This is an optimization exercise on Yosys and OpenROAD, whose aim is small area and a short achievable clock period, not a production implementation. Where RTL was checked, it was by simulation tests only, not by an equivalence proof against the original. Some runs may be left out. An edit can pass the tests and still lose a function that they never use. Function not checked in runs 2 and 3: the RTL went through the layout flow alone.

## flow/design.v in outline (module list and top-level ports)
// module mac_pe: 1657 lines
// module mac_pe0: 1788 lines
// module fa: 4 lines
// module booth_enc: 5 lines
// module booth_enc_m: 5 lines
// module ha: 4 lines
// module systolic_array: 54 lines
module systolic_array(
    input [31:0] a1,a2,a3,
    input [31:0] b1,b2,b3,
    input rst, clk,
    output [63:0] c1,c2,c3,c4,c5,c6,c7,c8,c9
    );
  // ...
==> flow/run.sh <==
#!/bin/bash
# synth_recipe.tcl (not shown) runs the flow's synth.tcl, then flattens the netlist and writes it again
# the make line also repeats each setting of config.mk as NAME=value (left out here)
make -C /OpenROAD-flow-scripts/flow DESIGN_CONFIG=/design/flow/config.mk WORK_HOME=/design/flow/orfs CLKGATE_MAP_FILE= SYNTH_SCRIPT=/design/flow/synth_recipe.tcl finish
==> flow/config.mk <==
export PLATFORM = sky130hd
export DESIGN_NAME = systolic_array
export DESIGN_NICKNAME = systolic_array
export VERILOG_FILES = /design/flow/design.v
export SDC_FILE = /design/flow/constraint.sdc
export NUM_CORES = 8
export LEC_CHECK = 0
export CAP_MARGIN = 20
export CORE_MARGIN = 2
export CORE_UTILIZATION = 40
export PLACE_DENSITY = 0.6
export SETUP_SLACK_MARGIN = 5
export SLEW_MARGIN = 20
export SYNTH_HIERARCHICAL = 1
==> flow/constraint.sdc <==
create_clock -name core_clock -period 12.0 [get_ports {clk}]
set_input_delay 2.4000 -clock core_clock [delete_from_list [all_inputs] [get_ports {clk}]]
set_output_delay 2.4000 -clock core_clock [all_outputs]
set_load 0.01 [all_outputs]
Figure 1. Met1 routing (run 1).
Scale: 1 px per um. Supply wires on this layer in gray.
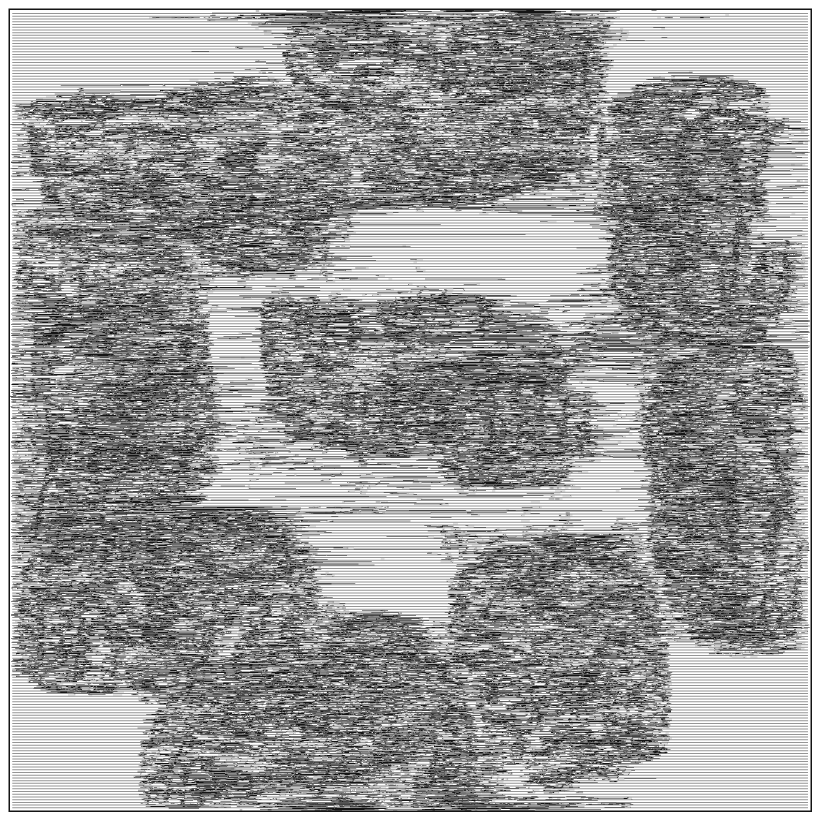
The wires run mostly horizontal. The layer holds 36% of the routed length. The longest straight run is 204 um. The layer carries 414 mm of wire.

Figure 2. Routing congestion (run 1).
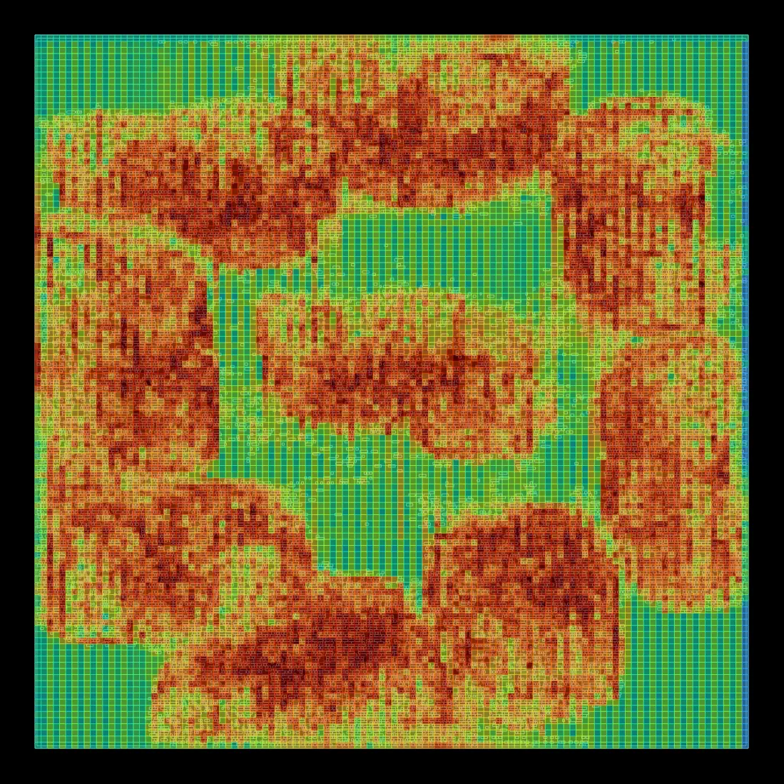
GR Util met1: 0.425
GRT Overall Usage: 0.337

Figure 3. Wires at chosen ports, followed through buffers (run 1).
Scale: 1 px per um.
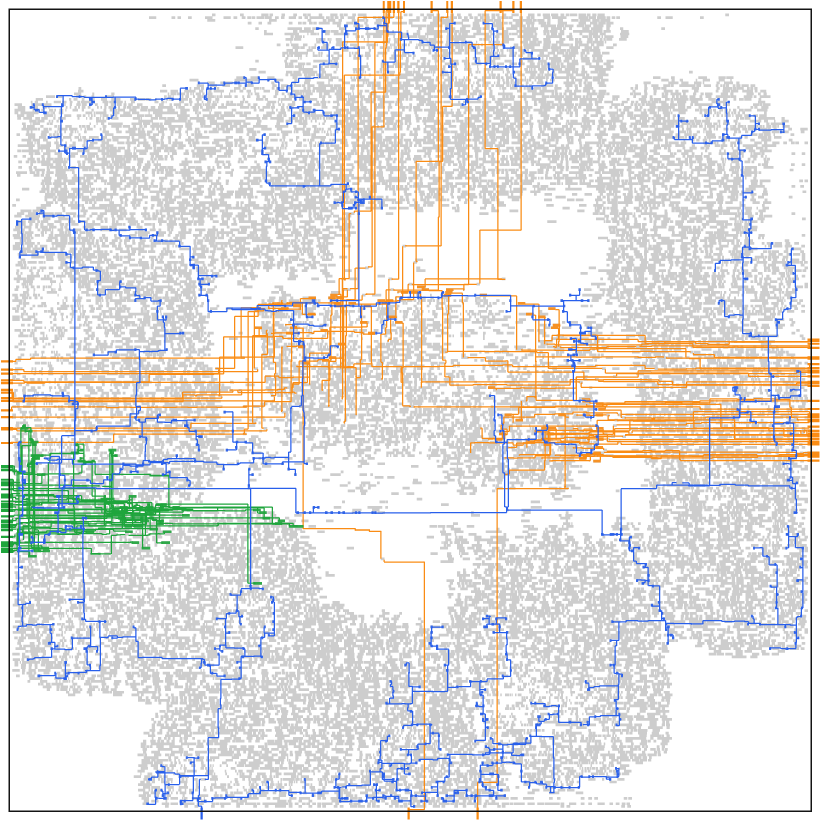
Orange marks c5, bits 64, direction output, end cells 64, buffers 64, wire 23.7 mm. Green marks b1, bits 32, direction input, end cells 96, buffers 32, wire 6940 um. Blue marks rst, bits 1, direction input, end cells 963, buffers 17, wire 14100 um.

==> metrics.md, run 1 <==
| Metric | Value |
|---|---|
| Clock transition at path regs | 0.06 ns |
| Detailed-route via count | 221k |
| Element type at the critical path start | register |
| Top-count cell post-synth | xnor2_1 |
| Final Slew Violations | 0 |
| Period minus WS final | 6.95 ns |
| ANT nets after route | 0 |
| Fmax | 144 MHz |
| CP Max Fanout | 19 |
| Drt wl/cell | 34.1 um |
| Detailed Route WL | 1140000 um |
| Worst Path Arrival | 7.87 ns |
| Overflow after GRT | 0 |
| CP peak stage delay | 0.77 ns |
| Largest net degree at the start of global routing | 144 |
| Layout Skew | 0.0820 ns |
| Mapped Cells | 25.7k |
| Max-Slew Margin vs Limit | 0.212 |
| H-tree depth | 4 |
| First-pass GRT wire length | 1620000 um |
| Max reg flops | 128 |
| Hold Fails Final Rpt | 0 |
| YS warnings | 9 |
| DR pass1 iterations | 10 |
| Asr flop ratio synth | 0 |
| CP Cell Sequence | buf_4, a22oi_1, xnor2_1, fa_1, fa_1, fa_1, fa_1, fa_1, ha_1, a21o_1, a21oi_1, nor2b_1, a311oi_2, a21oi_1, nor2_1, o21bai_1, a21oi_1, mux2_2 |
| Die Wd | 801 um |
| Commonest cells in the netlist | xnor2_1 (4778), a22oi_1 (4465), fa_1 (4435), clkbuf_1 (2197), dfxtp_1 (1216) |
| Max_cap viols | 0 |
| Clock sink count | 1216 |
| R2R depth | 18 |
| Max Root-Sink Buffers | 4 |
| Most used cell, CP | fa_1 |
| Std cell rows | 292 |
| Reg-to-reg slack, setup | 5.05 ns |
| Core Region | 0.632 mm2 |
| Layout cells sized above 1 | 0.102 |
| Hold Path Depth | 0 |
| Final Wtd Congestion | 0.976 |
| Hold_buf cts | 0 |
| Reg area | 0.0249 mm2 |
| Skew-Pair Late Insertion Delay | 1.04 ns |
| Yosys top cell by area | fa_1 |
| Average size of a mapped cell | 9.88 um2 |
| P&R area growth vs syn | 12.6% |
| Vias in the first global route | 229k |
| Synthesized area | 0.254 mm2 |
| Flop and latch count out of synthesis | 1216 |
| Synth top area share | 0.350 |
| Die height | 801 um |
| Unrepaired setup endpoints after global routing | true |
| Final TNS setup | 0 ns |
| Sequential share of the synthesized area | 0.0959 |
| Critical path capture point type | register |
| Final period util | 0.579 |
| Final Net Count | 30.6k |
| Status | finished clean |
| CTS Buf Count | 189 |
| Final non-filler cell total | 33.5k |
| Synth top area cells | fa_1 (35%), xnor2_1 (16%), a22oi_1 (13%) |
| IO Port Bufs | 769 |
| CTS tree | done |
| CP max-delay cell | dfxtp_2 |
| Dpl hpwl | 739000 um |
| Starting Density | 0.402 |
| Initial drt markers | 30.6k |
| Filler instances | 59.3k |
| DRC | 0 |
| Worst slew pin tran | 1.18 ns |
| CTS root buf | clkbuf_16 |
| Worst Path Required | 12.92 ns |
| Post-synth cell types | 91 |
| Number of flops mapped to enable cells by yosys | 0 |
| Via-to-Cell Ratio | 6.61 |
| Multi-input gate area | 0.219 mm2 |
| Final setup vio count | 0 |
| Initial antenna violation count | 67 |
| IO Pins | 770 |
| Die area | 0.641 mm2 |
[run 1: cell type report]
| cell class | count | area share |
|---|---|---|
| clock buffers | 227 | 0.0182 |
| inverters | 548 | 0.00720 |
| multi-input cells | 21000 | 0.766 |
| diodes | 37 | 0.000324 |
| well taps | 8379 | 0.0367 |
| flip-flops and latches | 1216 | 0.0869 |
| repair buffers | 1915 | 0.0786 |
| clock inverters | 121 | 0.00572 |
[run 1: per-layer routing]
metal | vias up | share of wire | track usage
li1 | 87000 | - | -
met1 | 111000 | 0.36 | 0.425
met2 | 17900 | 0.42 | 0.498
met3 | 4721 | 0.14 | 0.109
met4 | 66 | 0.080 | 0.211
met5 | - | 0.00068 | 0.00364
[run 1: repair_timing]
| item | 4_1_cts | 5_1_grt |
|---|---|---|
| buffers inserted | 77 | 181 |
| setup endpoints to repair | 293 | 235 |
| cloned | 52 | 94 |
| pin swaps | 40 | 188 |
| resized for setup | 750 | 647 |
[run 1: layout by cell type, fill, tap and decap left out, types with 285 or more instances in the layout]
| master | n |
|---|---|
| nor2_1 | 747 |
| inv_1 | 531 |
| buf_4 | 682 |
| xnor2_1 | 4764 |
| xor2_1 | 395 |
| nand2_1 | 881 |
| clkdlybuf4s50_1 | 757 |
| a21oi_1 | 719 |
| clkbuf_16 | 285 |
| a22oi_1 | 4464 |
| dfxtp_1 | 988 |
| fa_1 | 4414 |
| o21ai_0 | 467 |
| ha_1 | 948 |
| nor2b_1 | 479 |
[run 1: cell families after synthesis]
kind of cell / share of synthesized area
other: 0.000133
XOR/XNOR: 0.183
buffers and inverters: 0.0563
adder cells (fa/ha/maj): 0.401
AO/OA/AOI/OAI: 0.197
flip-flops: 0.0959
multiplexers: 0.00146
AND/OR/NAND/NOR: 0.0643
[run 1: worst max-delay path, delay by kind of cell, from the launching register on]
family / cells / cell delay (ns)
adder cells (fa/ha/maj): 6 / 2.76
multiplexers: 1 / 0.36
AO/OA/AOI/OAI: 7 / 1.96
buffers and inverters: 1 / 0.40
AND/OR/NAND/NOR: 2 / 0.33
flip-flops: 1 / 0.77
XOR/XNOR: 1 / 0.25
[run 1: stage by stage]
stage	setup WS, ns	util	hold WS, ns	area (um2)
finish	5.05	0.452	0.324	286000
global route	4.85	0.452	0.331	286000
CTS	4.98	0.442	0.325	279000
detailed placement	3.85	0.422	0.314	267000
global placement	3.87	0.422	0.311	267000
floorplan	5.09	-	0.310	254000
==> run 2: too many edits to list; what changed since run 1 <==
flow/design.v: 3519 -> 7247 lines; modules unchanged: 4
  mac_pe: edited, 1657 -> 2256 lines
  mac_pe_f: new, 2256 lines
  mac_pe0: edited, 1788 -> 2644 lines
  fa_g: new, 6 lines
  xor_g: new, 3 lines
  maj_g: new, 3 lines
  pg_aoi: new, 4 lines
  pg_oai: new, 4 lines
  g_aoi: new, 3 lines
  g_oai: new, 3 lines
  systolic_array: edited, 54 -> 45 lines
==> module g_aoi as of run 2 <==
module g_aoi(input wire gh, input wire ph, input wire gl, output wire go);
  assign go = ~(gh | (ph & gl));
endmodule
==> module maj_g as of run 2 <==
module maj_g(input wire a, input wire b, input wire c, output wire y);
  assign y = (a & b) | (a & c) | (b & c);
endmodule
==> module systolic_array as of run 2 <==
module systolic_array(
    input [31:0] a1,a2,a3,
    input [31:0] b1,b2,b3,
    input rst, clk,
    output [63:0] c1,c2,c3,c4,c5,c6,c7,c8,c9
    );
    reg [31:0] a1_1;
    reg [31:0] a2_1;
    reg [31:0] a2_2;
    reg [31:0] a3_1;
    reg [31:0] a3_2;
    reg [31:0] a3_3;
    reg [31:0] b1_1;
    reg [31:0] b2_1;
    reg [31:0] b2_2;
    reg [31:0] b3_1;
    reg [31:0] b3_2;
    reg [31:0] b3_3;
    reg rd;
    always @(posedge clk) begin
        rd <= rst;
        a1_1 <= rst ? 32'd0 : a1;
        a2_1 <= rst ? 32'd0 : a2;
        a2_2 <= rst ? 32'd0 : a2_1;
        a3_1 <= rst ? 32'd0 : a3;
        a3_2 <= rst ? 32'd0 : a3_1;
        a3_3 <= rst ? 32'd0 : a3_2;
        b1_1 <= b1;
        b2_1 <= b2;
        b2_2 <= b2_1;
        b3_1 <= b3;
        b3_2 <= b3_1;
        b3_3 <= b3_2;
    end
    wire clr = rst | rd;
    mac_pe0 m1(.clk(clk), .rst(rst), .a(a1), .b(b1), .c(c1));
    mac_pe m2(.clk(clk), .clr(clr), .a(a1), .b(b2), .acc(c2));
    mac_pe m3(.clk(clk), .clr(clr), .a(a1_1), .b(b3_1), .acc(c3));
    mac_pe m4(.clk(clk), .clr(clr), .a(a2), .b(b1), .acc(c4));
    mac_pe m5(.clk(clk), .clr(clr), .a(a2_1), .b(b2_1), .acc(c5));
    mac_pe m6(.clk(clk), .clr(clr), .a(a2_2), .b(b3_2), .acc(c6));
    mac_pe m7(.clk(clk), .clr(clr), .a(a3_1), .b(b1_1), .acc(c7));
    mac_pe m8(.clk(clk), .clr(clr), .a(a3_2), .b(b2_2), .acc(c8));
    mac_pe m9(.clk(clk), .clr(clr), .a(a3_3), .b(b3_3), .acc(c9));
endmodule
==> module g_oai as of run 2 <==
module g_oai(input wire gh, input wire ph, input wire gl, output wire go);
  assign go = ~(gh & (ph | gl));
endmodule
==> module pg_aoi as of run 2 <==
module pg_aoi(input wire gh, input wire ph, input wire gl, input wire pl, output wire go, output wire po);
  assign go = ~(gh | (ph & gl));
  assign po = ~(ph & pl);
endmodule
==> module pg_oai as of run 2 <==
module pg_oai(input wire gh, input wire ph, input wire gl, input wire pl, output wire go, output wire po);
  assign go = ~(gh & (ph | gl));
  assign po = ~(ph | pl);
endmodule
==> module xor_g as of run 2 <==
module xor_g(input wire a, input wire b, output wire y);
  assign y = a ^ b;
endmodule
==> module fa_g as of run 2 <==
module fa_g(input wire a, input wire b, input wire c, output wire s, output wire co);
  wire t;
  xor_g x0(a, b, t);
  xor_g x1(t, c, s);
  maj_g m0(a, b, c, co);
endmodule
==> flow/flow/run.sh (new file) <==
#!/bin/bash
set -euo pipefail
MARGIN=6.7
bash standard.sh SETUP_SLACK_MARGIN=$MARGIN finish > standard.log 2>&1
==> flow/standard.sh (new file) <==
#!/bin/bash
# synth_recipe.tcl (not shown) runs the flow's synth.tcl, then flattens the netlist and writes it again
# the make line also repeats each setting of config.mk as NAME=value (left out here)
make -C /OpenROAD-flow-scripts/flow DESIGN_CONFIG=/design/flow/config.mk WORK_HOME=/design/flow/orfs CLKGATE_MAP_FILE= SYNTH_SCRIPT=/design/flow/synth_recipe.tcl "${@:-finish}"
--- a/flow/config.mk
+++ b/flow/config.mk
@@ -10,5 +10,4 @@
 export CORE_UTILIZATION = 40
 export PLACE_DENSITY = 0.6
-export SETUP_SLACK_MARGIN = 5
 export SLEW_MARGIN = 20
 export SYNTH_HIERARCHICAL = 1
removed: flow/run.sh
Figure 4. Met1 routing (run 2).
Scale: 1 px per um. Supply wires on this layer in gray.
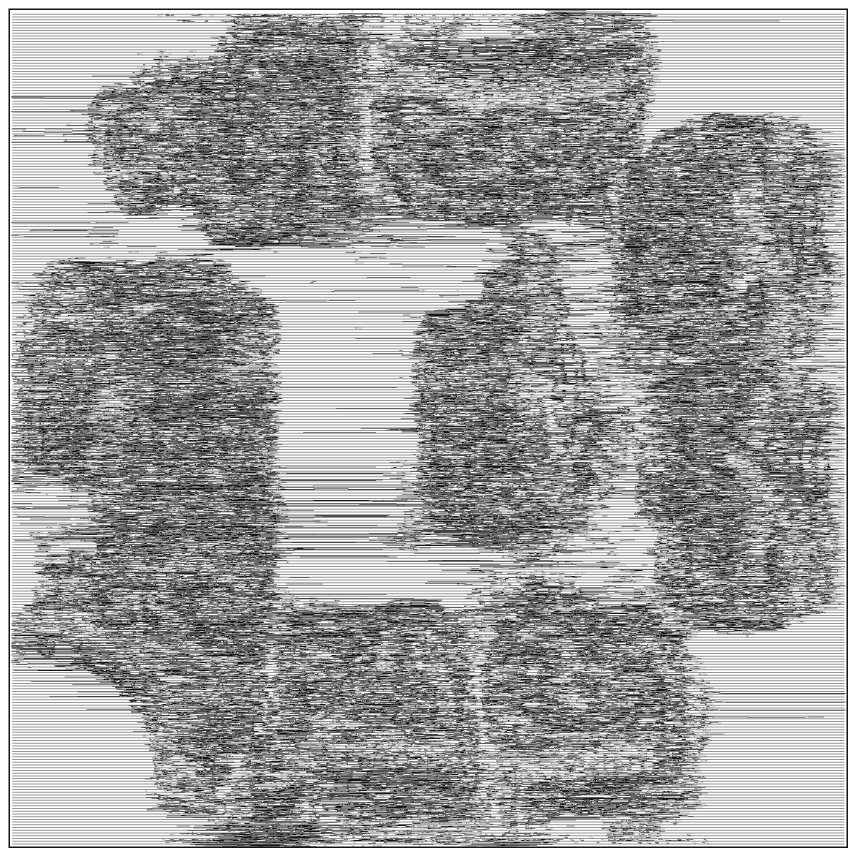
The longest straight run is 209 um. The layer holds 37% of the routed length. The wires run mostly horizontal. 26835 nets have wire on it.

Figure 5. Routing congestion (run 2).
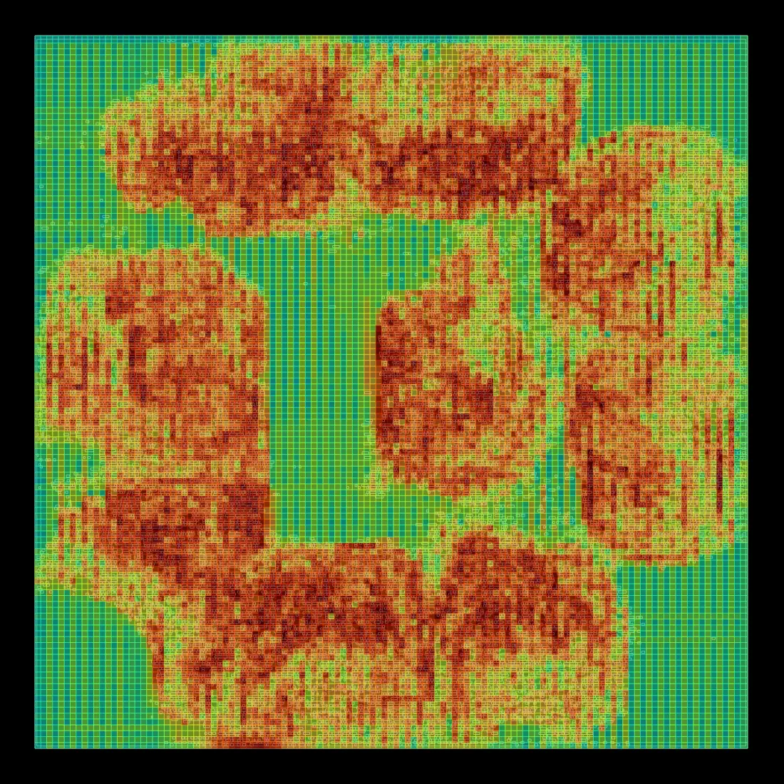
gr busiest metal: met2
GR Util met2: 0.468
drt wl/cell: 32.3 um

==> metrics.md, run 2 <==
| Metric | Value |
|---|---|
| Final TNS setup | 0 ns (unchanged) |
| Sequential share of the synthesized area | 0.146 (was 0.0959) |
| Skew-Pair Late Insertion Delay | 1.02 ns (was 1.04 ns) |
| Reg-to-reg slack, setup | 6.72 ns (was 5.05 ns) |
| Synth top area share | 0.320 (was 0.350) |
| Worst Path Required | 12.89 ns (was 12.92 ns) |
| Dpl hpwl | 703000 um (was 739000 um) |
| Final period util | 0.493 (was 0.579) |
| Asr flop ratio synth | 0 (unchanged) |
| Largest net degree at the start of global routing | 120 (was 144) |
| Element type at the critical path start | input pin (was register) |
| P&R area growth vs syn | 12.2% (was 12.6%) |
| Initial drt markers | 24.6k (was 30.6k) |
| Synthesized area | 0.277 mm2 (was 0.254 mm2) |
| Most used cell, CP | fa_2 (was fa_1) |
| GRT Overall Usage | 0.308 (was 0.337) |
| Status | finished clean (unchanged) |
| Die Wd | 837 um (was 801 um) |
| Overflow after GRT | 0 (unchanged) |
| Vias in the first global route | 230k (was 229k) |
| Via-to-Cell Ratio | 6.21 (was 6.61) |
| Post-synthesis compound-gate area fraction | 0.198 (was 0.197) |
| Die height | 837 um (was 801 um) |
| CP peak stage delay | 0.58 ns (was 0.77 ns) |
| Max Root-Sink Buffers | 4 (unchanged) |
| DRC | 0 (unchanged) |
| Final Slew Violations | 0 (unchanged) |
| Synth top area cells | fa_1 (32%), xnor2_1 (15%), dfxtp_1 (15%) (was fa_1 (35%), xnor2_1 (16%), a22oi_1 (13%)) |
| Most common cell after layout, fill and taps aside | xnor2_1 (unchanged) |
| R2R depth | 12 (was 18) |
| Final setup vio count | 0 (unchanged) |
| Core Region | 0.690 mm2 (was 0.632 mm2) |
| H-tree depth | 5 (was 4) |
| Unrepaired setup endpoints after global routing | true (unchanged) |
| Layout cells sized above 1 | 0.238 (was 0.102) |
| Starting Density | 0.402 (about the same) |
| Hold Fails Final Rpt | 0 (unchanged) |
| DR pass1 iterations | 7 (was 10) |
| Flop and latch count out of synthesis | 2025 (was 1216) |
| IO Pins | 770 (unchanged) |
| Hold Path Depth | 0 (unchanged) |
| Mapped Cells | 25.1k (was 25.7k) |
| Critical path capture point type | register (unchanged) |
| Combinational family with the most area after synthesis | adder cells (unchanged) |
| Most frequent cells in the layout | xnor2_1 (4505), fa_1 (3973), a22oi_1 (3591), dfxtp_1 (1810), a21oi_2 (1011) (was xnor2_1 (4764), a22oi_1 (4464), fa_1 (4414), dfxtp_1 (988), ha_1 (948)) |
| Clock transition at path regs | 0.07 ns (was 0.06 ns) |
| Post-synth cell types | 30 (was 91) |
| CTS root buf | clkbuf_16 (unchanged) |
| Cell area after placement | 0.285 mm2 (was 0.267 mm2) |
| Worst slew pin tran | 1.24 ns (was 1.18 ns) |
| Std cell rows | 305 (was 292) |
| First-pass GRT wire length | 1610000 um (was 1620000 um) |
| Worst Path Arrival | 6.81 ns (was 7.87 ns) |
| CP Cell Sequence | buf_16, inv_16, buf_8, buf_6, nand4b_1, o31ai_4, buf_12, buf_16, buf_12, a22oi_2, xnor2_2, fa_1, fa_1, fa_2, fa_2, fa_2, fa_2 (was buf_4, a22oi_1, xnor2_1, fa_1, fa_1, fa_1, fa_1, fa_1, ha_1, a21o_1, a21oi_1, nor2b_1, a311oi_2, a21oi_1, nor2_1, o21bai_1, a21oi_1, mux2_2) |
| Fmax | 169 MHz (was 144 MHz) |
| Max_cap viols | 0 (unchanged) |
| Detailed Route WL | 1110000 um (was 1140000 um) |
| Synth Area in XOR/XNOR | 0.175 (was 0.183) |
| Layout Skew | 0.0632 ns (was 0.0820 ns) |
| CTS Buf Count | 269 (was 189) |
| Initial antenna violation count | 72 (was 67) |
| Top-count cell post-synth | xnor2_1 (unchanged) |
| Final Wtd Congestion | 0.991 (was 0.976) |
| Final Util | 0.451 (was 0.452) |
Figure 6. Routed metal, one color a layer (run 2).
Scale: 1 px per um. Only two layers are drawn.
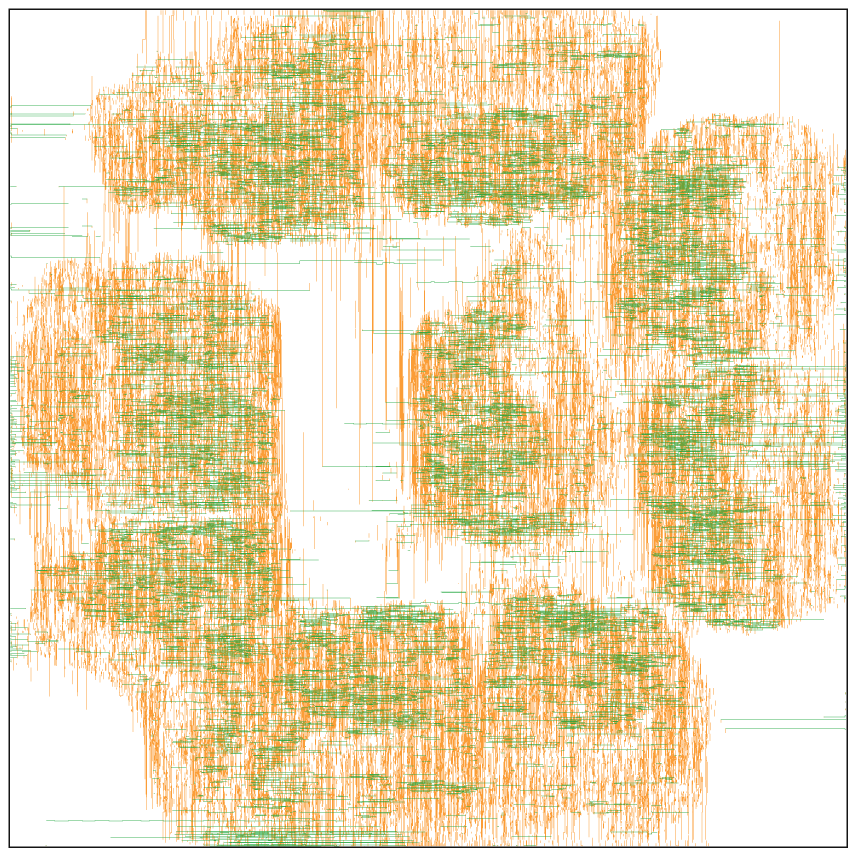
Orange marks metal 2, wire length 484 mm. Green marks metal 3, wire length 133 mm.

Figure 7. Wires at chosen ports, followed through buffers (run 2).
Scale: 1 px per um.
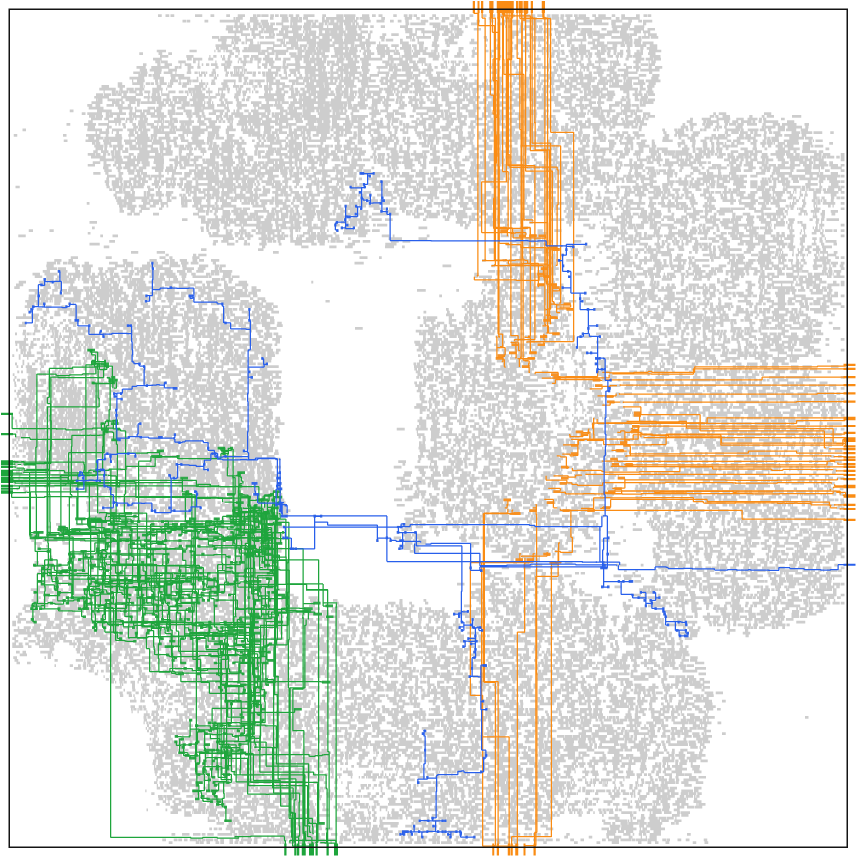
Blue marks rst, bits 1, direction input, end cells 296, buffers 9, wire 5550 um. Green marks b1, bits 32, direction input, end cells 710, buffers 109, wire 29.7 mm. Orange marks c5, bits 64, direction output, end cells 64, buffers 64, wire 20.0 mm.

==> run 2: area by class of cell <==
type	count	area [um2]
fill	63200	379000
multi-input combinational	20100	224000
sequential	2025	40900
timing repair buffer	2140	24000
tap	9210	11500
clock buffer	350	7470
clock inverter	128	1510
inverter	349	1340
antenna	27	67.6
timing repair inverter	2	32.5
==> run 2: repair_timing <==
item,4_1_cts,5_1_grt
setup endpoints to repair,394,340
pin swaps,417,429
setup buffers,377,180
gates resized for setup,1904,610
hold buffers,0,0
cloned,104,16
==> run 2: logic make-up (layout without fill, tap and decap cells) <==
| logic type | count (synthesis) | in the layout |
|---|---|---|
| adder cells (fa/ha/maj) | 5465 | 5465 |
| AND/OR/NAND/NOR | 2525 | 2525 |
| AO/OA/AOI/OAI | 6555 | 6555 |
| buffers and inverters | 3017 | 2969 |
| flip-flops | 2025 | 2025 |
| XOR/XNOR | 5513 | 5513 |
| other | 9 | 54 |
==> run 2: worst max-delay path, delay by kind of cell <==
| kind | cells | cell delay (ns) |
|---|---|---|
| fa+ha+maj | 6 | 2.85 |
| buf+inv | 7 | 0.89 |
| compound gates | 2 | 0.31 |
| xor+xnor | 1 | 0.15 |
| simple gates | 1 | 0.13 |
==> run 2: stage by stage <==
step	setup WS (ns)	std cells	hold slack (ns)
floorplan	5.52	25100	0.370
global placement	3.92	33100	0.424
detailed placement	3.83	33100	0.430
CTS	6.28	34100	0.442
global route	6.10	34300	0.452
finish	6.08	34300	0.432
==> run 2: routing by layer <==
metal  up-vias  GRT usage  part of all wire  wire, um
li1      84700          -                 -         -
met1    109000      0.386              0.37    410000
met2     15300      0.468              0.44    484000
met3      4180     0.0911              0.12    133000
met4        50      0.186             0.073     81500
met5         -    0.00339           0.00054       595
==> run 3: too many edits to list; what changed since run 2 <==
flow/design.v: 7247 -> 7247 lines; modules unchanged: 13
  mac_pe0: edited, 2644 -> 2644 lines
  systolic_array: edited, 45 -> 45 lines
==> module systolic_array as of run 3 <==
module systolic_array(
    input [31:0] a1,a2,a3,
    input [31:0] b1,b2,b3,
    input rst, clk,
    output [63:0] c1,c2,c3,c4,c5,c6,c7,c8,c9
    );
    reg [31:0] a1_1;
    reg [31:0] a2_1;
    reg [31:0] a2_2;
    reg [31:0] a3_1;
    reg [31:0] a3_2;
    reg [31:0] a3_3;
    reg [31:0] b1_1;
    reg [31:0] b2_1;
    reg [31:0] b2_2;
    reg [31:0] b3_1;
    reg [31:0] b3_2;
    reg [31:0] b3_3;
    reg rd;
    always @(posedge clk) begin
        rd <= rst;
        a1_1 <= rst ? 32'd0 : a1;
        a2_1 <= rst ? 32'd0 : a2;
        a2_2 <= rst ? 32'd0 : a2_1;
        a3_1 <= rst ? 32'd0 : a3;
        a3_2 <= rst ? 32'd0 : a3_1;
        a3_3 <= rst ? 32'd0 : a3_2;
        b1_1 <= b1;
        b2_1 <= b2;
        b2_2 <= b2_1;
        b3_1 <= b3;
        b3_2 <= b3_1;
        b3_3 <= b3_2;
    end
    wire clr = rst | rd;
    mac_pe0 m1(.clk(clk), .rst(rst), .a(a1), .b(b1), .c(c1));
    mac_pe_f m2(.clk(clk), .clr(clr), .a(a1), .b(b2), .acc(c2));
    mac_pe m3(.clk(clk), .clr(clr), .a(a1_1), .b(b3_1), .acc(c3));
    mac_pe_f m4(.clk(clk), .clr(clr), .a(a2), .b(b1), .acc(c4));
    mac_pe m5(.clk(clk), .clr(clr), .a(a2_1), .b(b2_1), .acc(c5));
    mac_pe m6(.clk(clk), .clr(clr), .a(a2_2), .b(b3_2), .acc(c6));
    mac_pe m7(.clk(clk), .clr(clr), .a(a3_1), .b(b1_1), .acc(c7));
    mac_pe m8(.clk(clk), .clr(clr), .a(a3_2), .b(b2_2), .acc(c8));
    mac_pe m9(.clk(clk), .clr(clr), .a(a3_3), .b(b3_3), .acc(c9));
endmodule
Figure 8. Routed metal, one color a layer (run 3).
Scale: 1 px per um. Only two layers are drawn.
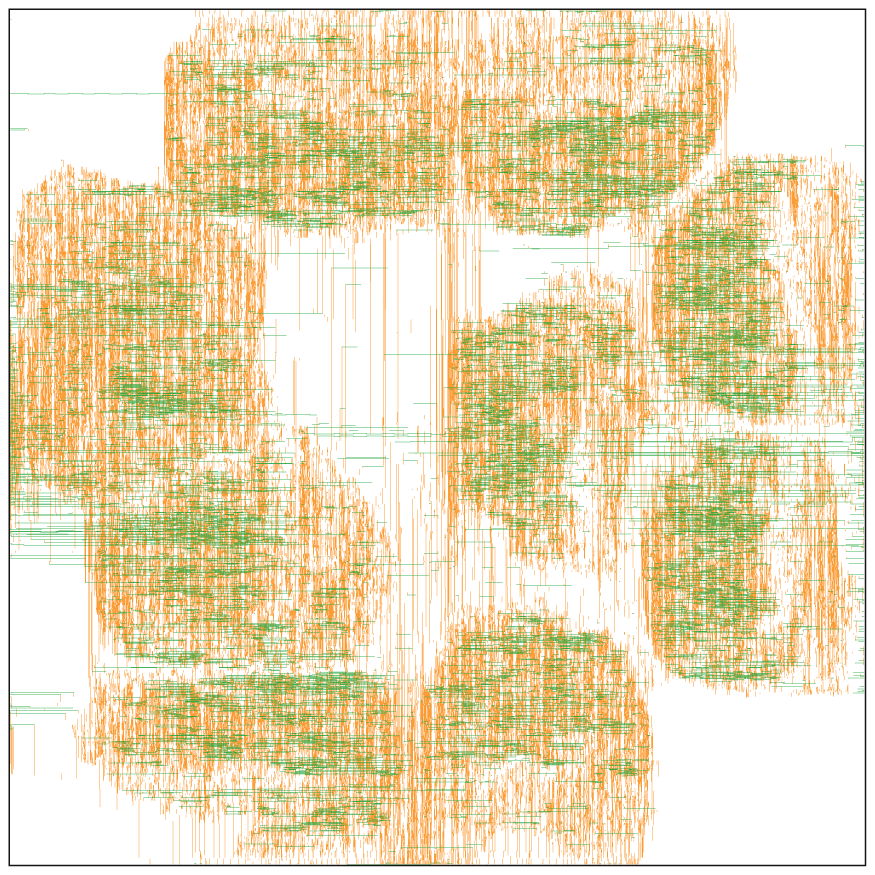
Orange marks metal 2, wire length 498 mm. Green marks metal 3, wire length 132 mm.

Figure 9. Met1 routing (run 3).
Scale: 1 px per um. Supply wires on this layer in gray.
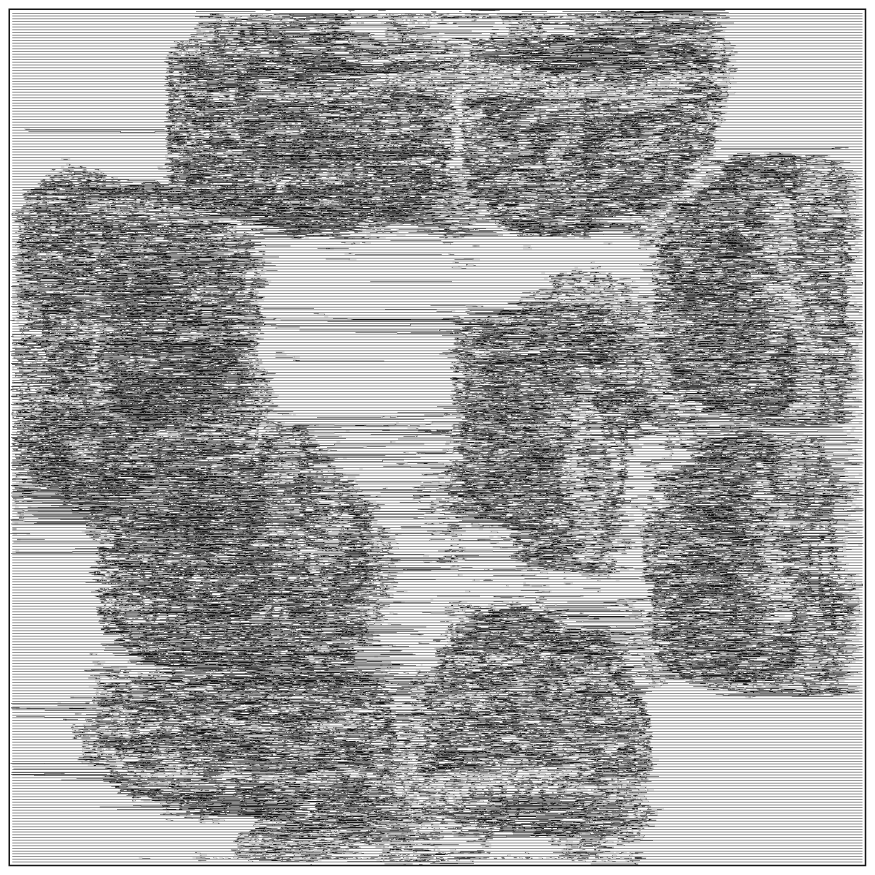
28312 nets have wire on it. The layer holds 38% of the routed length. The longest straight run is 205 um.

Figure 10. Routing congestion (run 3).
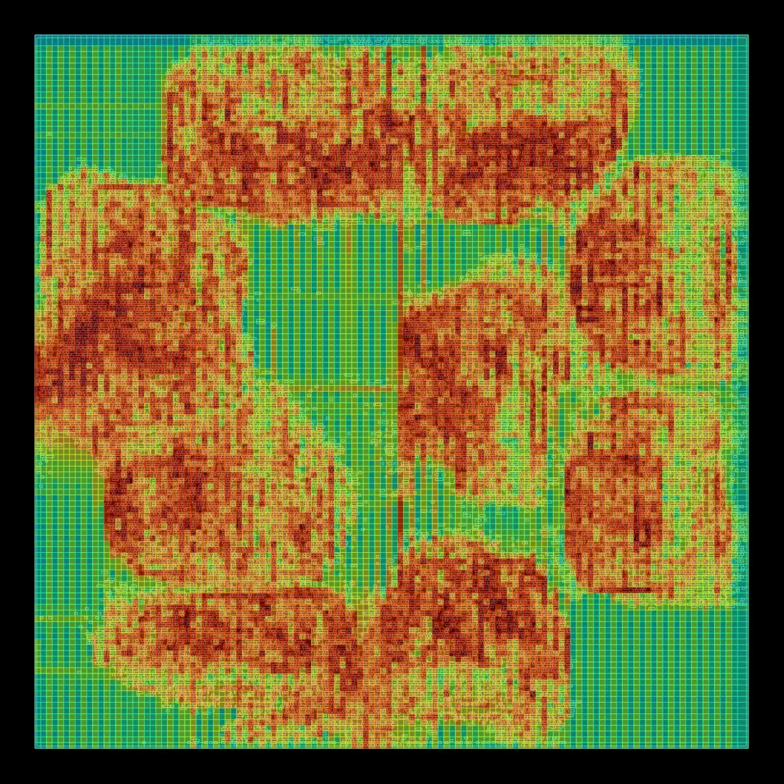
GRT Overall Usage: 0.299
GRT met3 Usage: 0.0845
GR Util met2: 0.460
drt wl/cell: 30.9 um

Figure 11. Wires at chosen ports, followed through buffers (run 3).
Scale: 1 px per um.
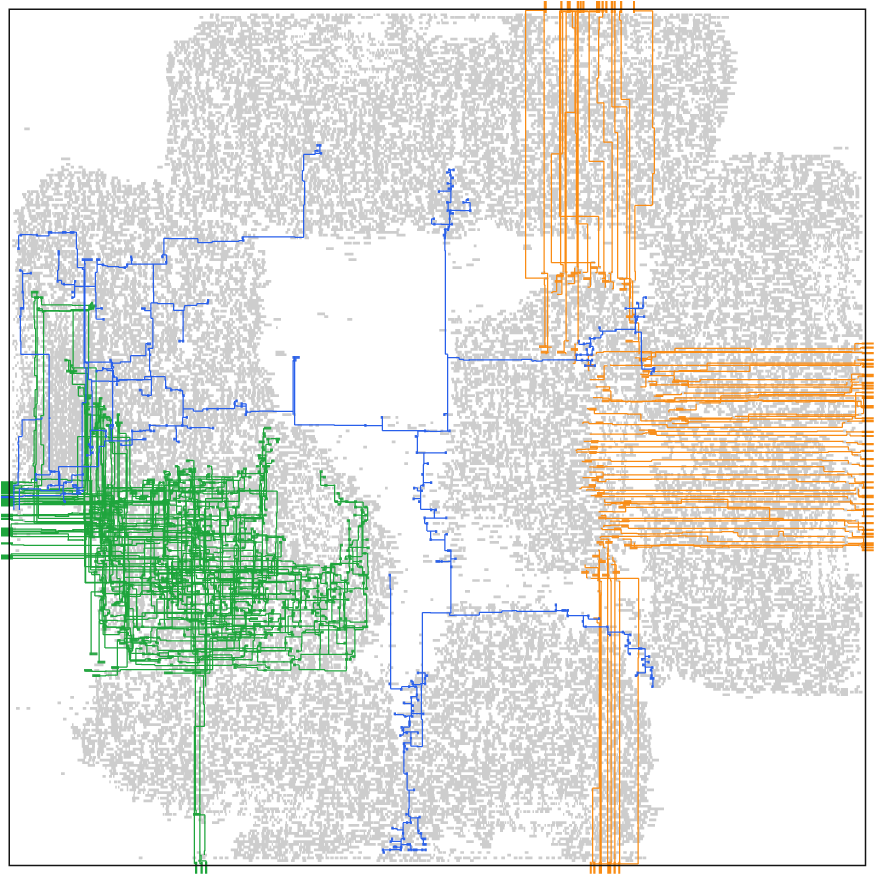
Green marks b1, bits 32, direction input, end cells 719, buffers 73, wire 28.5 mm. Blue marks rst, bits 1, direction input, end cells 297, buffers 10, wire 5560 um. Orange marks c5, bits 64, direction output, end cells 64, buffers 64, wire 18400 um.

==> metrics.md, run 3 <==
| Metric | Value |
|---|---|
| Status | finished clean (unchanged) |
| Period minus WS final | 5.64 ns (was 5.92 ns) |
| Max reg flops | 128 (unchanged) |
| Final TNS setup | 0 ns (unchanged) |
| Flop and latch count out of synthesis | 2025 (unchanged) |
| Element type at the critical path start | register (was input pin) |
| Synth top area share | 0.210 (was 0.320) |
| Worst hold slack | 0.462 ns (was 0.432 ns) |
| Reg area | 0.0409 mm2 (about the same) |
| Unrepaired setup endpoints after global routing | true (unchanged) |
| Fmax | 177 MHz (was 169 MHz) |
| DRC | 0 (unchanged) |
| Number of flops mapped to enable cells by yosys | 0 (unchanged) |
| Mapped Cells | 27.9k (was 25.1k) |
| Top FF cell, synth | dfxtp_1 (unchanged) |
| Post-Place Setup Slack | 4.64 ns (was 3.83 ns) |
| Worst Path Required | 9.60 ns (was 12.89 ns) |
| Hold Path Depth | 0 (unchanged) |
| IO Port Bufs | 769 (unchanged) |
| Initial drt markers | 25.4k (was 24.6k) |
| Final Slew Violations | 0 (unchanged) |
| Max Root-Sink Buffers | 4 (unchanged) |
| Largest net degree at the start of global routing | 176 (was 120) |
| Hold Fails Final Rpt | 0 (unchanged) |
| Final period util | 0.470 (was 0.493) |
| Most common cell after layout, fill and taps aside | xnor2_1 (unchanged) |
| Commonest cells in the netlist | xnor2_1 (4656), a22oi_1 (3664), xor2_1 (3641), fa_1 (3038), dfxtp_1 (2025) (was xnor2_1 (4656), fa_1 (4434), a22oi_1 (3716), dfxtp_1 (2025), buf_2 (1332)) |
| CTS Buf Count | 278 (was 269) |
| R2R depth | 12 (unchanged) |
| Final non-filler cell total | 37.2k (was 34.3k) |
| Synthesized area | 0.290 mm2 (was 0.277 mm2) |
| Dpl hpwl | 741000 um (was 703000 um) |
| Clock sink count | 2025 (unchanged) |
| Max_cap viols | 0 (unchanged) |
| Die area | 0.731 mm2 (was 0.700 mm2) |
| Multi-input gate area | 0.234 mm2 (was 0.224 mm2) |
| CTS root buf | clkbuf_16 (unchanged) |
| H-tree depth | 5 (unchanged) |
| Std cell rows | 312 (was 305) |
| DR pass1 iterations | 7 (unchanged) |
| Yosys top cell by area | fa_1 (unchanged) |
| Max-Slew Margin vs Limit | 0.169 (was 0.176) |
| IO Pins | 770 (unchanged) |
| # placed instances | 36.3k (was 33.1k) |
| Filler instances | 68.1k (was 63.2k) |
| Kind of critical path | reg2out (was in2reg) |
| First-pass GRT wire length | 1640000 um (was 1610000 um) |
| Detailed Route WL | 1150000 um (was 1110000 um) |
| Top-count cell post-synth | xnor2_1 (unchanged) |
| Layout Skew | 0.0624 ns (was 0.0632 ns) |
| Via-to-Cell Ratio | 6.10 (was 6.21) |
| Initial antenna violation count | 87 (was 72) |
| Min-Delay Path Class | reg2reg (unchanged) |
| Setup WS post-layout | 6.36 ns (was 6.08 ns) |
| Average size of a mapped cell | 10.4 um2 (was 11.0 um2) |
| Most frequent cells in the layout | xnor2_1 (4582), a22oi_1 (3662), xor2_1 (3478), fa_1 (3038), dfxtp_1 (1822) (was xnor2_1 (4505), fa_1 (3973), a22oi_1 (3591), dfxtp_1 (1810), a21oi_2 (1011)) |
| Vias in the first global route | 239k (was 230k) |
| Asr flop ratio synth | 0 (unchanged) |
| ANT nets after route | 0 (unchanged) |
| Layout cells sized above 1 | 0.233 (was 0.238) |
| Final Net Count | 31.6k (was 30.5k) |
| P&R area growth vs syn | 9.37% (was 12.2%) |
| Skew-Pair Late Insertion Delay | 1.03 ns (was 1.02 ns) |
| CTS tree | done (unchanged) |
| Final setup vio count | 0 (unchanged) |
| Synth top area cells | fa_1 (21%), xnor2_1 (14%), dfxtp_1 (14%) (was fa_1 (32%), xnor2_1 (15%), dfxtp_1 (15%)) |
| Overflow after GRT | 0 (unchanged) |
| Starting Density | 0.401 (was 0.402) |
| Die height | 855 um (was 837 um) |
| Die Wd | 855 um (was 837 um) |
| Reg-to-reg slack, setup | 6.76 ns (was 6.72 ns) |
| Hold_buf cts | 0 (unchanged) |
| Worst slew pin tran | 1.25 ns (was 1.24 ns) |
| Detailed-route via count | 227k (was 213k) |
| CP Max Fanout | 3 (was 6) |
| Final Wtd Congestion | 0.951 (was 0.991) |
| Clock transition at path regs | 0.07 ns (about the same) |
| Post-synth cell types | 31 (was 30) |
| YS warnings | 10 (was 9) |
| Core Region | 0.721 mm2 (was 0.690 mm2) |
| Worst Path Arrival | 3.24 ns (was 6.81 ns) |
| Sequential share of the synthesized area | 0.140 (was 0.146) |
| Critical path capture point type | output port (was register) |
[run 3: cell count changes after synthesis]
| cell | previous run | this run |
|---|---|---|
| fa_1 | 4434 | 3038 |
| a22oi_4 | 32 | 24 |
| o21ai_1 | 209 | 207 |
| a22oi_1 | 3716 | 3664 |
| maj3_2 | 0 | 1396 |
| buf_6 | 778 | 740 |
| o21ai_0 | 136 | 138 |
| buf_4 | 526 | 540 |
| xor2_1 | 849 | 3641 |
| buf_2 | 1332 | 1358 |
| a22oi_2 | 716 | 776 |
| clkbuf_4 | 8 | 6 |
[run 3: final cells by class]
cell class	count	share of cell area
repair inverters	3	0.000107
diodes	43	0.000340
flip-flops and latches	2025	0.129
multi-input cells	22900	0.740
clock buffers	364	0.0245
repair buffers	1845	0.0590
inverters	349	0.00432
clock inverters	134	0.00517
well taps	9577	0.0378
[run 3: logic make-up after synthesis]
| group | Yosys count | share of synthesized area |
|---|---|---|
| AO/OA/AOI/OAI | 6555 | 0.191 |
| XOR/XNOR | 8305 | 0.252 |
| adder cells (fa/ha/maj) | 5465 | 0.309 |
| buffers and inverters | 3017 | 0.0717 |
| flip-flops | 2025 | 0.140 |
| other | 9 | 0.000117 |
| AND/OR/NAND/NOR | 2525 | 0.0368 |
[run 3: routing by layer]
layer	GRT usage	vias up	routed length, um
met3	0.0845	4069	132000
met4	0.183	50	86200
li1	-	94100	-
met1	0.370	114000	432000
met5	0.00144	-	434
met2	0.460	14900	498000
[run 3: repair_timing]
action                     4_1_cts  5_1_grt
gates cloned                    18       50
setup endpoints to repair      383      311
pin swaps                      222      226
resized for setup             1263      520
buffers inserted               130      196
[run 3: through the flow]
| step | cell area (um2) | util |
|---|---|---|
| 2_1_floorplan | 290000 | - |
| 3_3_place_gp | 297000 | 0.411 |
| 3_5_place_dp | 297000 | 0.411 |
| 4_1_cts | 312000 | 0.432 |
| 5_1_grt | 317000 | 0.439 |
| 6_report | 317000 | 0.439 |
[run 3: critical path, stage by stage, from the launching register on]
cell and delay, ns:
dfxtp_2 0.34, ha_4 0.33, buf_12 0.12, nand2_8 0.07
nor2_4 0.22, nand2_4 0.10, o21ai_4 0.25, buf_4 0.16
inv_1 0.03, o21ai_1 0.15, xor2_1 0.28, buf_2 0.19
## Run 4: large edit since run 3, in outline
flow/design.v: 7247 -> 6952 lines; modules unchanged: 11
  mac_pe: edited, 2256 -> 2110 lines
  mac_pe_f: edited, 2256 -> 2110 lines
  mac_pe0: edited, 2644 -> 2640 lines
  systolic_array: edited, 45 -> 46 lines
==> module systolic_array as of run 4 <==
module systolic_array(
    input [31:0] a1,a2,a3,
    input [31:0] b1,b2,b3,
    input rst, clk,
    output [63:0] c1,c2,c3,c4,c5,c6,c7,c8,c9
    );
    reg [31:0] a1_1;
    reg [31:0] a2_1;
    reg [31:0] a2_2;
    reg [31:0] a3_1;
    reg [31:0] a3_2;
    reg [31:0] a3_3;
    reg [31:0] b1_1;
    reg [31:0] b2_1;
    reg [31:0] b2_2;
    reg [31:0] b3_1;
    reg [31:0] b3_2;
    reg [31:0] b3_3;
    reg rd;
    always @(posedge clk) begin
        rd <= rst;
        a1_1 <= rst ? 32'd0 : a1;
        a2_1 <= rst ? 32'd0 : a2;
        a2_2 <= rst ? 32'd0 : a2_1;
        a3_1 <= rst ? 32'd0 : a3;
        a3_2 <= rst ? 32'd0 : a3_1;
        a3_3 <= rst ? 32'd0 : a3_2;
        b1_1 <= b1;
        b2_1 <= b2;
        b2_2 <= b2_1;
        b3_1 <= b3;
        b3_2 <= b3_1;
        b3_3 <= b3_2;
    end
    wire clr = rst | rd;
    wire [31:0] a1m = a1 & {32{~rst}};
    mac_pe0 m1(.clk(clk), .rst(rst), .a(a1m), .b(b1), .c(c1));
    mac_pe_f m2(.clk(clk), .clr(clr), .a(a1), .b(b2), .acc(c2));
    mac_pe m3(.clk(clk), .clr(clr), .a(a1_1), .b(b3_1), .acc(c3));
    mac_pe_f m4(.clk(clk), .clr(clr), .a(a2), .b(b1), .acc(c4));
    mac_pe m5(.clk(clk), .clr(clr), .a(a2_1), .b(b2_1), .acc(c5));
    mac_pe m6(.clk(clk), .clr(clr), .a(a2_2), .b(b3_2), .acc(c6));
    mac_pe m7(.clk(clk), .clr(clr), .a(a3_1), .b(b1_1), .acc(c7));
    mac_pe m8(.clk(clk), .clr(clr), .a(a3_2), .b(b2_2), .acc(c8));
    mac_pe m9(.clk(clk), .clr(clr), .a(a3_3), .b(b3_3), .acc(c9));
endmodule
--- a/flow/config.mk
+++ b/flow/config.mk
@@ -8,5 +8,5 @@
 export CAP_MARGIN = 20
 export CORE_MARGIN = 2
-export CORE_UTILIZATION = 40
+export CORE_UTILIZATION = 55
 export PLACE_DENSITY = 0.6
 export SLEW_MARGIN = 20
Figure 12. Routed metal, one color a layer (run 4).
Scale: 1 px per um. Only two layers are drawn.
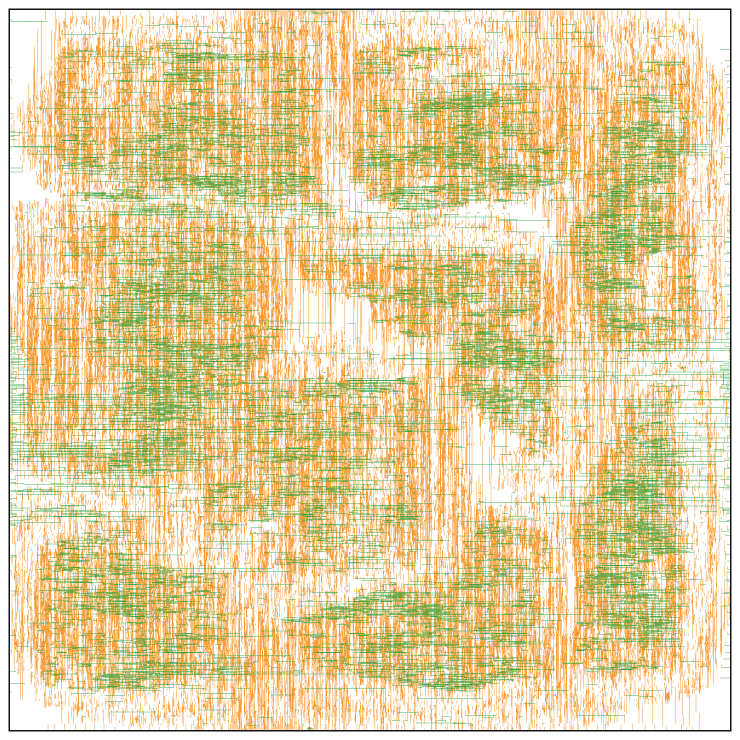
Green marks metal 3, wire length 118 mm. Orange marks metal 2, wire length 455 mm.

Figure 13. Met1 routing (run 4).
Scale: 1 px per um. Supply wires on this layer in gray.
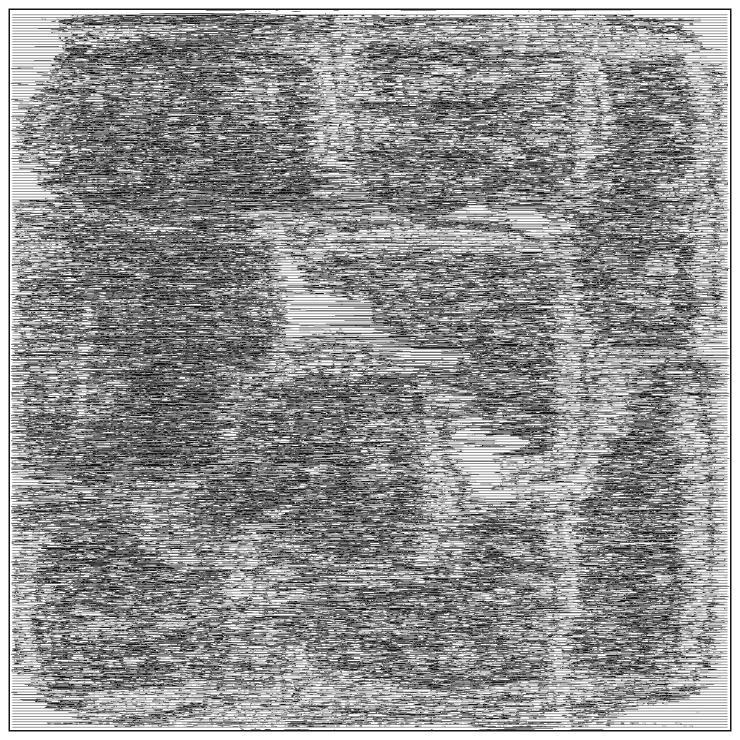
The wires run mostly horizontal. 27500 nets have wire on it. The layer carries 386 mm of wire. The longest straight run is 155 um.

==> metrics.md, run 4 <==
| Metric | Value |
|---|---|
| Synth Area in XOR/XNOR | 0.258 (was 0.252) |
| First-pass GRT wire length | 1510000 um (was 1640000 um) |
| Top-count cell post-synth | xnor2_1 (unchanged) |
| Max-Slew Margin vs Limit | 0.210 (was 0.169) |
| Core Region | 0.510 mm2 (was 0.721 mm2) |
| Overflow after GRT | 0 (unchanged) |
| Kind of critical path | in2reg (was reg2out) |
| Synth Area in Simple Gates | 0.0307 (was 0.0368) |
| Worst Path Arrival | 6.29 ns (was 3.24 ns) |
| Multiplexer share of the synthesized area | 0 (unchanged) |
| Yosys top cell by area | fa_1 (unchanged) |
| Final TNS setup | 0 ns (unchanged) |
| Element type at the critical path start | input pin (was register) |
| IO Pins | 770 (unchanged) |
| Synthesized area | 0.282 mm2 (was 0.290 mm2) |
| Worst slew pin tran | 1.18 ns (was 1.25 ns) |
| Commonest cells in the netlist | xnor2_1 (4654), a22oi_1 (3754), xor2_1 (3641), fa_1 (3038), dfxtp_1 (2024) (was xnor2_1 (4656), a22oi_1 (3664), xor2_1 (3641), fa_1 (3038), dfxtp_1 (2025)) |
| Post-Place Setup Slack | 4.40 ns (was 4.64 ns) |
| Skew-Pair Late Insertion Delay | 0.99 ns (was 1.03 ns) |
| Final non-filler cell total | 33.4k (was 37.2k) |
| Top FF cell, synth | dfxtp_1 (unchanged) |
| Min-Delay Path Class | reg2reg (unchanged) |
| Crit path max-delay family | XOR/XNOR gates (was buffers and inverters) |
| Final instance area | 0.309 mm2 (was 0.317 mm2) |
| CP Max Fanout | 8 (was 3) |
| Starting Density | 0.553 (was 0.401) |
| Dpl hpwl | 645000 um (was 741000 um) |
| Die area | 0.518 mm2 (was 0.731 mm2) |
| Synth top area cells | fa_1 (22%), xnor2_1 (14%), dfxtp_1 (14%) (was fa_1 (21%), xnor2_1 (14%), dfxtp_1 (14%)) |
| Largest net degree at the start of global routing | 132 (was 176) |
| Worst hold slack | 0.440 ns (was 0.462 ns) |
| YS warnings | 10 (unchanged) |
| Post-synth cell types | 31 (unchanged) |
| Hold_buf cts | 0 (unchanged) |
| CP Depth | 18 (was 11) |
| Layout cells sized above 1 | 0.227 (was 0.233) |
| Sequential share of the synthesized area | 0.144 (was 0.140) |
| ANT nets after route | 0 (unchanged) |
| DRC | 0 (unchanged) |
| Combinational family with the most area after synthesis | adder cells (unchanged) |
| P&R area growth vs syn | 9.57% (was 9.37%) |
| Reg-to-reg slack, setup | 6.75 ns (was 6.76 ns) |
| Max reg flops | 127 (was 128) |
| Number of flops mapped to enable cells by yosys | 0 (unchanged) |
| Unrepaired setup endpoints after global routing | true (unchanged) |
| Hold Fails Final Rpt | 0 (unchanged) |
| Final period util | 0.452 (was 0.470) |
| Final Slew Violations | 0 (unchanged) |
| Cell area after placement | 0.286 mm2 (was 0.297 mm2) |
| Synth top area share | 0.216 (was 0.210) |
| Period minus WS final | 5.42 ns (was 5.64 ns) |
| H-tree depth | 5 (unchanged) |
| Die Wd | 720 um (was 855 um) |
| Most common cell after layout, fill and taps aside | xnor2_1 (unchanged) |
| CP peak stage delay | 0.38 ns (was 0.34 ns) |
| R2R depth | 11 (was 12) |
| Post-synthesis adder-cell area fraction | 0.317 (was 0.309) |
| Hold Path Depth | 0 (unchanged) |
| Die height | 720 um (was 855 um) |
| Average size of a mapped cell | 10.5 um2 (was 10.4 um2) |
| Detailed-route via count | 217k (was 227k) |
| CTS Buf Count | 266 (was 278) |
| Final setup vio count | 0 (unchanged) |
| Clock transition at path regs | 0.06 ns (was 0.07 ns) |
| Drt wl/cell | 31.2 um (was 30.9 um) |
| CTS root buf | clkbuf_16 (unchanged) |
| # placed instances | 32.3k (was 36.3k) |
| Initial drt markers | 24.4k (was 25.4k) |
| Post-synthesis compound-gate area fraction | 0.177 (was 0.191) |
| Via-to-Cell Ratio | 6.51 (was 6.10) |
| Vias in the first global route | 227k (was 239k) |
| Std cell rows | 262 (was 312) |
| Max Root-Sink Buffers | 4 (unchanged) |
| CP max-delay cell | maj3_2 (was dfxtp_2) |
| CP Cell Sequence | buf_6, buf_12, nand2b_4, o22ai_4, buf_12, buf_12, a22oi_2, xnor2_2, xor2_1, xor2_1, xor2_1, xor2_1, xor2_2, maj3_2, maj3_2, xor2_1, xor2_1, ha_2 (was ha_4, buf_12, nand2_8, nor2_4, nand2_4, o21ai_4, buf_4, inv_1, o21ai_1, xor2_1, buf_2) |
| IO Port Bufs | 769 (unchanged) |
| Initial antenna violation count | 80 (was 87) |
| Critical path capture point type | register (was output port) |
| Most used cell, CP | xor2_1 |
| Clock sink count | 2024 (was 2025) |
| Final Net Count | 30.7k (was 31.6k) |
| DR pass1 iterations | 9 (was 7) |
| Setup WS post-layout | 6.58 ns (was 6.36 ns) |
| Status | finished clean (unchanged) |
| CP bufs+invs | 4 (unchanged) |
| Detailed Route WL | 1040000 um (was 1150000 um) |
| Mapped Cells | 26.8k (was 27.9k) |
| Flop and latch count out of synthesis | 2024 (was 2025) |
| Most frequent cells in the layout | xnor2_1 (4492), a22oi_1 (3746), xor2_1 (3426), fa_1 (3038), dfxtp_1 (1768) (was xnor2_1 (4582), a22oi_1 (3662), xor2_1 (3478), fa_1 (3038), dfxtp_1 (1822)) |
| Max_cap viols | 0 (unchanged) |
| Layout Skew | 0.0680 ns (was 0.0624 ns) |
| Final Wtd Congestion | 0.910 (was 0.951) |
| Fmax | 184 MHz (was 177 MHz) |
| CTS tree | done (unchanged) |
| Asr flop ratio synth | 0 (unchanged) |
Figure 14. Routing congestion (run 4).
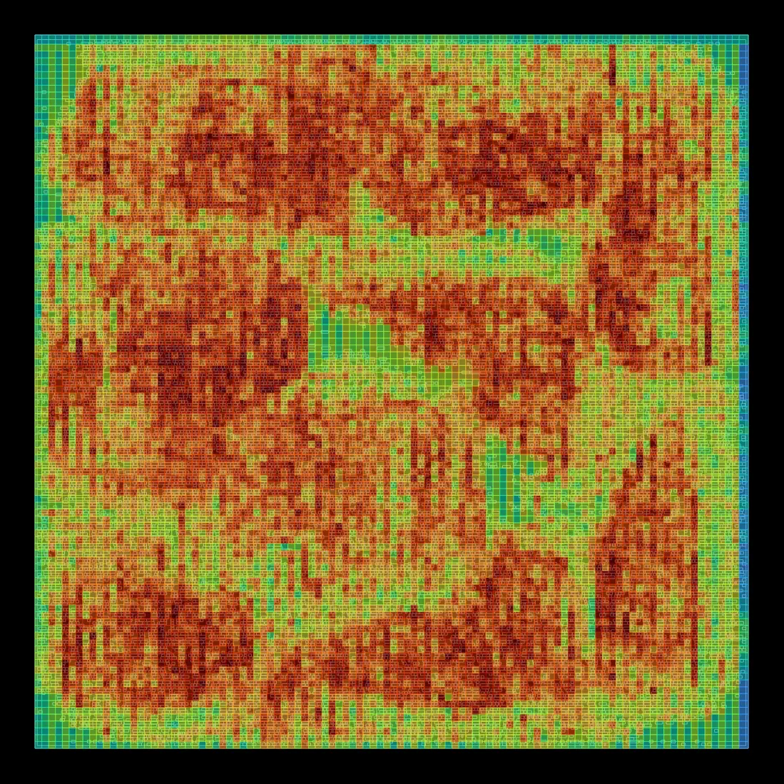
GRT Overall Usage: 0.385
Final Util: 0.606
GRT met3 Usage: 0.100
GR Util met1: 0.477

Figure 15. Wires at chosen ports, followed through buffers (run 4).
Scale: 1 px per um.
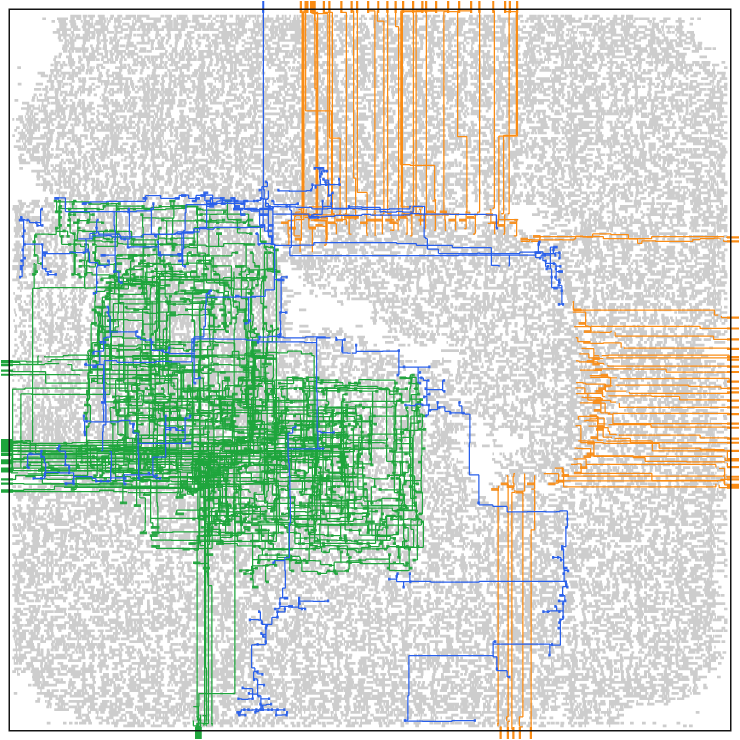
Green marks b1, bits 32, direction input, end cells 1277, buffers 167, wire 44.3 mm. Blue marks rst, bits 1, direction input, end cells 353, buffers 10, wire 7550 um. Orange marks c5, bits 64, direction output, end cells 64, buffers 64, wire 13600 um.

-- run 4: changes by cell type after synthesis, sizes merged, moves of 18 or more --
cell,previous run,this run
nand2,1039,723
a21oi,1080,792
o21ai,867,579
nor2,1027,740
nand2b,128,172
buf,2638,2660
and2b,0,18
-- run 4: metrics by stage --
step            util
3_3_place_gp   0.561
2_1_floorplan      -
6_report       0.606
3_5_place_dp   0.561
5_1_grt        0.606
4_1_cts        0.594
-- run 4: final cells by class --
type / count / area (um2)
multi-input combinational: 21700 / 227000
timing repair buffer: 2065 / 22400
tap: 6732 / 8420
inverter: 332 / 1250
fill: 42800 / 201000
clock inverter: 121 / 1760
sequential: 2024 / 41000
antenna: 55 / 138
clock buffer: 352 / 7420
-- run 4: layer usage --
layer | GRT usage | vias up | share of wire
li1 | - | 90300 | -
met5 | 0.00481 | - | 0.00058
met1 | 0.477 | 109000 | 0.37
met3 | 0.100 | 3912 | 0.11
met2 | 0.592 | 14100 | 0.44
met4 | 0.252 | 42 | 0.078
-- run 4: cell families (layout without fill, tap and decap cells) --
kind of cell,count (synthesis),after routing
XOR/XNOR,8304,8304
flip-flops,2024,2024
adder cells (fa/ha/maj),5463,5463
AO/OA/AOI/OAI,5979,5979
AND/OR/NAND/NOR,1964,1965
buffers and inverters,3020,2870
other,9,82
-- run 4: timing repair --
item | 4_1_cts | 5_1_grt
endpoints found under the setup margin | 687 | 302
pin swaps | 182 | 401
buffers inserted | 200 | 306
resized for setup | 1061 | 660
gates cloned | 62 | 41
-- run 4: worst reg2reg max path: cells and delay by family (launching register included) --
kind                       cells  cell delay (ns)
adders and majority gates      6             2.91
buffers and inverters          2             0.96
DFF                            1             0.61
xor gates and xnor gates       2             0.42
AOI/OAI and AO/OA              1             0.23
--- run 5: outline of the changes from run 4 ---
flow/design.v: 6952 -> 6955 lines; modules unchanged: 13
  mac_pe1: new, 2110 lines
  systolic_array: edited, 46 -> 49 lines
  removed: mac_pe_f
==> module systolic_array as of run 5 <==
module systolic_array(
    input [31:0] a1,a2,a3,
    input [31:0] b1,b2,b3,
    input rst, clk,
    output [63:0] c1,c2,c3,c4,c5,c6,c7,c8,c9
    );
    reg [31:0] a1_1;
    reg [31:0] a2_1;
    reg [31:0] a2_2;
    reg [31:0] a3_1;
    reg [31:0] a3_2;
    reg [31:0] a3_3;
    reg [31:0] b1_1;
    reg [31:0] b2_1;
    reg [31:0] b2_2;
    reg [31:0] b3_1;
    reg [31:0] b3_2;
    reg [31:0] b3_3;
    reg [4:1] rh;
    always @(posedge clk) begin
        rh <= {rh[3:1], rst};
        a1_1 <= a1;
        a2_1 <= a2;
        a2_2 <= a2_1;
        a3_1 <= a3;
        a3_2 <= a3_1;
        a3_3 <= a3_2;
        b1_1 <= b1;
        b2_1 <= b2;
        b2_2 <= b2_1;
        b3_1 <= b3;
        b3_2 <= b3_1;
        b3_3 <= b3_2;
    end
    wire clr1 = rst | rh[1];
    wire clr2 = clr1 | rh[2];
    wire clr3 = clr2 | rh[3];
    wire clr4 = clr3 | rh[4];
    wire [31:0] a1m = a1 & {32{~rst}};
    mac_pe0 m1(.clk(clk), .rst(rst), .a(a1m), .b(b1), .c(c1));
    mac_pe1 m2(.clk(clk), .clr(clr1), .a(a1), .b(b2), .acc(c2));
    mac_pe m3(.clk(clk), .clr(clr2), .a(a1_1), .b(b3_1), .acc(c3));
    mac_pe1 m4(.clk(clk), .clr(clr1), .a(a2), .b(b1), .acc(c4));
    mac_pe m5(.clk(clk), .clr(clr2), .a(a2_1), .b(b2_1), .acc(c5));
    mac_pe m6(.clk(clk), .clr(clr3), .a(a2_2), .b(b3_2), .acc(c6));
    mac_pe m7(.clk(clk), .clr(clr2), .a(a3_1), .b(b1_1), .acc(c7));
    mac_pe m8(.clk(clk), .clr(clr3), .a(a3_2), .b(b2_2), .acc(c8));
    mac_pe m9(.clk(clk), .clr(clr4), .a(a3_3), .b(b3_3), .acc(c9));
endmodule
--- a/flow/config.mk
+++ b/flow/config.mk
@@ -9,4 +9,5 @@
 export CORE_MARGIN = 2
 export CORE_UTILIZATION = 55
+export CTS_BUF_LIST = sky130_fd_sc_hd__clkbuf_4 sky130_fd_sc_hd__clkbuf_8
 export PLACE_DENSITY = 0.6
 export SLEW_MARGIN = 20
Figure 16. Wires at chosen ports, followed through buffers (run 5).
Scale: 1 px per um.
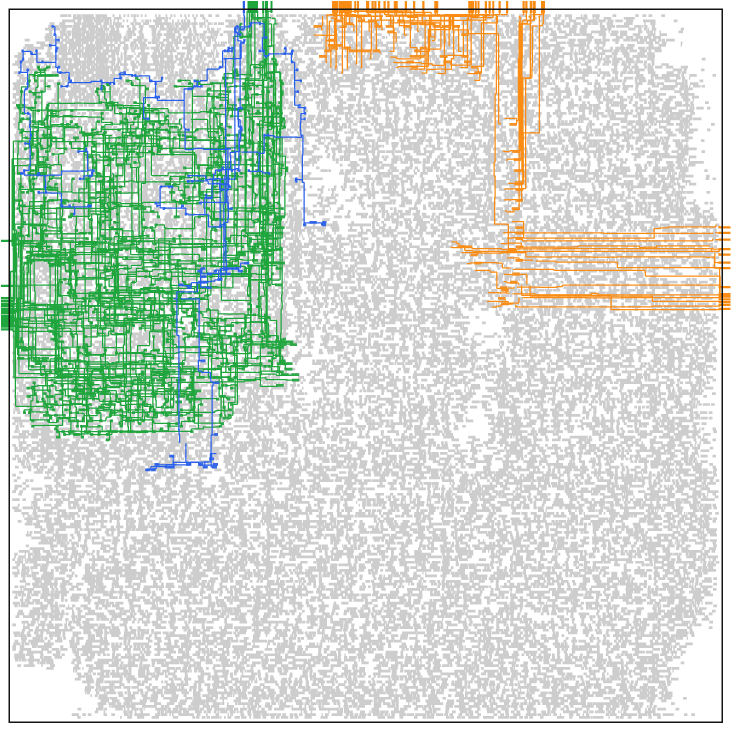
Green marks b1, bits 32, direction input, end cells 1269, buffers 108, wire 38.1 mm. Blue marks rst, bits 1, direction input, end cells 163, buffers 11, wire 3560 um. Orange marks c5, bits 64, direction output, end cells 64, buffers 64, wire 8740 um.

Figure 17. Routing congestion (run 5).
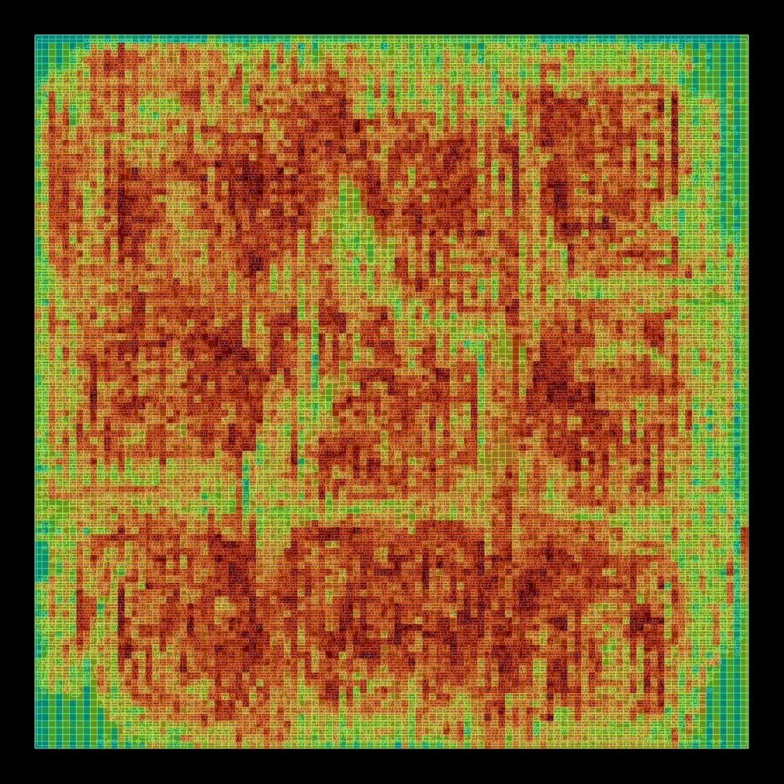
GRT Overall Usage: 0.395
GRT met3 Usage: 0.119
GR Util met2: 0.591
Final Util: 0.599
GR Util met1: 0.490

Figure 18. Routed metal, one color a layer (run 5).
Scale: 1 px per um. Only two layers are drawn.
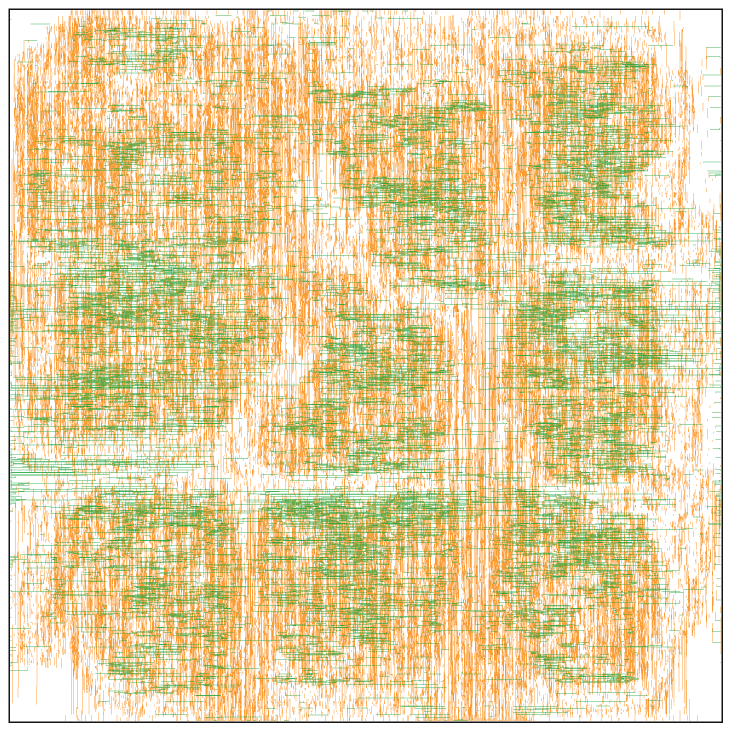
Green marks metal 3, wire length 124 mm. Orange marks metal 2, wire length 441 mm.

Figure 19. Met1 routing (run 5).
Scale: 1 px per um. Supply wires on this layer in gray.
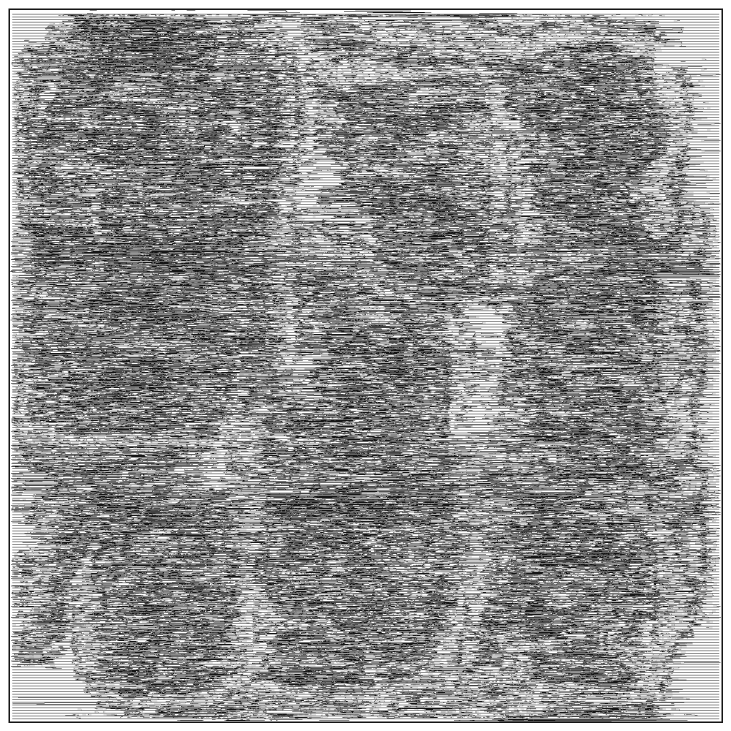
The longest straight run is 192 um. The layer carries 378 mm of wire.

==> metrics.md, run 5 <==
| Metric | Value |
|---|---|
| Clock transition at path regs | 0.07 ns (was 0.06 ns) |
| Post-synth cell types | 34 (was 31) |
| DRC | 0 (unchanged) |
| Clock sink count | 2139 (was 2024) |
| Vias in the first global route | 217k (was 227k) |
| CP Cell Sequence | a21oi_4, buf_6, o21ai_4, a21oi_4, buf_6, o21ai_4, a21oi_4, buf_6, buf_6, xnor2_2, buf_2 (was buf_6, buf_12, nand2b_4, o22ai_4, buf_12, buf_12, a22oi_2, xnor2_2, xor2_1, xor2_1, xor2_1, xor2_1, xor2_2, maj3_2, maj3_2, xor2_1, xor2_1, ha_2) |
| Top-count cell post-synth | xnor2_1 (unchanged) |
| CTS root buf | clkbuf_8 (was clkbuf_16) |
| Initial drt markers | 23.2k (was 24.4k) |
| CP bufs+invs | 5 (was 4) |
| Most common cell after layout, fill and taps aside | xnor2_1 (unchanged) |
| P&R area growth vs syn | 8.39% (was 9.57%) |
| Worst Path Required | 9.60 ns (was 12.86 ns) |
| Top FF cell, synth | dfxtp_1 (unchanged) |
| WL met2 | 441000 um (was 455000 um) |
| Sequential share of the synthesized area | 0.156 (was 0.144) |
| Max Root-Sink Buffers | 4 (unchanged) |
| Initial antenna violation count | 69 (was 80) |
| Synth top area cells | fa_1 (28%), dfxtp_1 (16%), xnor2_1 (15%) (was fa_1 (22%), xnor2_1 (14%), dfxtp_1 (14%)) |
| ANT nets after route | 0 (unchanged) |
| Detailed Route WL | 1030000 um (was 1040000 um) |
| Fmax | 180 MHz (was 184 MHz) |
| Element type at the critical path start | register (was input pin) |
| Worst hold slack | 0.368 ns (was 0.440 ns) |
| CP max-delay cell | dfxtp_4 (was maj3_2) |
| Mapped Cells | 25.0k (was 26.8k) |
| Max_cap viols | 0 (unchanged) |
| Synth top area share | 0.283 (was 0.216) |
| Die Wd | 711 um (was 720 um) |
| Die area | 0.506 mm2 (was 0.518 mm2) |
| YS warnings | 10 (unchanged) |
| Setup WS post-layout | 6.46 ns (was 6.58 ns) |
| Final Slew Violations | 0 (unchanged) |
| Die height | 711 um (was 720 um) |
| Dpl hpwl | 656000 um (was 645000 um) |
| Most frequent cells in the layout | xnor2_1 (4584), fa_1 (3794), a22oi_1 (3761), dfxtp_1 (1891), xor2_1 (1781) (was xnor2_1 (4492), a22oi_1 (3746), xor2_1 (3426), fa_1 (3038), dfxtp_1 (1768)) |
| First-pass GRT wire length | 1490000 um (was 1510000 um) |
| Period minus WS final | 5.54 ns (was 5.42 ns) |
| DR pass1 iterations | 9 (unchanged) |
| R2R depth | 11 (unchanged) |
| Asr flop ratio synth | 0 (unchanged) |
| Hold Path Depth | 0 (unchanged) |
| Status | finished clean (unchanged) |
| Worst Path Arrival | 3.14 ns (was 6.29 ns) |
| Yosys top cell by area | fa_1 (unchanged) |
| Top layer in use | met5 (unchanged) |
| Skew-Pair Late Insertion Delay | 1.25 ns (was 0.99 ns) |
| Crit path max-delay family | compound AO/OA/AOI/OAI gates (was XOR/XNOR gates) |
| Most used cell, CP | buf_6 (was xor2_1) |
| Flop and latch count out of synthesis | 2139 (was 2024) |
| Drt wl/cell | 32.6 um (was 31.2 um) |
| Min-Delay Path Class | reg2reg (unchanged) |
| Final TNS setup | 0 ns (unchanged) |
| Max-Slew Margin vs Limit | 0.135 (was 0.210) |
| Number of flops mapped to enable cells by yosys | 0 (unchanged) |
| H-tree depth | 5 (unchanged) |
| Final period util | 0.462 (was 0.452) |
| IO Pins | 770 (unchanged) |
| Kind of critical path | reg2out (was in2reg) |
| Largest net degree at the start of global routing | 77 (was 132) |
| Routed wl met3 | 124000 um (was 118000 um) |
| Filler instances | 41.7k (was 42.8k) |
| Std cell rows | 259 (was 262) |
| IO Port Bufs | 769 (unchanged) |
| Worst slew pin tran | 1.30 ns (was 1.18 ns) |
| Overflow after GRT | 0 (unchanged) |
| Critical path capture point type | output port (was register) |
[run 5: changes by cell type after synthesis, moves of 17 or more]
cell	previous run	this run
fa_1	3038	3888
xor2_1	3641	1939
nor2b_1	310	115
a22oi_2	685	635
dfxtp_1	2024	2139
maj3_2	1395	545
a22oi_1	3754	3804
buf_6	734	708
buf_4	551	534
[run 5: final cells by class]
cell class	count	share of cell area
Antenna cell	50	0.000419
Tap cell	6655	0.0279
Clock inverter	117	0.00522
Sequential cell	2139	0.145
Timing Repair Buffer	1815	0.0622
Multi-Input combinational cell	19800	0.729
Inverter	334	0.00420
Clock buffer	610	0.0258
[run 5: cell families after synthesis]
group / after synthesis / share of synthesized area
AO/OA/AOI/OAI: 5979 / 0.180
XOR/XNOR: 6602 / 0.211
adder cells (fa/ha/maj): 5463 / 0.352
buffers and inverters: 3000 / 0.0746
flip-flops: 2139 / 0.156
other: 9 / 0.000123
AND/OR/NAND/NOR: 1775 / 0.0272
[run 5: through the flow]
step | std cells | area (um2)
2_1_floorplan | 25000 | 277000
3_3_place_gp | 30500 | 280000
3_5_place_dp | 30500 | 280000
4_1_cts | 31300 | 294000
5_1_grt | 31500 | 298000
6_report | 31600 | 298000
[run 5: per-layer routing]
metal  up-vias  track usage
met1    105000        0.490
met5         -      0.00264
met2     14200        0.591
met4        26        0.269
li1      83900            -
met3      3643        0.119
[run 5: what timing repair did]
action / in CTS / in global routing
cloned: 14 / 42
pin swaps: 128 / 139
endpoints found under the setup margin: 430 / 256
resized for setup: 1071 / 513
hold buffers: 0 / 0
buffers inserted: 108 / 172
==> run 5 -> run 6 <==
--- a/flow/config.mk
+++ b/flow/config.mk
@@ -10,3 +10,2 @@
 export CORE_UTILIZATION = 55
-export CTS_BUF_LIST = sky130_fd_sc_hd__clkbuf_4 sky130_fd_sc_hd__clkbuf_8
 export PLACE_DENSITY = 0.6
Figure 20. Routing congestion (run 6).
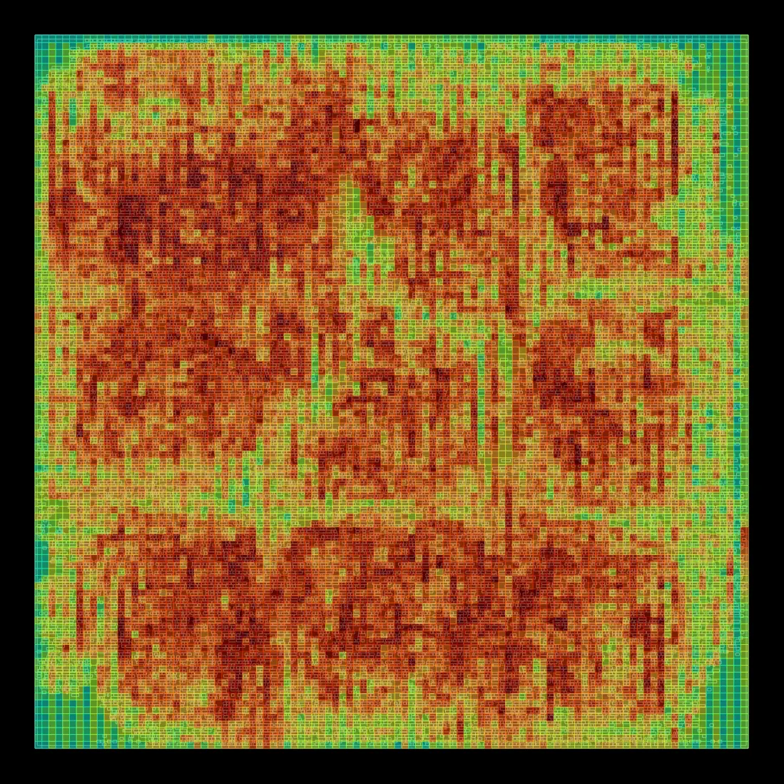
GRT Overall Usage: 0.402
drt wl/cell: 33.4 um
GR Util met2: 0.597
Final Util: 0.611

Figure 21. Met1 routing (run 6).
Scale: 1 px per um. Supply wires on this layer in gray.
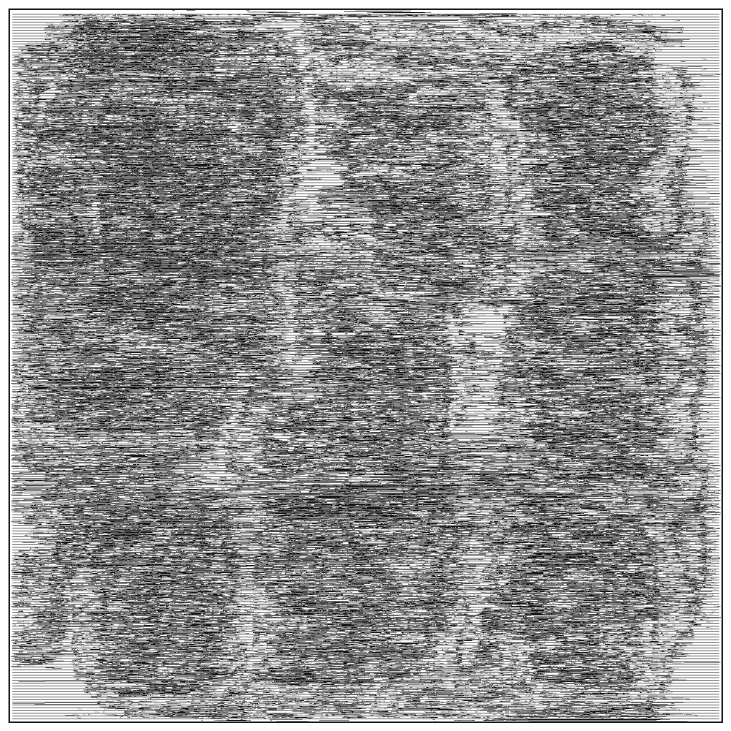
The layer holds 36% of the routed length. The wires run mostly horizontal.

==> metrics.md, run 6 <==
| Metric | Value |
|---|---|
| CTS Buf Count | 274 (was 400) |
| CP Depth | 8 (was 11) |
| Fmax | 179 MHz (was 180 MHz) |
| DRC | 0 (unchanged) |
| Std cell rows | 259 (unchanged) |
| CTS root buf | clkbuf_16 (was clkbuf_8) |
| Element type at the critical path start | register (unchanged) |
| Unrepaired setup endpoints after global routing | true (unchanged) |
| Layout Skew | 0.0567 ns (was 0.154 ns) |
| Final Net Count | 29.9k (was 29.7k) |
| CP peak stage delay | 0.55 ns (was 0.39 ns) |
| Yosys top cell by area | fa_1 (unchanged) |
| Worst Path Arrival | 3.17 ns (was 3.14 ns) |
| Clock transition at path regs | 0.06 ns (was 0.07 ns) |
| Worst hold slack | 0.371 ns (was 0.368 ns) |
| Skew-Pair Late Insertion Delay | 1.03 ns (was 1.25 ns) |
| Filler instances | 40.9k (was 41.7k) |
| Final TNS setup | 0 ns (unchanged) |
| Final Slew Violations | 0 (unchanged) |
| DR pass1 iterations | 9 (unchanged) |
| Die area | 0.506 mm2 (unchanged) |
| Die Wd | 711 um (unchanged) |
| Commonest cells in the netlist | xnor2_1 (4654), fa_1 (3888), a22oi_1 (3804), dfxtp_1 (2139), xor2_1 (1939) (unchanged) |
| Hold Fails Final Rpt | 0 (unchanged) |
| Crit path max-delay family | buffers and inverters (was compound AO/OA/AOI/OAI gates) |
| Synth Area in XOR/XNOR | 0.211 (unchanged) |
| Clock sink count | 2139 (unchanged) |
| Critical path capture point type | output port (unchanged) |
| Vias in the first global route | 218k (was 217k) |
| H-tree depth | 5 (unchanged) |
| Post-synthesis adder-cell area fraction | 0.352 (unchanged) |
| R2R depth | 11 (unchanged) |
| Max-Slew Margin vs Limit | 0.136 (was 0.135) |
| Hold Path Depth | 0 (unchanged) |
| Detailed-route via count | 209k (was 206k) |
| Average size of a mapped cell | 11.0 um2 (unchanged) |
| IO Port Bufs | 769 (unchanged) |
| Multi-input gate area | 0.218 mm2 (was 0.217 mm2) |
| Layout cells sized above 1 | 0.214 (was 0.210) |
| Most frequent cells in the layout | xnor2_1 (4535), fa_1 (3794), a22oi_1 (3756), dfxtp_1 (1900), xor2_1 (1729) (was xnor2_1 (4584), fa_1 (3794), a22oi_1 (3761), dfxtp_1 (1891), xor2_1 (1781)) |
| Worst Path Required | 9.60 ns (about the same) |
| Die height | 711 um (unchanged) |
| Asr flop ratio synth | 0 (unchanged) |
| Initial antenna violation count | 84 (was 69) |
| Kind of critical path | reg2out (unchanged) |
| First-pass GRT wire length | 1510000 um (was 1490000 um) |
| Sequential share of the synthesized area | 0.156 (unchanged) |
| Synth top area cells | fa_1 (28%), dfxtp_1 (16%), xnor2_1 (15%) (unchanged) |
| Min-Delay Path Class | reg2reg (unchanged) |
| CP Cell Sequence | nand2_2, nor2_4, nand2_2, o21ai_4, a21oi_4, o21ai_2, xor2_1, clkdlybuf4s50_1 (was a21oi_4, buf_6, o21ai_4, a21oi_4, buf_6, o21ai_4, a21oi_4, buf_6, buf_6, xnor2_2, buf_2) |
| Final period util | 0.464 (was 0.462) |
| Mapped Cells | 25.0k (unchanged) |
| Overflow after GRT | 0 (unchanged) |
| Largest net degree at the start of global routing | 77 (unchanged) |
| Detailed Route WL | 1060000 um (was 1030000 um) |
| P&R area growth vs syn | 10.6% (was 8.39%) |
| Top-count cell post-synth | xnor2_1 (unchanged) |
| CP max-delay cell | clkdlybuf4s50_1 (was dfxtp_4) |
| Core Region | 0.498 mm2 (unchanged) |
| Number of flops mapped to enable cells by yosys | 0 (unchanged) |
| Hold_buf cts | 0 (unchanged) |
| ANT nets after route | 0 (unchanged) |
| Flop and latch count out of synthesis | 2139 (unchanged) |
| Post-synthesis compound-gate area fraction | 0.180 (unchanged) |
| Top FF cell, synth | dfxtp_1 (unchanged) |
| Initial drt markers | 25.0k (was 23.2k) |
| Combinational family with the most area after synthesis | adder cells (unchanged) |
| Synth top area share | 0.283 (unchanged) |
| Dpl hpwl | 656000 um (unchanged) |
| CTS tree | done (unchanged) |
| Max Root-Sink Buffers | 4 (unchanged) |
| Period minus WS final | 5.57 ns (was 5.54 ns) |
| YS warnings | 10 (unchanged) |
| Synthesized area | 0.275 mm2 (unchanged) |
| CP Max Fanout | 5 (unchanged) |
| Via-to-Cell Ratio | 6.59 (was 6.54) |
| Reg-to-reg slack, setup | 6.68 ns (was 6.67 ns) |
| Final Wtd Congestion | 0.931 (unchanged) |
| IO Pins | 770 (unchanged) |
| CP bufs+invs | 1 (was 5) |
| Final setup vio count | 0 (unchanged) |
| Max_cap viols | 0 (unchanged) |
| Most used cell, CP | nand2_2 (was buf_6) |
| Reg area | 0.0433 mm2 (about the same) |
| Worst slew pin tran | 1.29 ns (was 1.30 ns) |
| Post-synth cell types | 34 (unchanged) |
| Synth Area in Simple Gates | 0.0272 (unchanged) |
| Status | finished clean (unchanged) |
| Multiplexer share of the synthesized area | 0 (unchanged) |
| Starting Density | 0.553 (unchanged) |
| Most common cell after layout, fill and taps aside | xnor2_1 (unchanged) |
Figure 22. Routed metal, one color a layer (run 6).
Scale: 1 px per um. Only two layers are drawn.
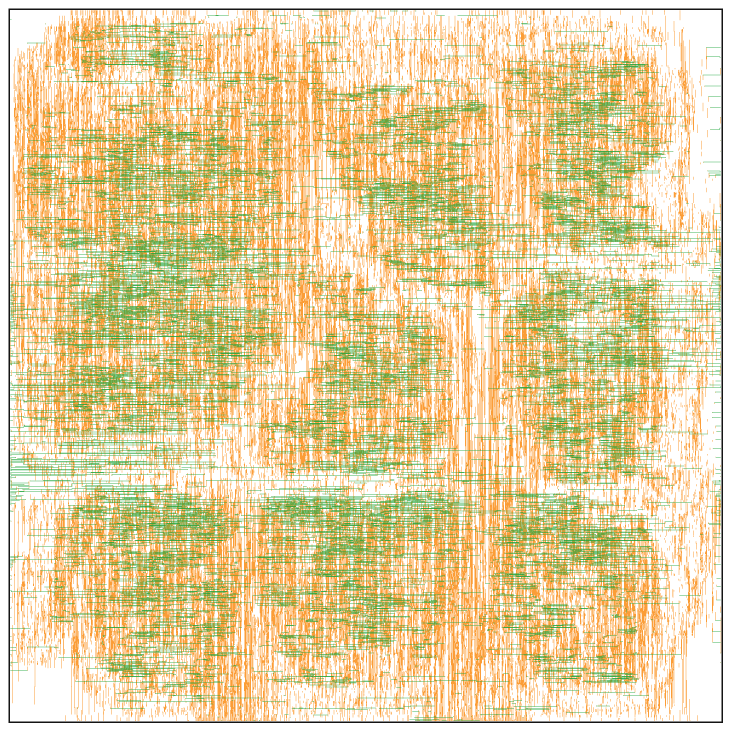
Orange marks metal 2, wire length 450 mm. Green marks metal 3, wire length 135 mm.

Figure 23. Wires at chosen ports, followed through buffers (run 6).
Scale: 1 px per um.
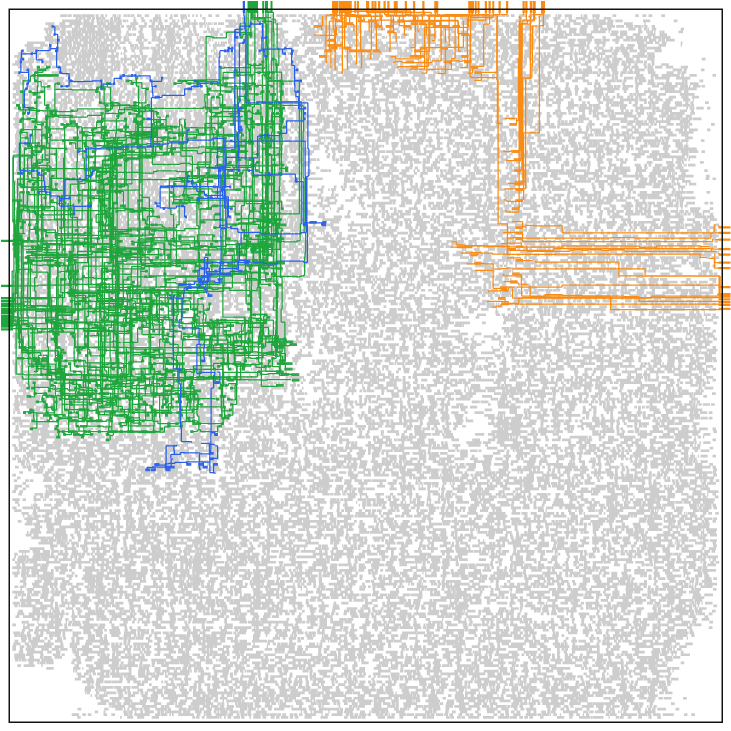
Green marks b1, bits 32, direction input, end cells 1269, buffers 166, wire 42.5 mm. Orange marks c5, bits 64, direction output, end cells 64, buffers 64, wire 8740 um. Blue marks rst, bits 1, direction input, end cells 163, buffers 27, wire 4320 um.

[run 6: cell counts after synthesis]
No cell type changed its count.
[run 6: per-layer routing]
metal,up-vias,track usage,routed length (um)
li1,84300,-,-
met1,106000,0.496,382000
met2,15000,0.597,450000
met3,3943,0.127,135000
met4,39,0.281,92700
met5,-,0.00349,452
[run 6: cell type report]
type                       instances  share of cell area
multi-input combinational      19800               0.716
antenna                           58            0.000477
tap                             6655              0.0273
sequential                      2139               0.142
clock inverter                   124             0.00574
timing repair buffer            2165              0.0784
clock buffer                     371              0.0259
inverter                         334             0.00413
[run 6: metrics by stage]
stage	area, um2	setup WS, ns	cells
5_1_grt	304000	6.40	31700
3_3_place_gp	280000	4.18	30500
4_1_cts	297000	6.43	31200
3_5_place_dp	280000	4.23	30500
6_report	304000	6.43	31700
2_1_floorplan	277000	6.35	25000
[run 6: logic make-up (layout without fill, tap and decap cells)]
group / after synthesis / count (layout)
AOI/OAI and AO/OA: 5979 / 5981
adders and majority gates: 5463 / 5463
buffers and inverters: 3000 / 2994
other: 9 / 85
DFF: 2139 / 2139
and+or+nand+nor: 1775 / 1776
xor gates and xnor gates: 6602 / 6602
[run 6: repair_timing]
action | CTS | global route
buffers inserted | 193 | 372
resized for setup | 1033 | 621
gates cloned | 64 | 57
pin swaps | 100 | 349
setup endpoints to repair | 449 | 262
[run 6: worst register-to-register path: stages (launching register included)]
cell	delay (ns)
dfxtp_2	0.70
buf_6	0.57
nand2_1	0.14
o22ai_2	0.17
buf_4	0.53
a22oi_1	0.21
xnor2_1	0.20
fa_1	0.53
fa_1	0.58
fa_1	0.49
fa_1	0.47
fa_1	0.58
==> run 6 -> run 7 <==
--- a/flow/design.v
+++ b/flow/design.v
@@ -4960,4 +4960,4 @@
   assign c = csum;
-  wire [63:0] fm0 = p & {64{~rst}};
-  wire [63:0] fm1 = {g[62:0], 1'b0} & {64{~rst}};
+  wire [63:0] fm0 = p;
+  wire [63:0] fm1 = {g[62:0], 1'b0};
   wire p0, p1, p2;
@@ -6858,3 +6858,4 @@
   always @(posedge clk) begin
-    st <= st_d;
+    if (rst) st <= 128'd0;
+    else st <= st_d;
   end
@@ -6944,4 +6945,3 @@
     wire clr4 = clr3 | rh[4];
-    wire [31:0] a1m = a1 & {32{~rst}};
-    mac_pe0 m1(.clk(clk), .rst(rst), .a(a1m), .b(b1), .c(c1));
+    mac_pe0 m1(.clk(clk), .rst(rst), .a(a1), .b(b1), .c(c1));
     mac_pe1 m2(.clk(clk), .clr(clr1), .a(a1), .b(b2), .acc(c2));
==> flow/flow/run.sh (replaced) <==
#!/bin/bash
set -euo pipefail
MARGIN=6.7
bash standard.sh SETUP_SLACK_MARGIN=$MARGIN "BUFFER_PORTS_ARGS=-buffer_cell sky130_fd_sc_hd__buf_2" finish > standard.log 2>&1
--- a/flow/config.mk
+++ b/flow/config.mk
@@ -10,2 +10,3 @@
 export CORE_UTILIZATION = 55
+export CTS_BUF_LIST = sky130_fd_sc_hd__clkbuf_4 sky130_fd_sc_hd__clkbuf_8
 export PLACE_DENSITY = 0.6
==> metrics.md, run 7 <==
| Metric | Value |
|---|---|
| Status | finished clean (unchanged) |
| DRC | 0 (unchanged) |
| Most common cell after layout, fill and taps aside | xnor2_1 (unchanged) |
| CP Max Fanout | 5 (unchanged) |
| Asr flop ratio synth | 0 (unchanged) |
| Hold Path Depth | 0 (unchanged) |
| Clock transition at path regs | 0.06 ns (about the same) |
| Most frequent cells in the layout | xnor2_1 (4593), a22oi_1 (4007), fa_1 (3794), dfxtp_1 (1886), xor2_1 (1750) (was xnor2_1 (4535), fa_1 (3794), a22oi_1 (3756), dfxtp_1 (1900), xor2_1 (1729)) |
| Max Root-Sink Buffers | 4 (unchanged) |
| Flop and latch count out of synthesis | 2139 (unchanged) |
| Worst slew pin tran | 1.23 ns (was 1.29 ns) |
| Unrepaired setup endpoints after global routing | true (unchanged) |
| Final period util | 0.468 (was 0.464) |
| Min-Delay Path Class | reg2reg (unchanged) |
| Post-synth cell types | 31 (was 34) |
| Die Wd | 709 um (was 711 um) |
| Largest net degree at the start of global routing | 107 (was 77) |
| Dpl hpwl | 648000 um (was 656000 um) |
| Initial antenna violation count | 75 (was 84) |
| H-tree depth | 5 (unchanged) |
| Filler instances | 41.9k (was 40.9k) |
| Initial drt markers | 23.7k (was 25.0k) |
| Final TNS setup | 0 ns (unchanged) |
| CTS Buf Count | 404 (was 274) |
| Final Wtd Congestion | 0.938 (was 0.931) |
| Final Net Count | 29.6k (was 29.9k) |
| Worst Path Arrival | 3.22 ns (was 3.17 ns) |
| Number of flops mapped to enable cells by yosys | 0 (unchanged) |
| Critical path capture point type | output port (unchanged) |
| Max_cap viols | 0 (unchanged) |
| P&R area growth vs syn | 7.12% (was 10.6%) |
| First-pass GRT wire length | 1470000 um (was 1510000 um) |
| Clock sink count | 2139 (unchanged) |
| Die area | 0.503 mm2 (was 0.506 mm2) |
| Mapped Cells | 25.0k (about the same) |
| Core Region | 0.494 mm2 (was 0.498 mm2) |
| Final setup vio count | 0 (unchanged) |
| IO Pins | 770 (unchanged) |
| IO Port Bufs | 769 (unchanged) |
| Layout Skew | 0.158 ns (was 0.0567 ns) |
| Vias in the first global route | 218k (about the same) |
| DR pass1 iterations | 8 (was 9) |
| Element type at the critical path start | register (unchanged) |
| Skew-Pair Late Insertion Delay | 1.33 ns (was 1.03 ns) |
| Kind of critical path | reg2out (unchanged) |
| Max-Slew Margin vs Limit | 0.177 (was 0.136) |
| Detailed Route WL | 1010000 um (was 1060000 um) |
| Synthesized area | 0.273 mm2 (was 0.275 mm2) |
| Overflow after GRT | 0 (unchanged) |
| ANT nets after route | 0 (unchanged) |
| Top FF cell, synth | dfxtp_1 (unchanged) |
| Synth top area share | 0.285 (was 0.283) |
| Hold Fails Final Rpt | 0 (unchanged) |
| Setup WS post-layout | 6.38 ns (was 6.43 ns) |
| YS warnings | 10 (unchanged) |
| Hold_buf cts | 0 (unchanged) |
| Fmax | 178 MHz (was 179 MHz) |
| Std cell rows | 258 (was 259) |
| Synth top area cells | fa_1 (28%), dfxtp_1 (16%), xnor2_1 (15%) (unchanged) |
| Period minus WS final | 5.62 ns (was 5.57 ns) |
| Top-count cell post-synth | xnor2_1 (unchanged) |
| Final Slew Violations | 0 (unchanged) |
| Reg-to-reg slack, setup | 6.72 ns (was 6.68 ns) |
| Worst Path Required | 9.60 ns (about the same) |
| Commonest cells in the netlist | xnor2_1 (4655), a22oi_1 (4061), fa_1 (3888), dfxtp_1 (2139), xor2_1 (1939) (was xnor2_1 (4654), fa_1 (3888), a22oi_1 (3804), dfxtp_1 (2139), xor2_1 (1939)) |
| CTS root buf | clkbuf_8 (was clkbuf_16) |
| Average size of a mapped cell | 10.9 um2 (was 11.0 um2) |
| R2R depth | 12 (was 11) |
| Starting Density | 0.553 (about the same) |
| Die height | 709 um (was 711 um) |
| Layout cells sized above 1 | 0.221 (was 0.214) |
| Post-Place Setup Slack | 4.17 ns (was 4.23 ns) |
| Yosys top cell by area | fa_1 (unchanged) |
| CTS tree | done (unchanged) |
| Detailed-route via count | 206k (was 209k) |
| Via-to-Cell Ratio | 6.53 (was 6.59) |
| Sequential share of the synthesized area | 0.157 (was 0.156) |
==> run 7: changes by cell type after synthesis, moves of 9 or more <==
cell      previous run  this run
nor2b_1            115       124
a22oi_2            635       379
and2b_1             21        10
nand2b_1           172       144
a22oi_1           3804      4061
buf_2             1386      1468
inv_1              334       358
buf_6              708       639
==> run 7: layer usage <==
layer | part of all wire | wire (um) | track usage | vias up
met2 | 0.43 | 433000 | 0.590 | 14200
li1 | - | - | - | 83700
met4 | 0.079 | 79700 | 0.248 | 56
met5 | 0.00049 | 495 | 0.00135 | -
met1 | 0.37 | 371000 | 0.492 | 104000
met3 | 0.13 | 128000 | 0.123 | 3679
==> run 7: cell families (layout without fill, tap and decap cells) <==
group,count (synthesis),count (layout),synth area share
xor gates and xnor gates,6602,6602,0.212
AOI/OAI and AO/OA,5979,5982,0.177
adders and majority gates,5463,5463,0.354
buffers and inverters,3021,2851,0.0736
DFF,2139,2139,0.157
and+or+nand+nor,1744,1744,0.0266
other,9,67,0.000124
==> run 7: final cells by class <==
| class | instances | area [um2] | area share |
|---|---|---|---|
| clock inverter | 148 | 1970 | 0.00672 |
| timing repair buffer | 1743 | 14500 | 0.0494 |
| sequential | 2139 | 43300 | 0.148 |
| antenna | 40 | 100 | 0.000342 |
| clock buffer | 602 | 7770 | 0.0266 |
| tap | 6630 | 8300 | 0.0283 |
| multi-input combinational | 19800 | 215000 | 0.736 |
| inverter | 358 | 1350 | 0.00460 |
==> run 7: worst max-delay path, cell delays in order (launching register included) <==
cell and delay [ns]:
dfxtp_4 0.41, a21oi_4 0.34, o21ai_4 0.15, a21oi_4 0.21, o21ai_2 0.11, a21oi_4 0.23
o21ai_2 0.10, xor2_1 0.25, buf_2 0.19
==> run 7: per-stage QoR <==
stage / cell area (um2) / hold WS, ns / cells
2_1_floorplan: 275000 / 0.332 / 25000
3_3_place_gp: 275000 / 0.339 / 30400
3_5_place_dp: 275000 / 0.354 / 30400
4_1_cts: 288000 / 0.367 / 31200
5_1_grt: 293000 / 0.370 / 31500
6_report: 293000 / 0.363 / 31500
==> run 7: repair_timing <==
action,CTS,global route
resized for setup,653,414
pin swaps,90,190
gates cloned,19,30
setup buffers,96,174
endpoints found under the setup margin,457,282
Figure 24. Routed metal, one color a layer (run 7).
Scale: 1 px per um. Only two layers are drawn.
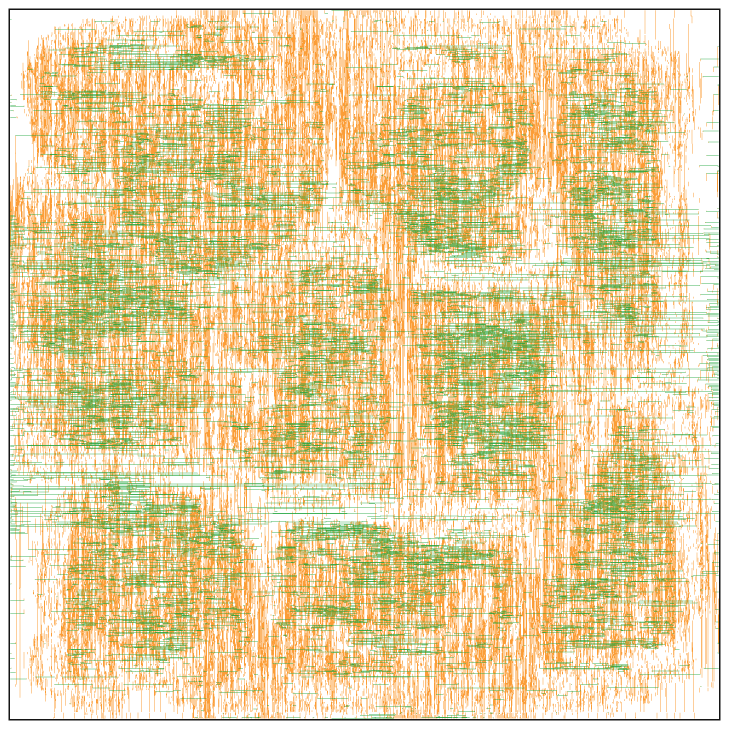
Orange marks metal 2, wire length 433 mm. Green marks metal 3, wire length 128 mm.

Figure 25. Routing congestion (run 7).
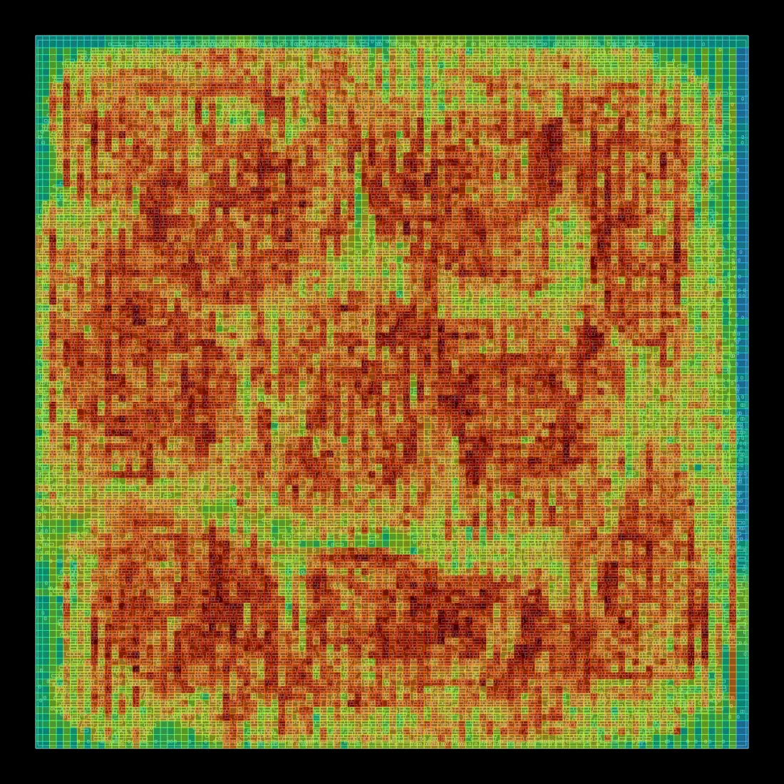
GR Util met2: 0.590
GRT Overall Usage: 0.393
Final Util: 0.592
drt wl/cell: 32.2 um

Figure 26. Met1 routing (run 7).
Scale: 1 px per um. Supply wires on this layer in gray.
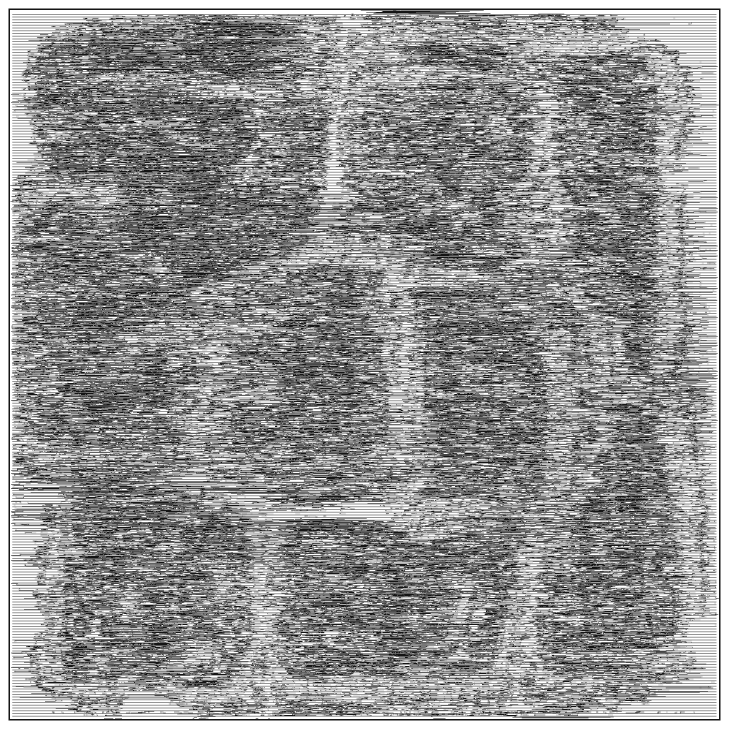
The layer holds 37% of the routed length. The longest straight run is 176 um.

Figure 27. Wires at chosen ports, followed through buffers (run 7).
Scale: 1 px per um.
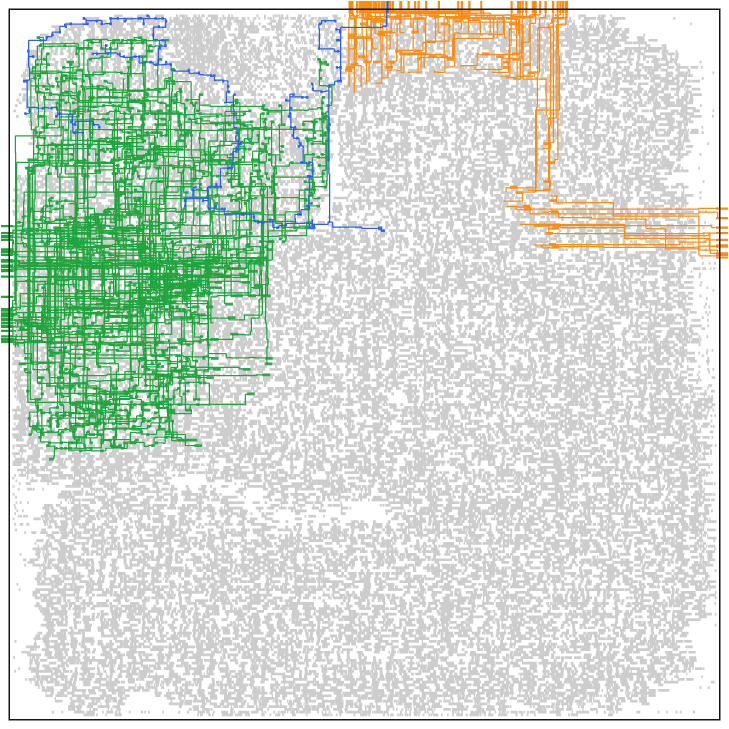
Green marks b1, bits 32, direction input, end cells 1270, buffers 133, wire 42.3 mm. Blue marks rst, bits 1, direction input, end cells 131, buffers 3, wire 1770 um. Orange marks c5, bits 64, direction output, end cells 64, buffers 64, wire 7450 um.

==> run 7 -> run 8 <==
==> flow/flow/run.sh (replaced) <==
#!/bin/bash
set -euo pipefail
MARGIN=6.7
bash standard.sh SETUP_SLACK_MARGIN=$MARGIN \
  "BUFFER_PORTS_ARGS=-buffer_cell sky130_fd_sc_hd__buf_2" \
  "CTS_ARGS=-sink_clustering_enable -repair_clock_nets -buf_list {sky130_fd_sc_hd__clkbuf_4 sky130_fd_sc_hd__clkbuf_8} -dont_use_dummy_load" \
  finish > standard.log 2>&1
Figure 28. Routing congestion (run 8).
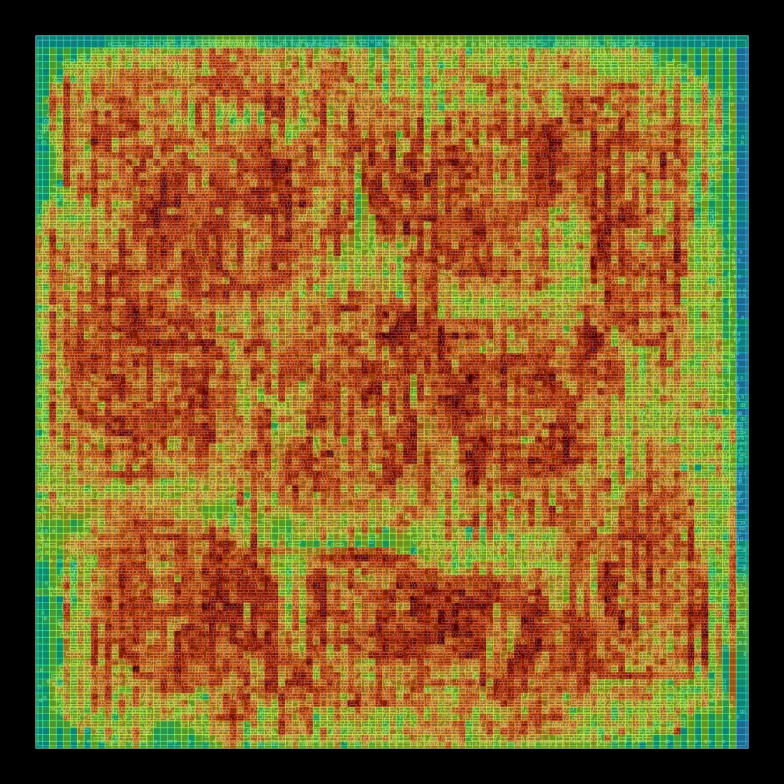
GR Util met2: 0.589
GRT Overall Usage: 0.394
Final Util: 0.586
GRT met3 Usage: 0.124

Figure 29. Met1 routing (run 8).
Scale: 1 px per um. Supply wires on this layer in gray.
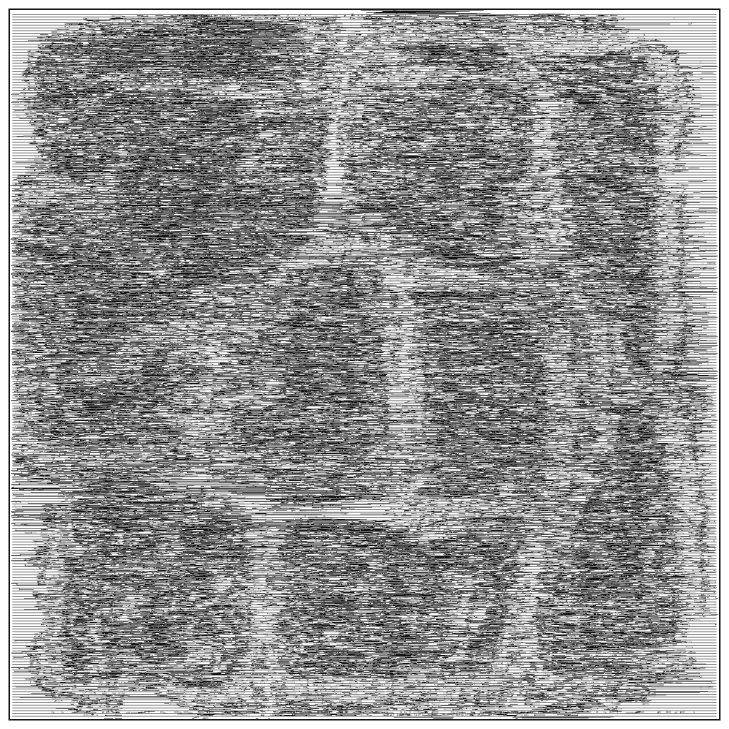
26085 nets have wire on it. The wires run mostly horizontal.

Figure 30. Wires at chosen ports, followed through buffers (run 8).
Scale: 1 px per um.
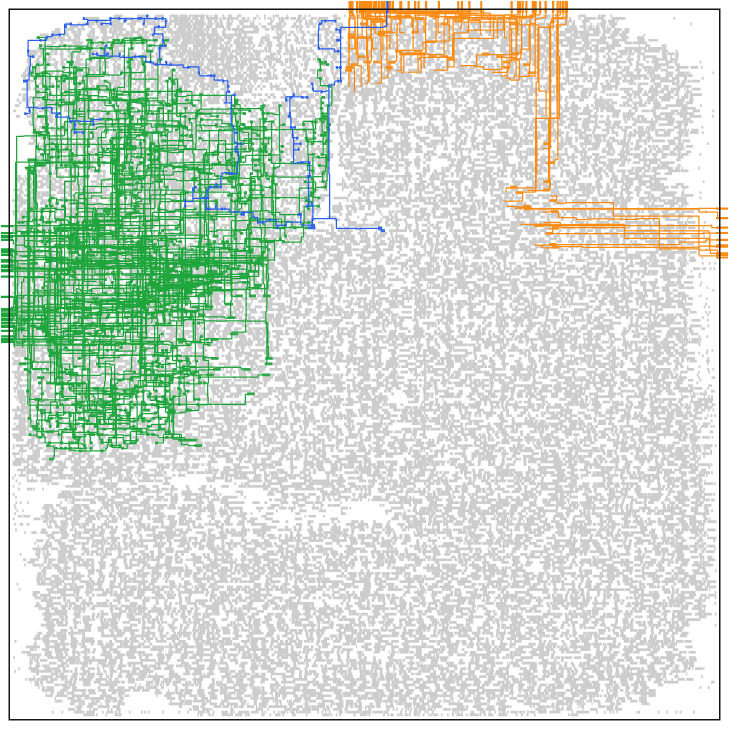
Blue marks rst, bits 1, direction input, end cells 131, buffers 3, wire 1770 um. Orange marks c5, bits 64, direction output, end cells 64, buffers 64, wire 7420 um. Green marks b1, bits 32, direction input, end cells 1270, buffers 162, wire 43.8 mm.

Figure 31. Routed metal, one color a layer (run 8).
Scale: 1 px per um. Only two layers are drawn.
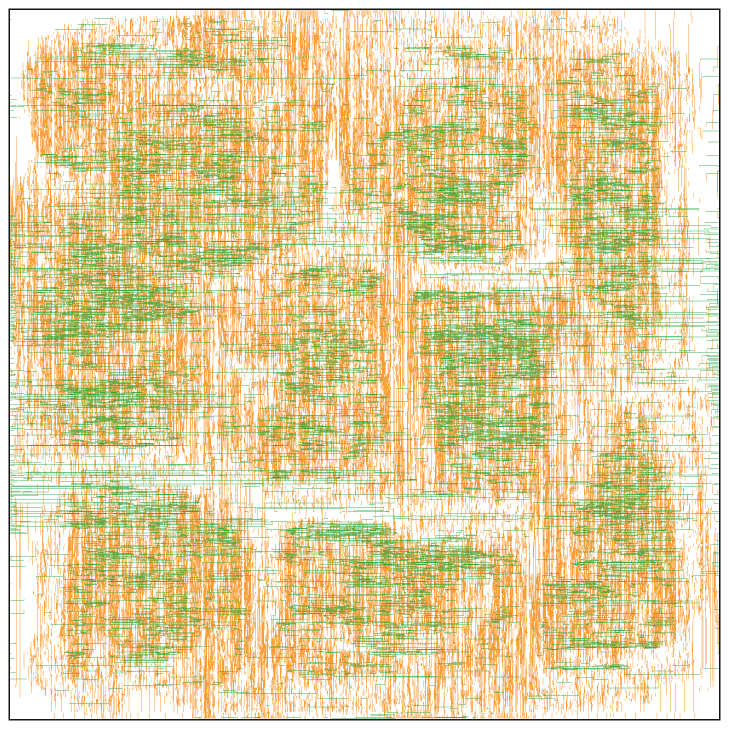
Green marks metal 3, wire length 130 mm. Orange marks metal 2, wire length 435 mm.

==> metrics.md, run 8 <==
| Metric | Value |
|---|---|
| Asr flop ratio synth | 0 (unchanged) |
| Filler instances | 42.2k (was 41.9k) |
| # placed instances | 30.4k (unchanged) |
| Cell area after placement | 0.275 mm2 (unchanged) |
| Max_cap viols | 0 (unchanged) |
| Detailed Route WL | 1020000 um (was 1010000 um) |
| Final period util | 0.472 (was 0.468) |
| Final setup vio count | 0 (unchanged) |
| Status | finished clean (unchanged) |
| CP Depth | 9 (was 8) |
| Hold_buf cts | 0 (unchanged) |
| Average size of a mapped cell | 10.9 um2 (unchanged) |
| H-tree depth | 5 (unchanged) |
| Worst hold slack | 0.343 ns (was 0.363 ns) |
| Die Wd | 709 um (unchanged) |
| Top FF cell, synth | dfxtp_1 (unchanged) |
| Hold Fails Final Rpt | 0 (unchanged) |
| Hold Path Depth | 0 (unchanged) |
| Final TNS setup | 0 ns (unchanged) |
| Final Net Count | 29.6k (about the same) |
| ANT nets after route | 0 (unchanged) |
| P&R area growth vs syn | 6.07% (was 7.12%) |
| Worst Path Required | 9.60 ns (about the same) |
| Reg-to-reg slack, setup | 6.74 ns (was 6.72 ns) |
| Final Wtd Congestion | 0.938 (unchanged) |
-- run 8: logic make-up after synthesis --
kind of cell	after synthesis	share of synthesized area
buffers and inverters	3021	0.0736
adder cells (fa/ha/maj)	5463	0.354
AO/OA/AOI/OAI	5979	0.177
AND/OR/NAND/NOR	1744	0.0266
XOR/XNOR	6602	0.212
flip-flops	2139	0.157
other	9	0.000124
-- run 8: layer usage --
metal	wire length, um	track usage
met5	612	0.00135
met4	79900	0.253
met3	130000	0.124
met2	435000	0.589
met1	370000	0.493
-- run 8: area by class of cell --
type	count	area share
diodes	35	0.000302
clock buffers	404	0.0192
inverters	358	0.00464
multi-input cells	19800	0.745
flip-flops and latches	2139	0.149
well taps	6630	0.0286
repair buffers	1813	0.0532
-- run 8: timing repair --
item / 4_1_cts / 5_1_grt
setup buffers: 107 / 226
setup endpoints to repair: 464 / 289
hold endpoints to repair: 0 / 0
gates cloned: 26 / 31
pin swaps: 83 / 268
resized for setup: 654 / 512

## separate check: timing with driven ports
The flow's constraints put no driver on any port. The routed layouts listed below were extracted and timed again, unchanged, in two steps.
Step 1 sets driving cells, clkbuf_16 on the clock port and buf_2 on the other inputs (assumed; they add their load-dependent delay and slew).
Step 2 moves the port delays by t, midway between the first and last clock arrival at a register: inputs arrive t later, outputs are due t later. That takes back most of the time a late clock gives input paths.
Three values: ideal ports, drivers, drivers and shift; two values: the first two.
run	t (ns)	setup slack, ns	worst setup path at the end	clock arrival spread, ns	worst data-port slew with drivers (ns)
run 1	1.140	5.047 / 4.946 / 4.036	input to register	0.100 / 0.100	0.16
run 2	1.127	6.079 / 5.842 / 4.715	input to register	0.089 / 0.090	0.45
run 3	1.137	6.358 / 6.215 / 5.481	input to register	0.073 / 0.073	0.40
run 4	1.108	6.575 / 6.375 / 5.267	input to register	0.082 / 0.082	0.51
run 5	1.319	6.460 / 6.327 / 5.322	input to register	0.183 / 0.183	0.36
run 6	1.134	6.428 / 6.294 / 5.315	input to register	0.063 / 0.063	0.40
run 7	1.384	6.383 / 6.252 / 5.133	input to register	0.158 / 0.159	0.37
run 8	1.377	6.330 / 6.188 / 5.102	input to register	0.223 / 0.222	0.41
After both steps setup and hold are still met in every run listed. For run 2, which loses most, drivers alone change the setup slack by -0.237 ns; drivers and shift together by -1.364 ns.
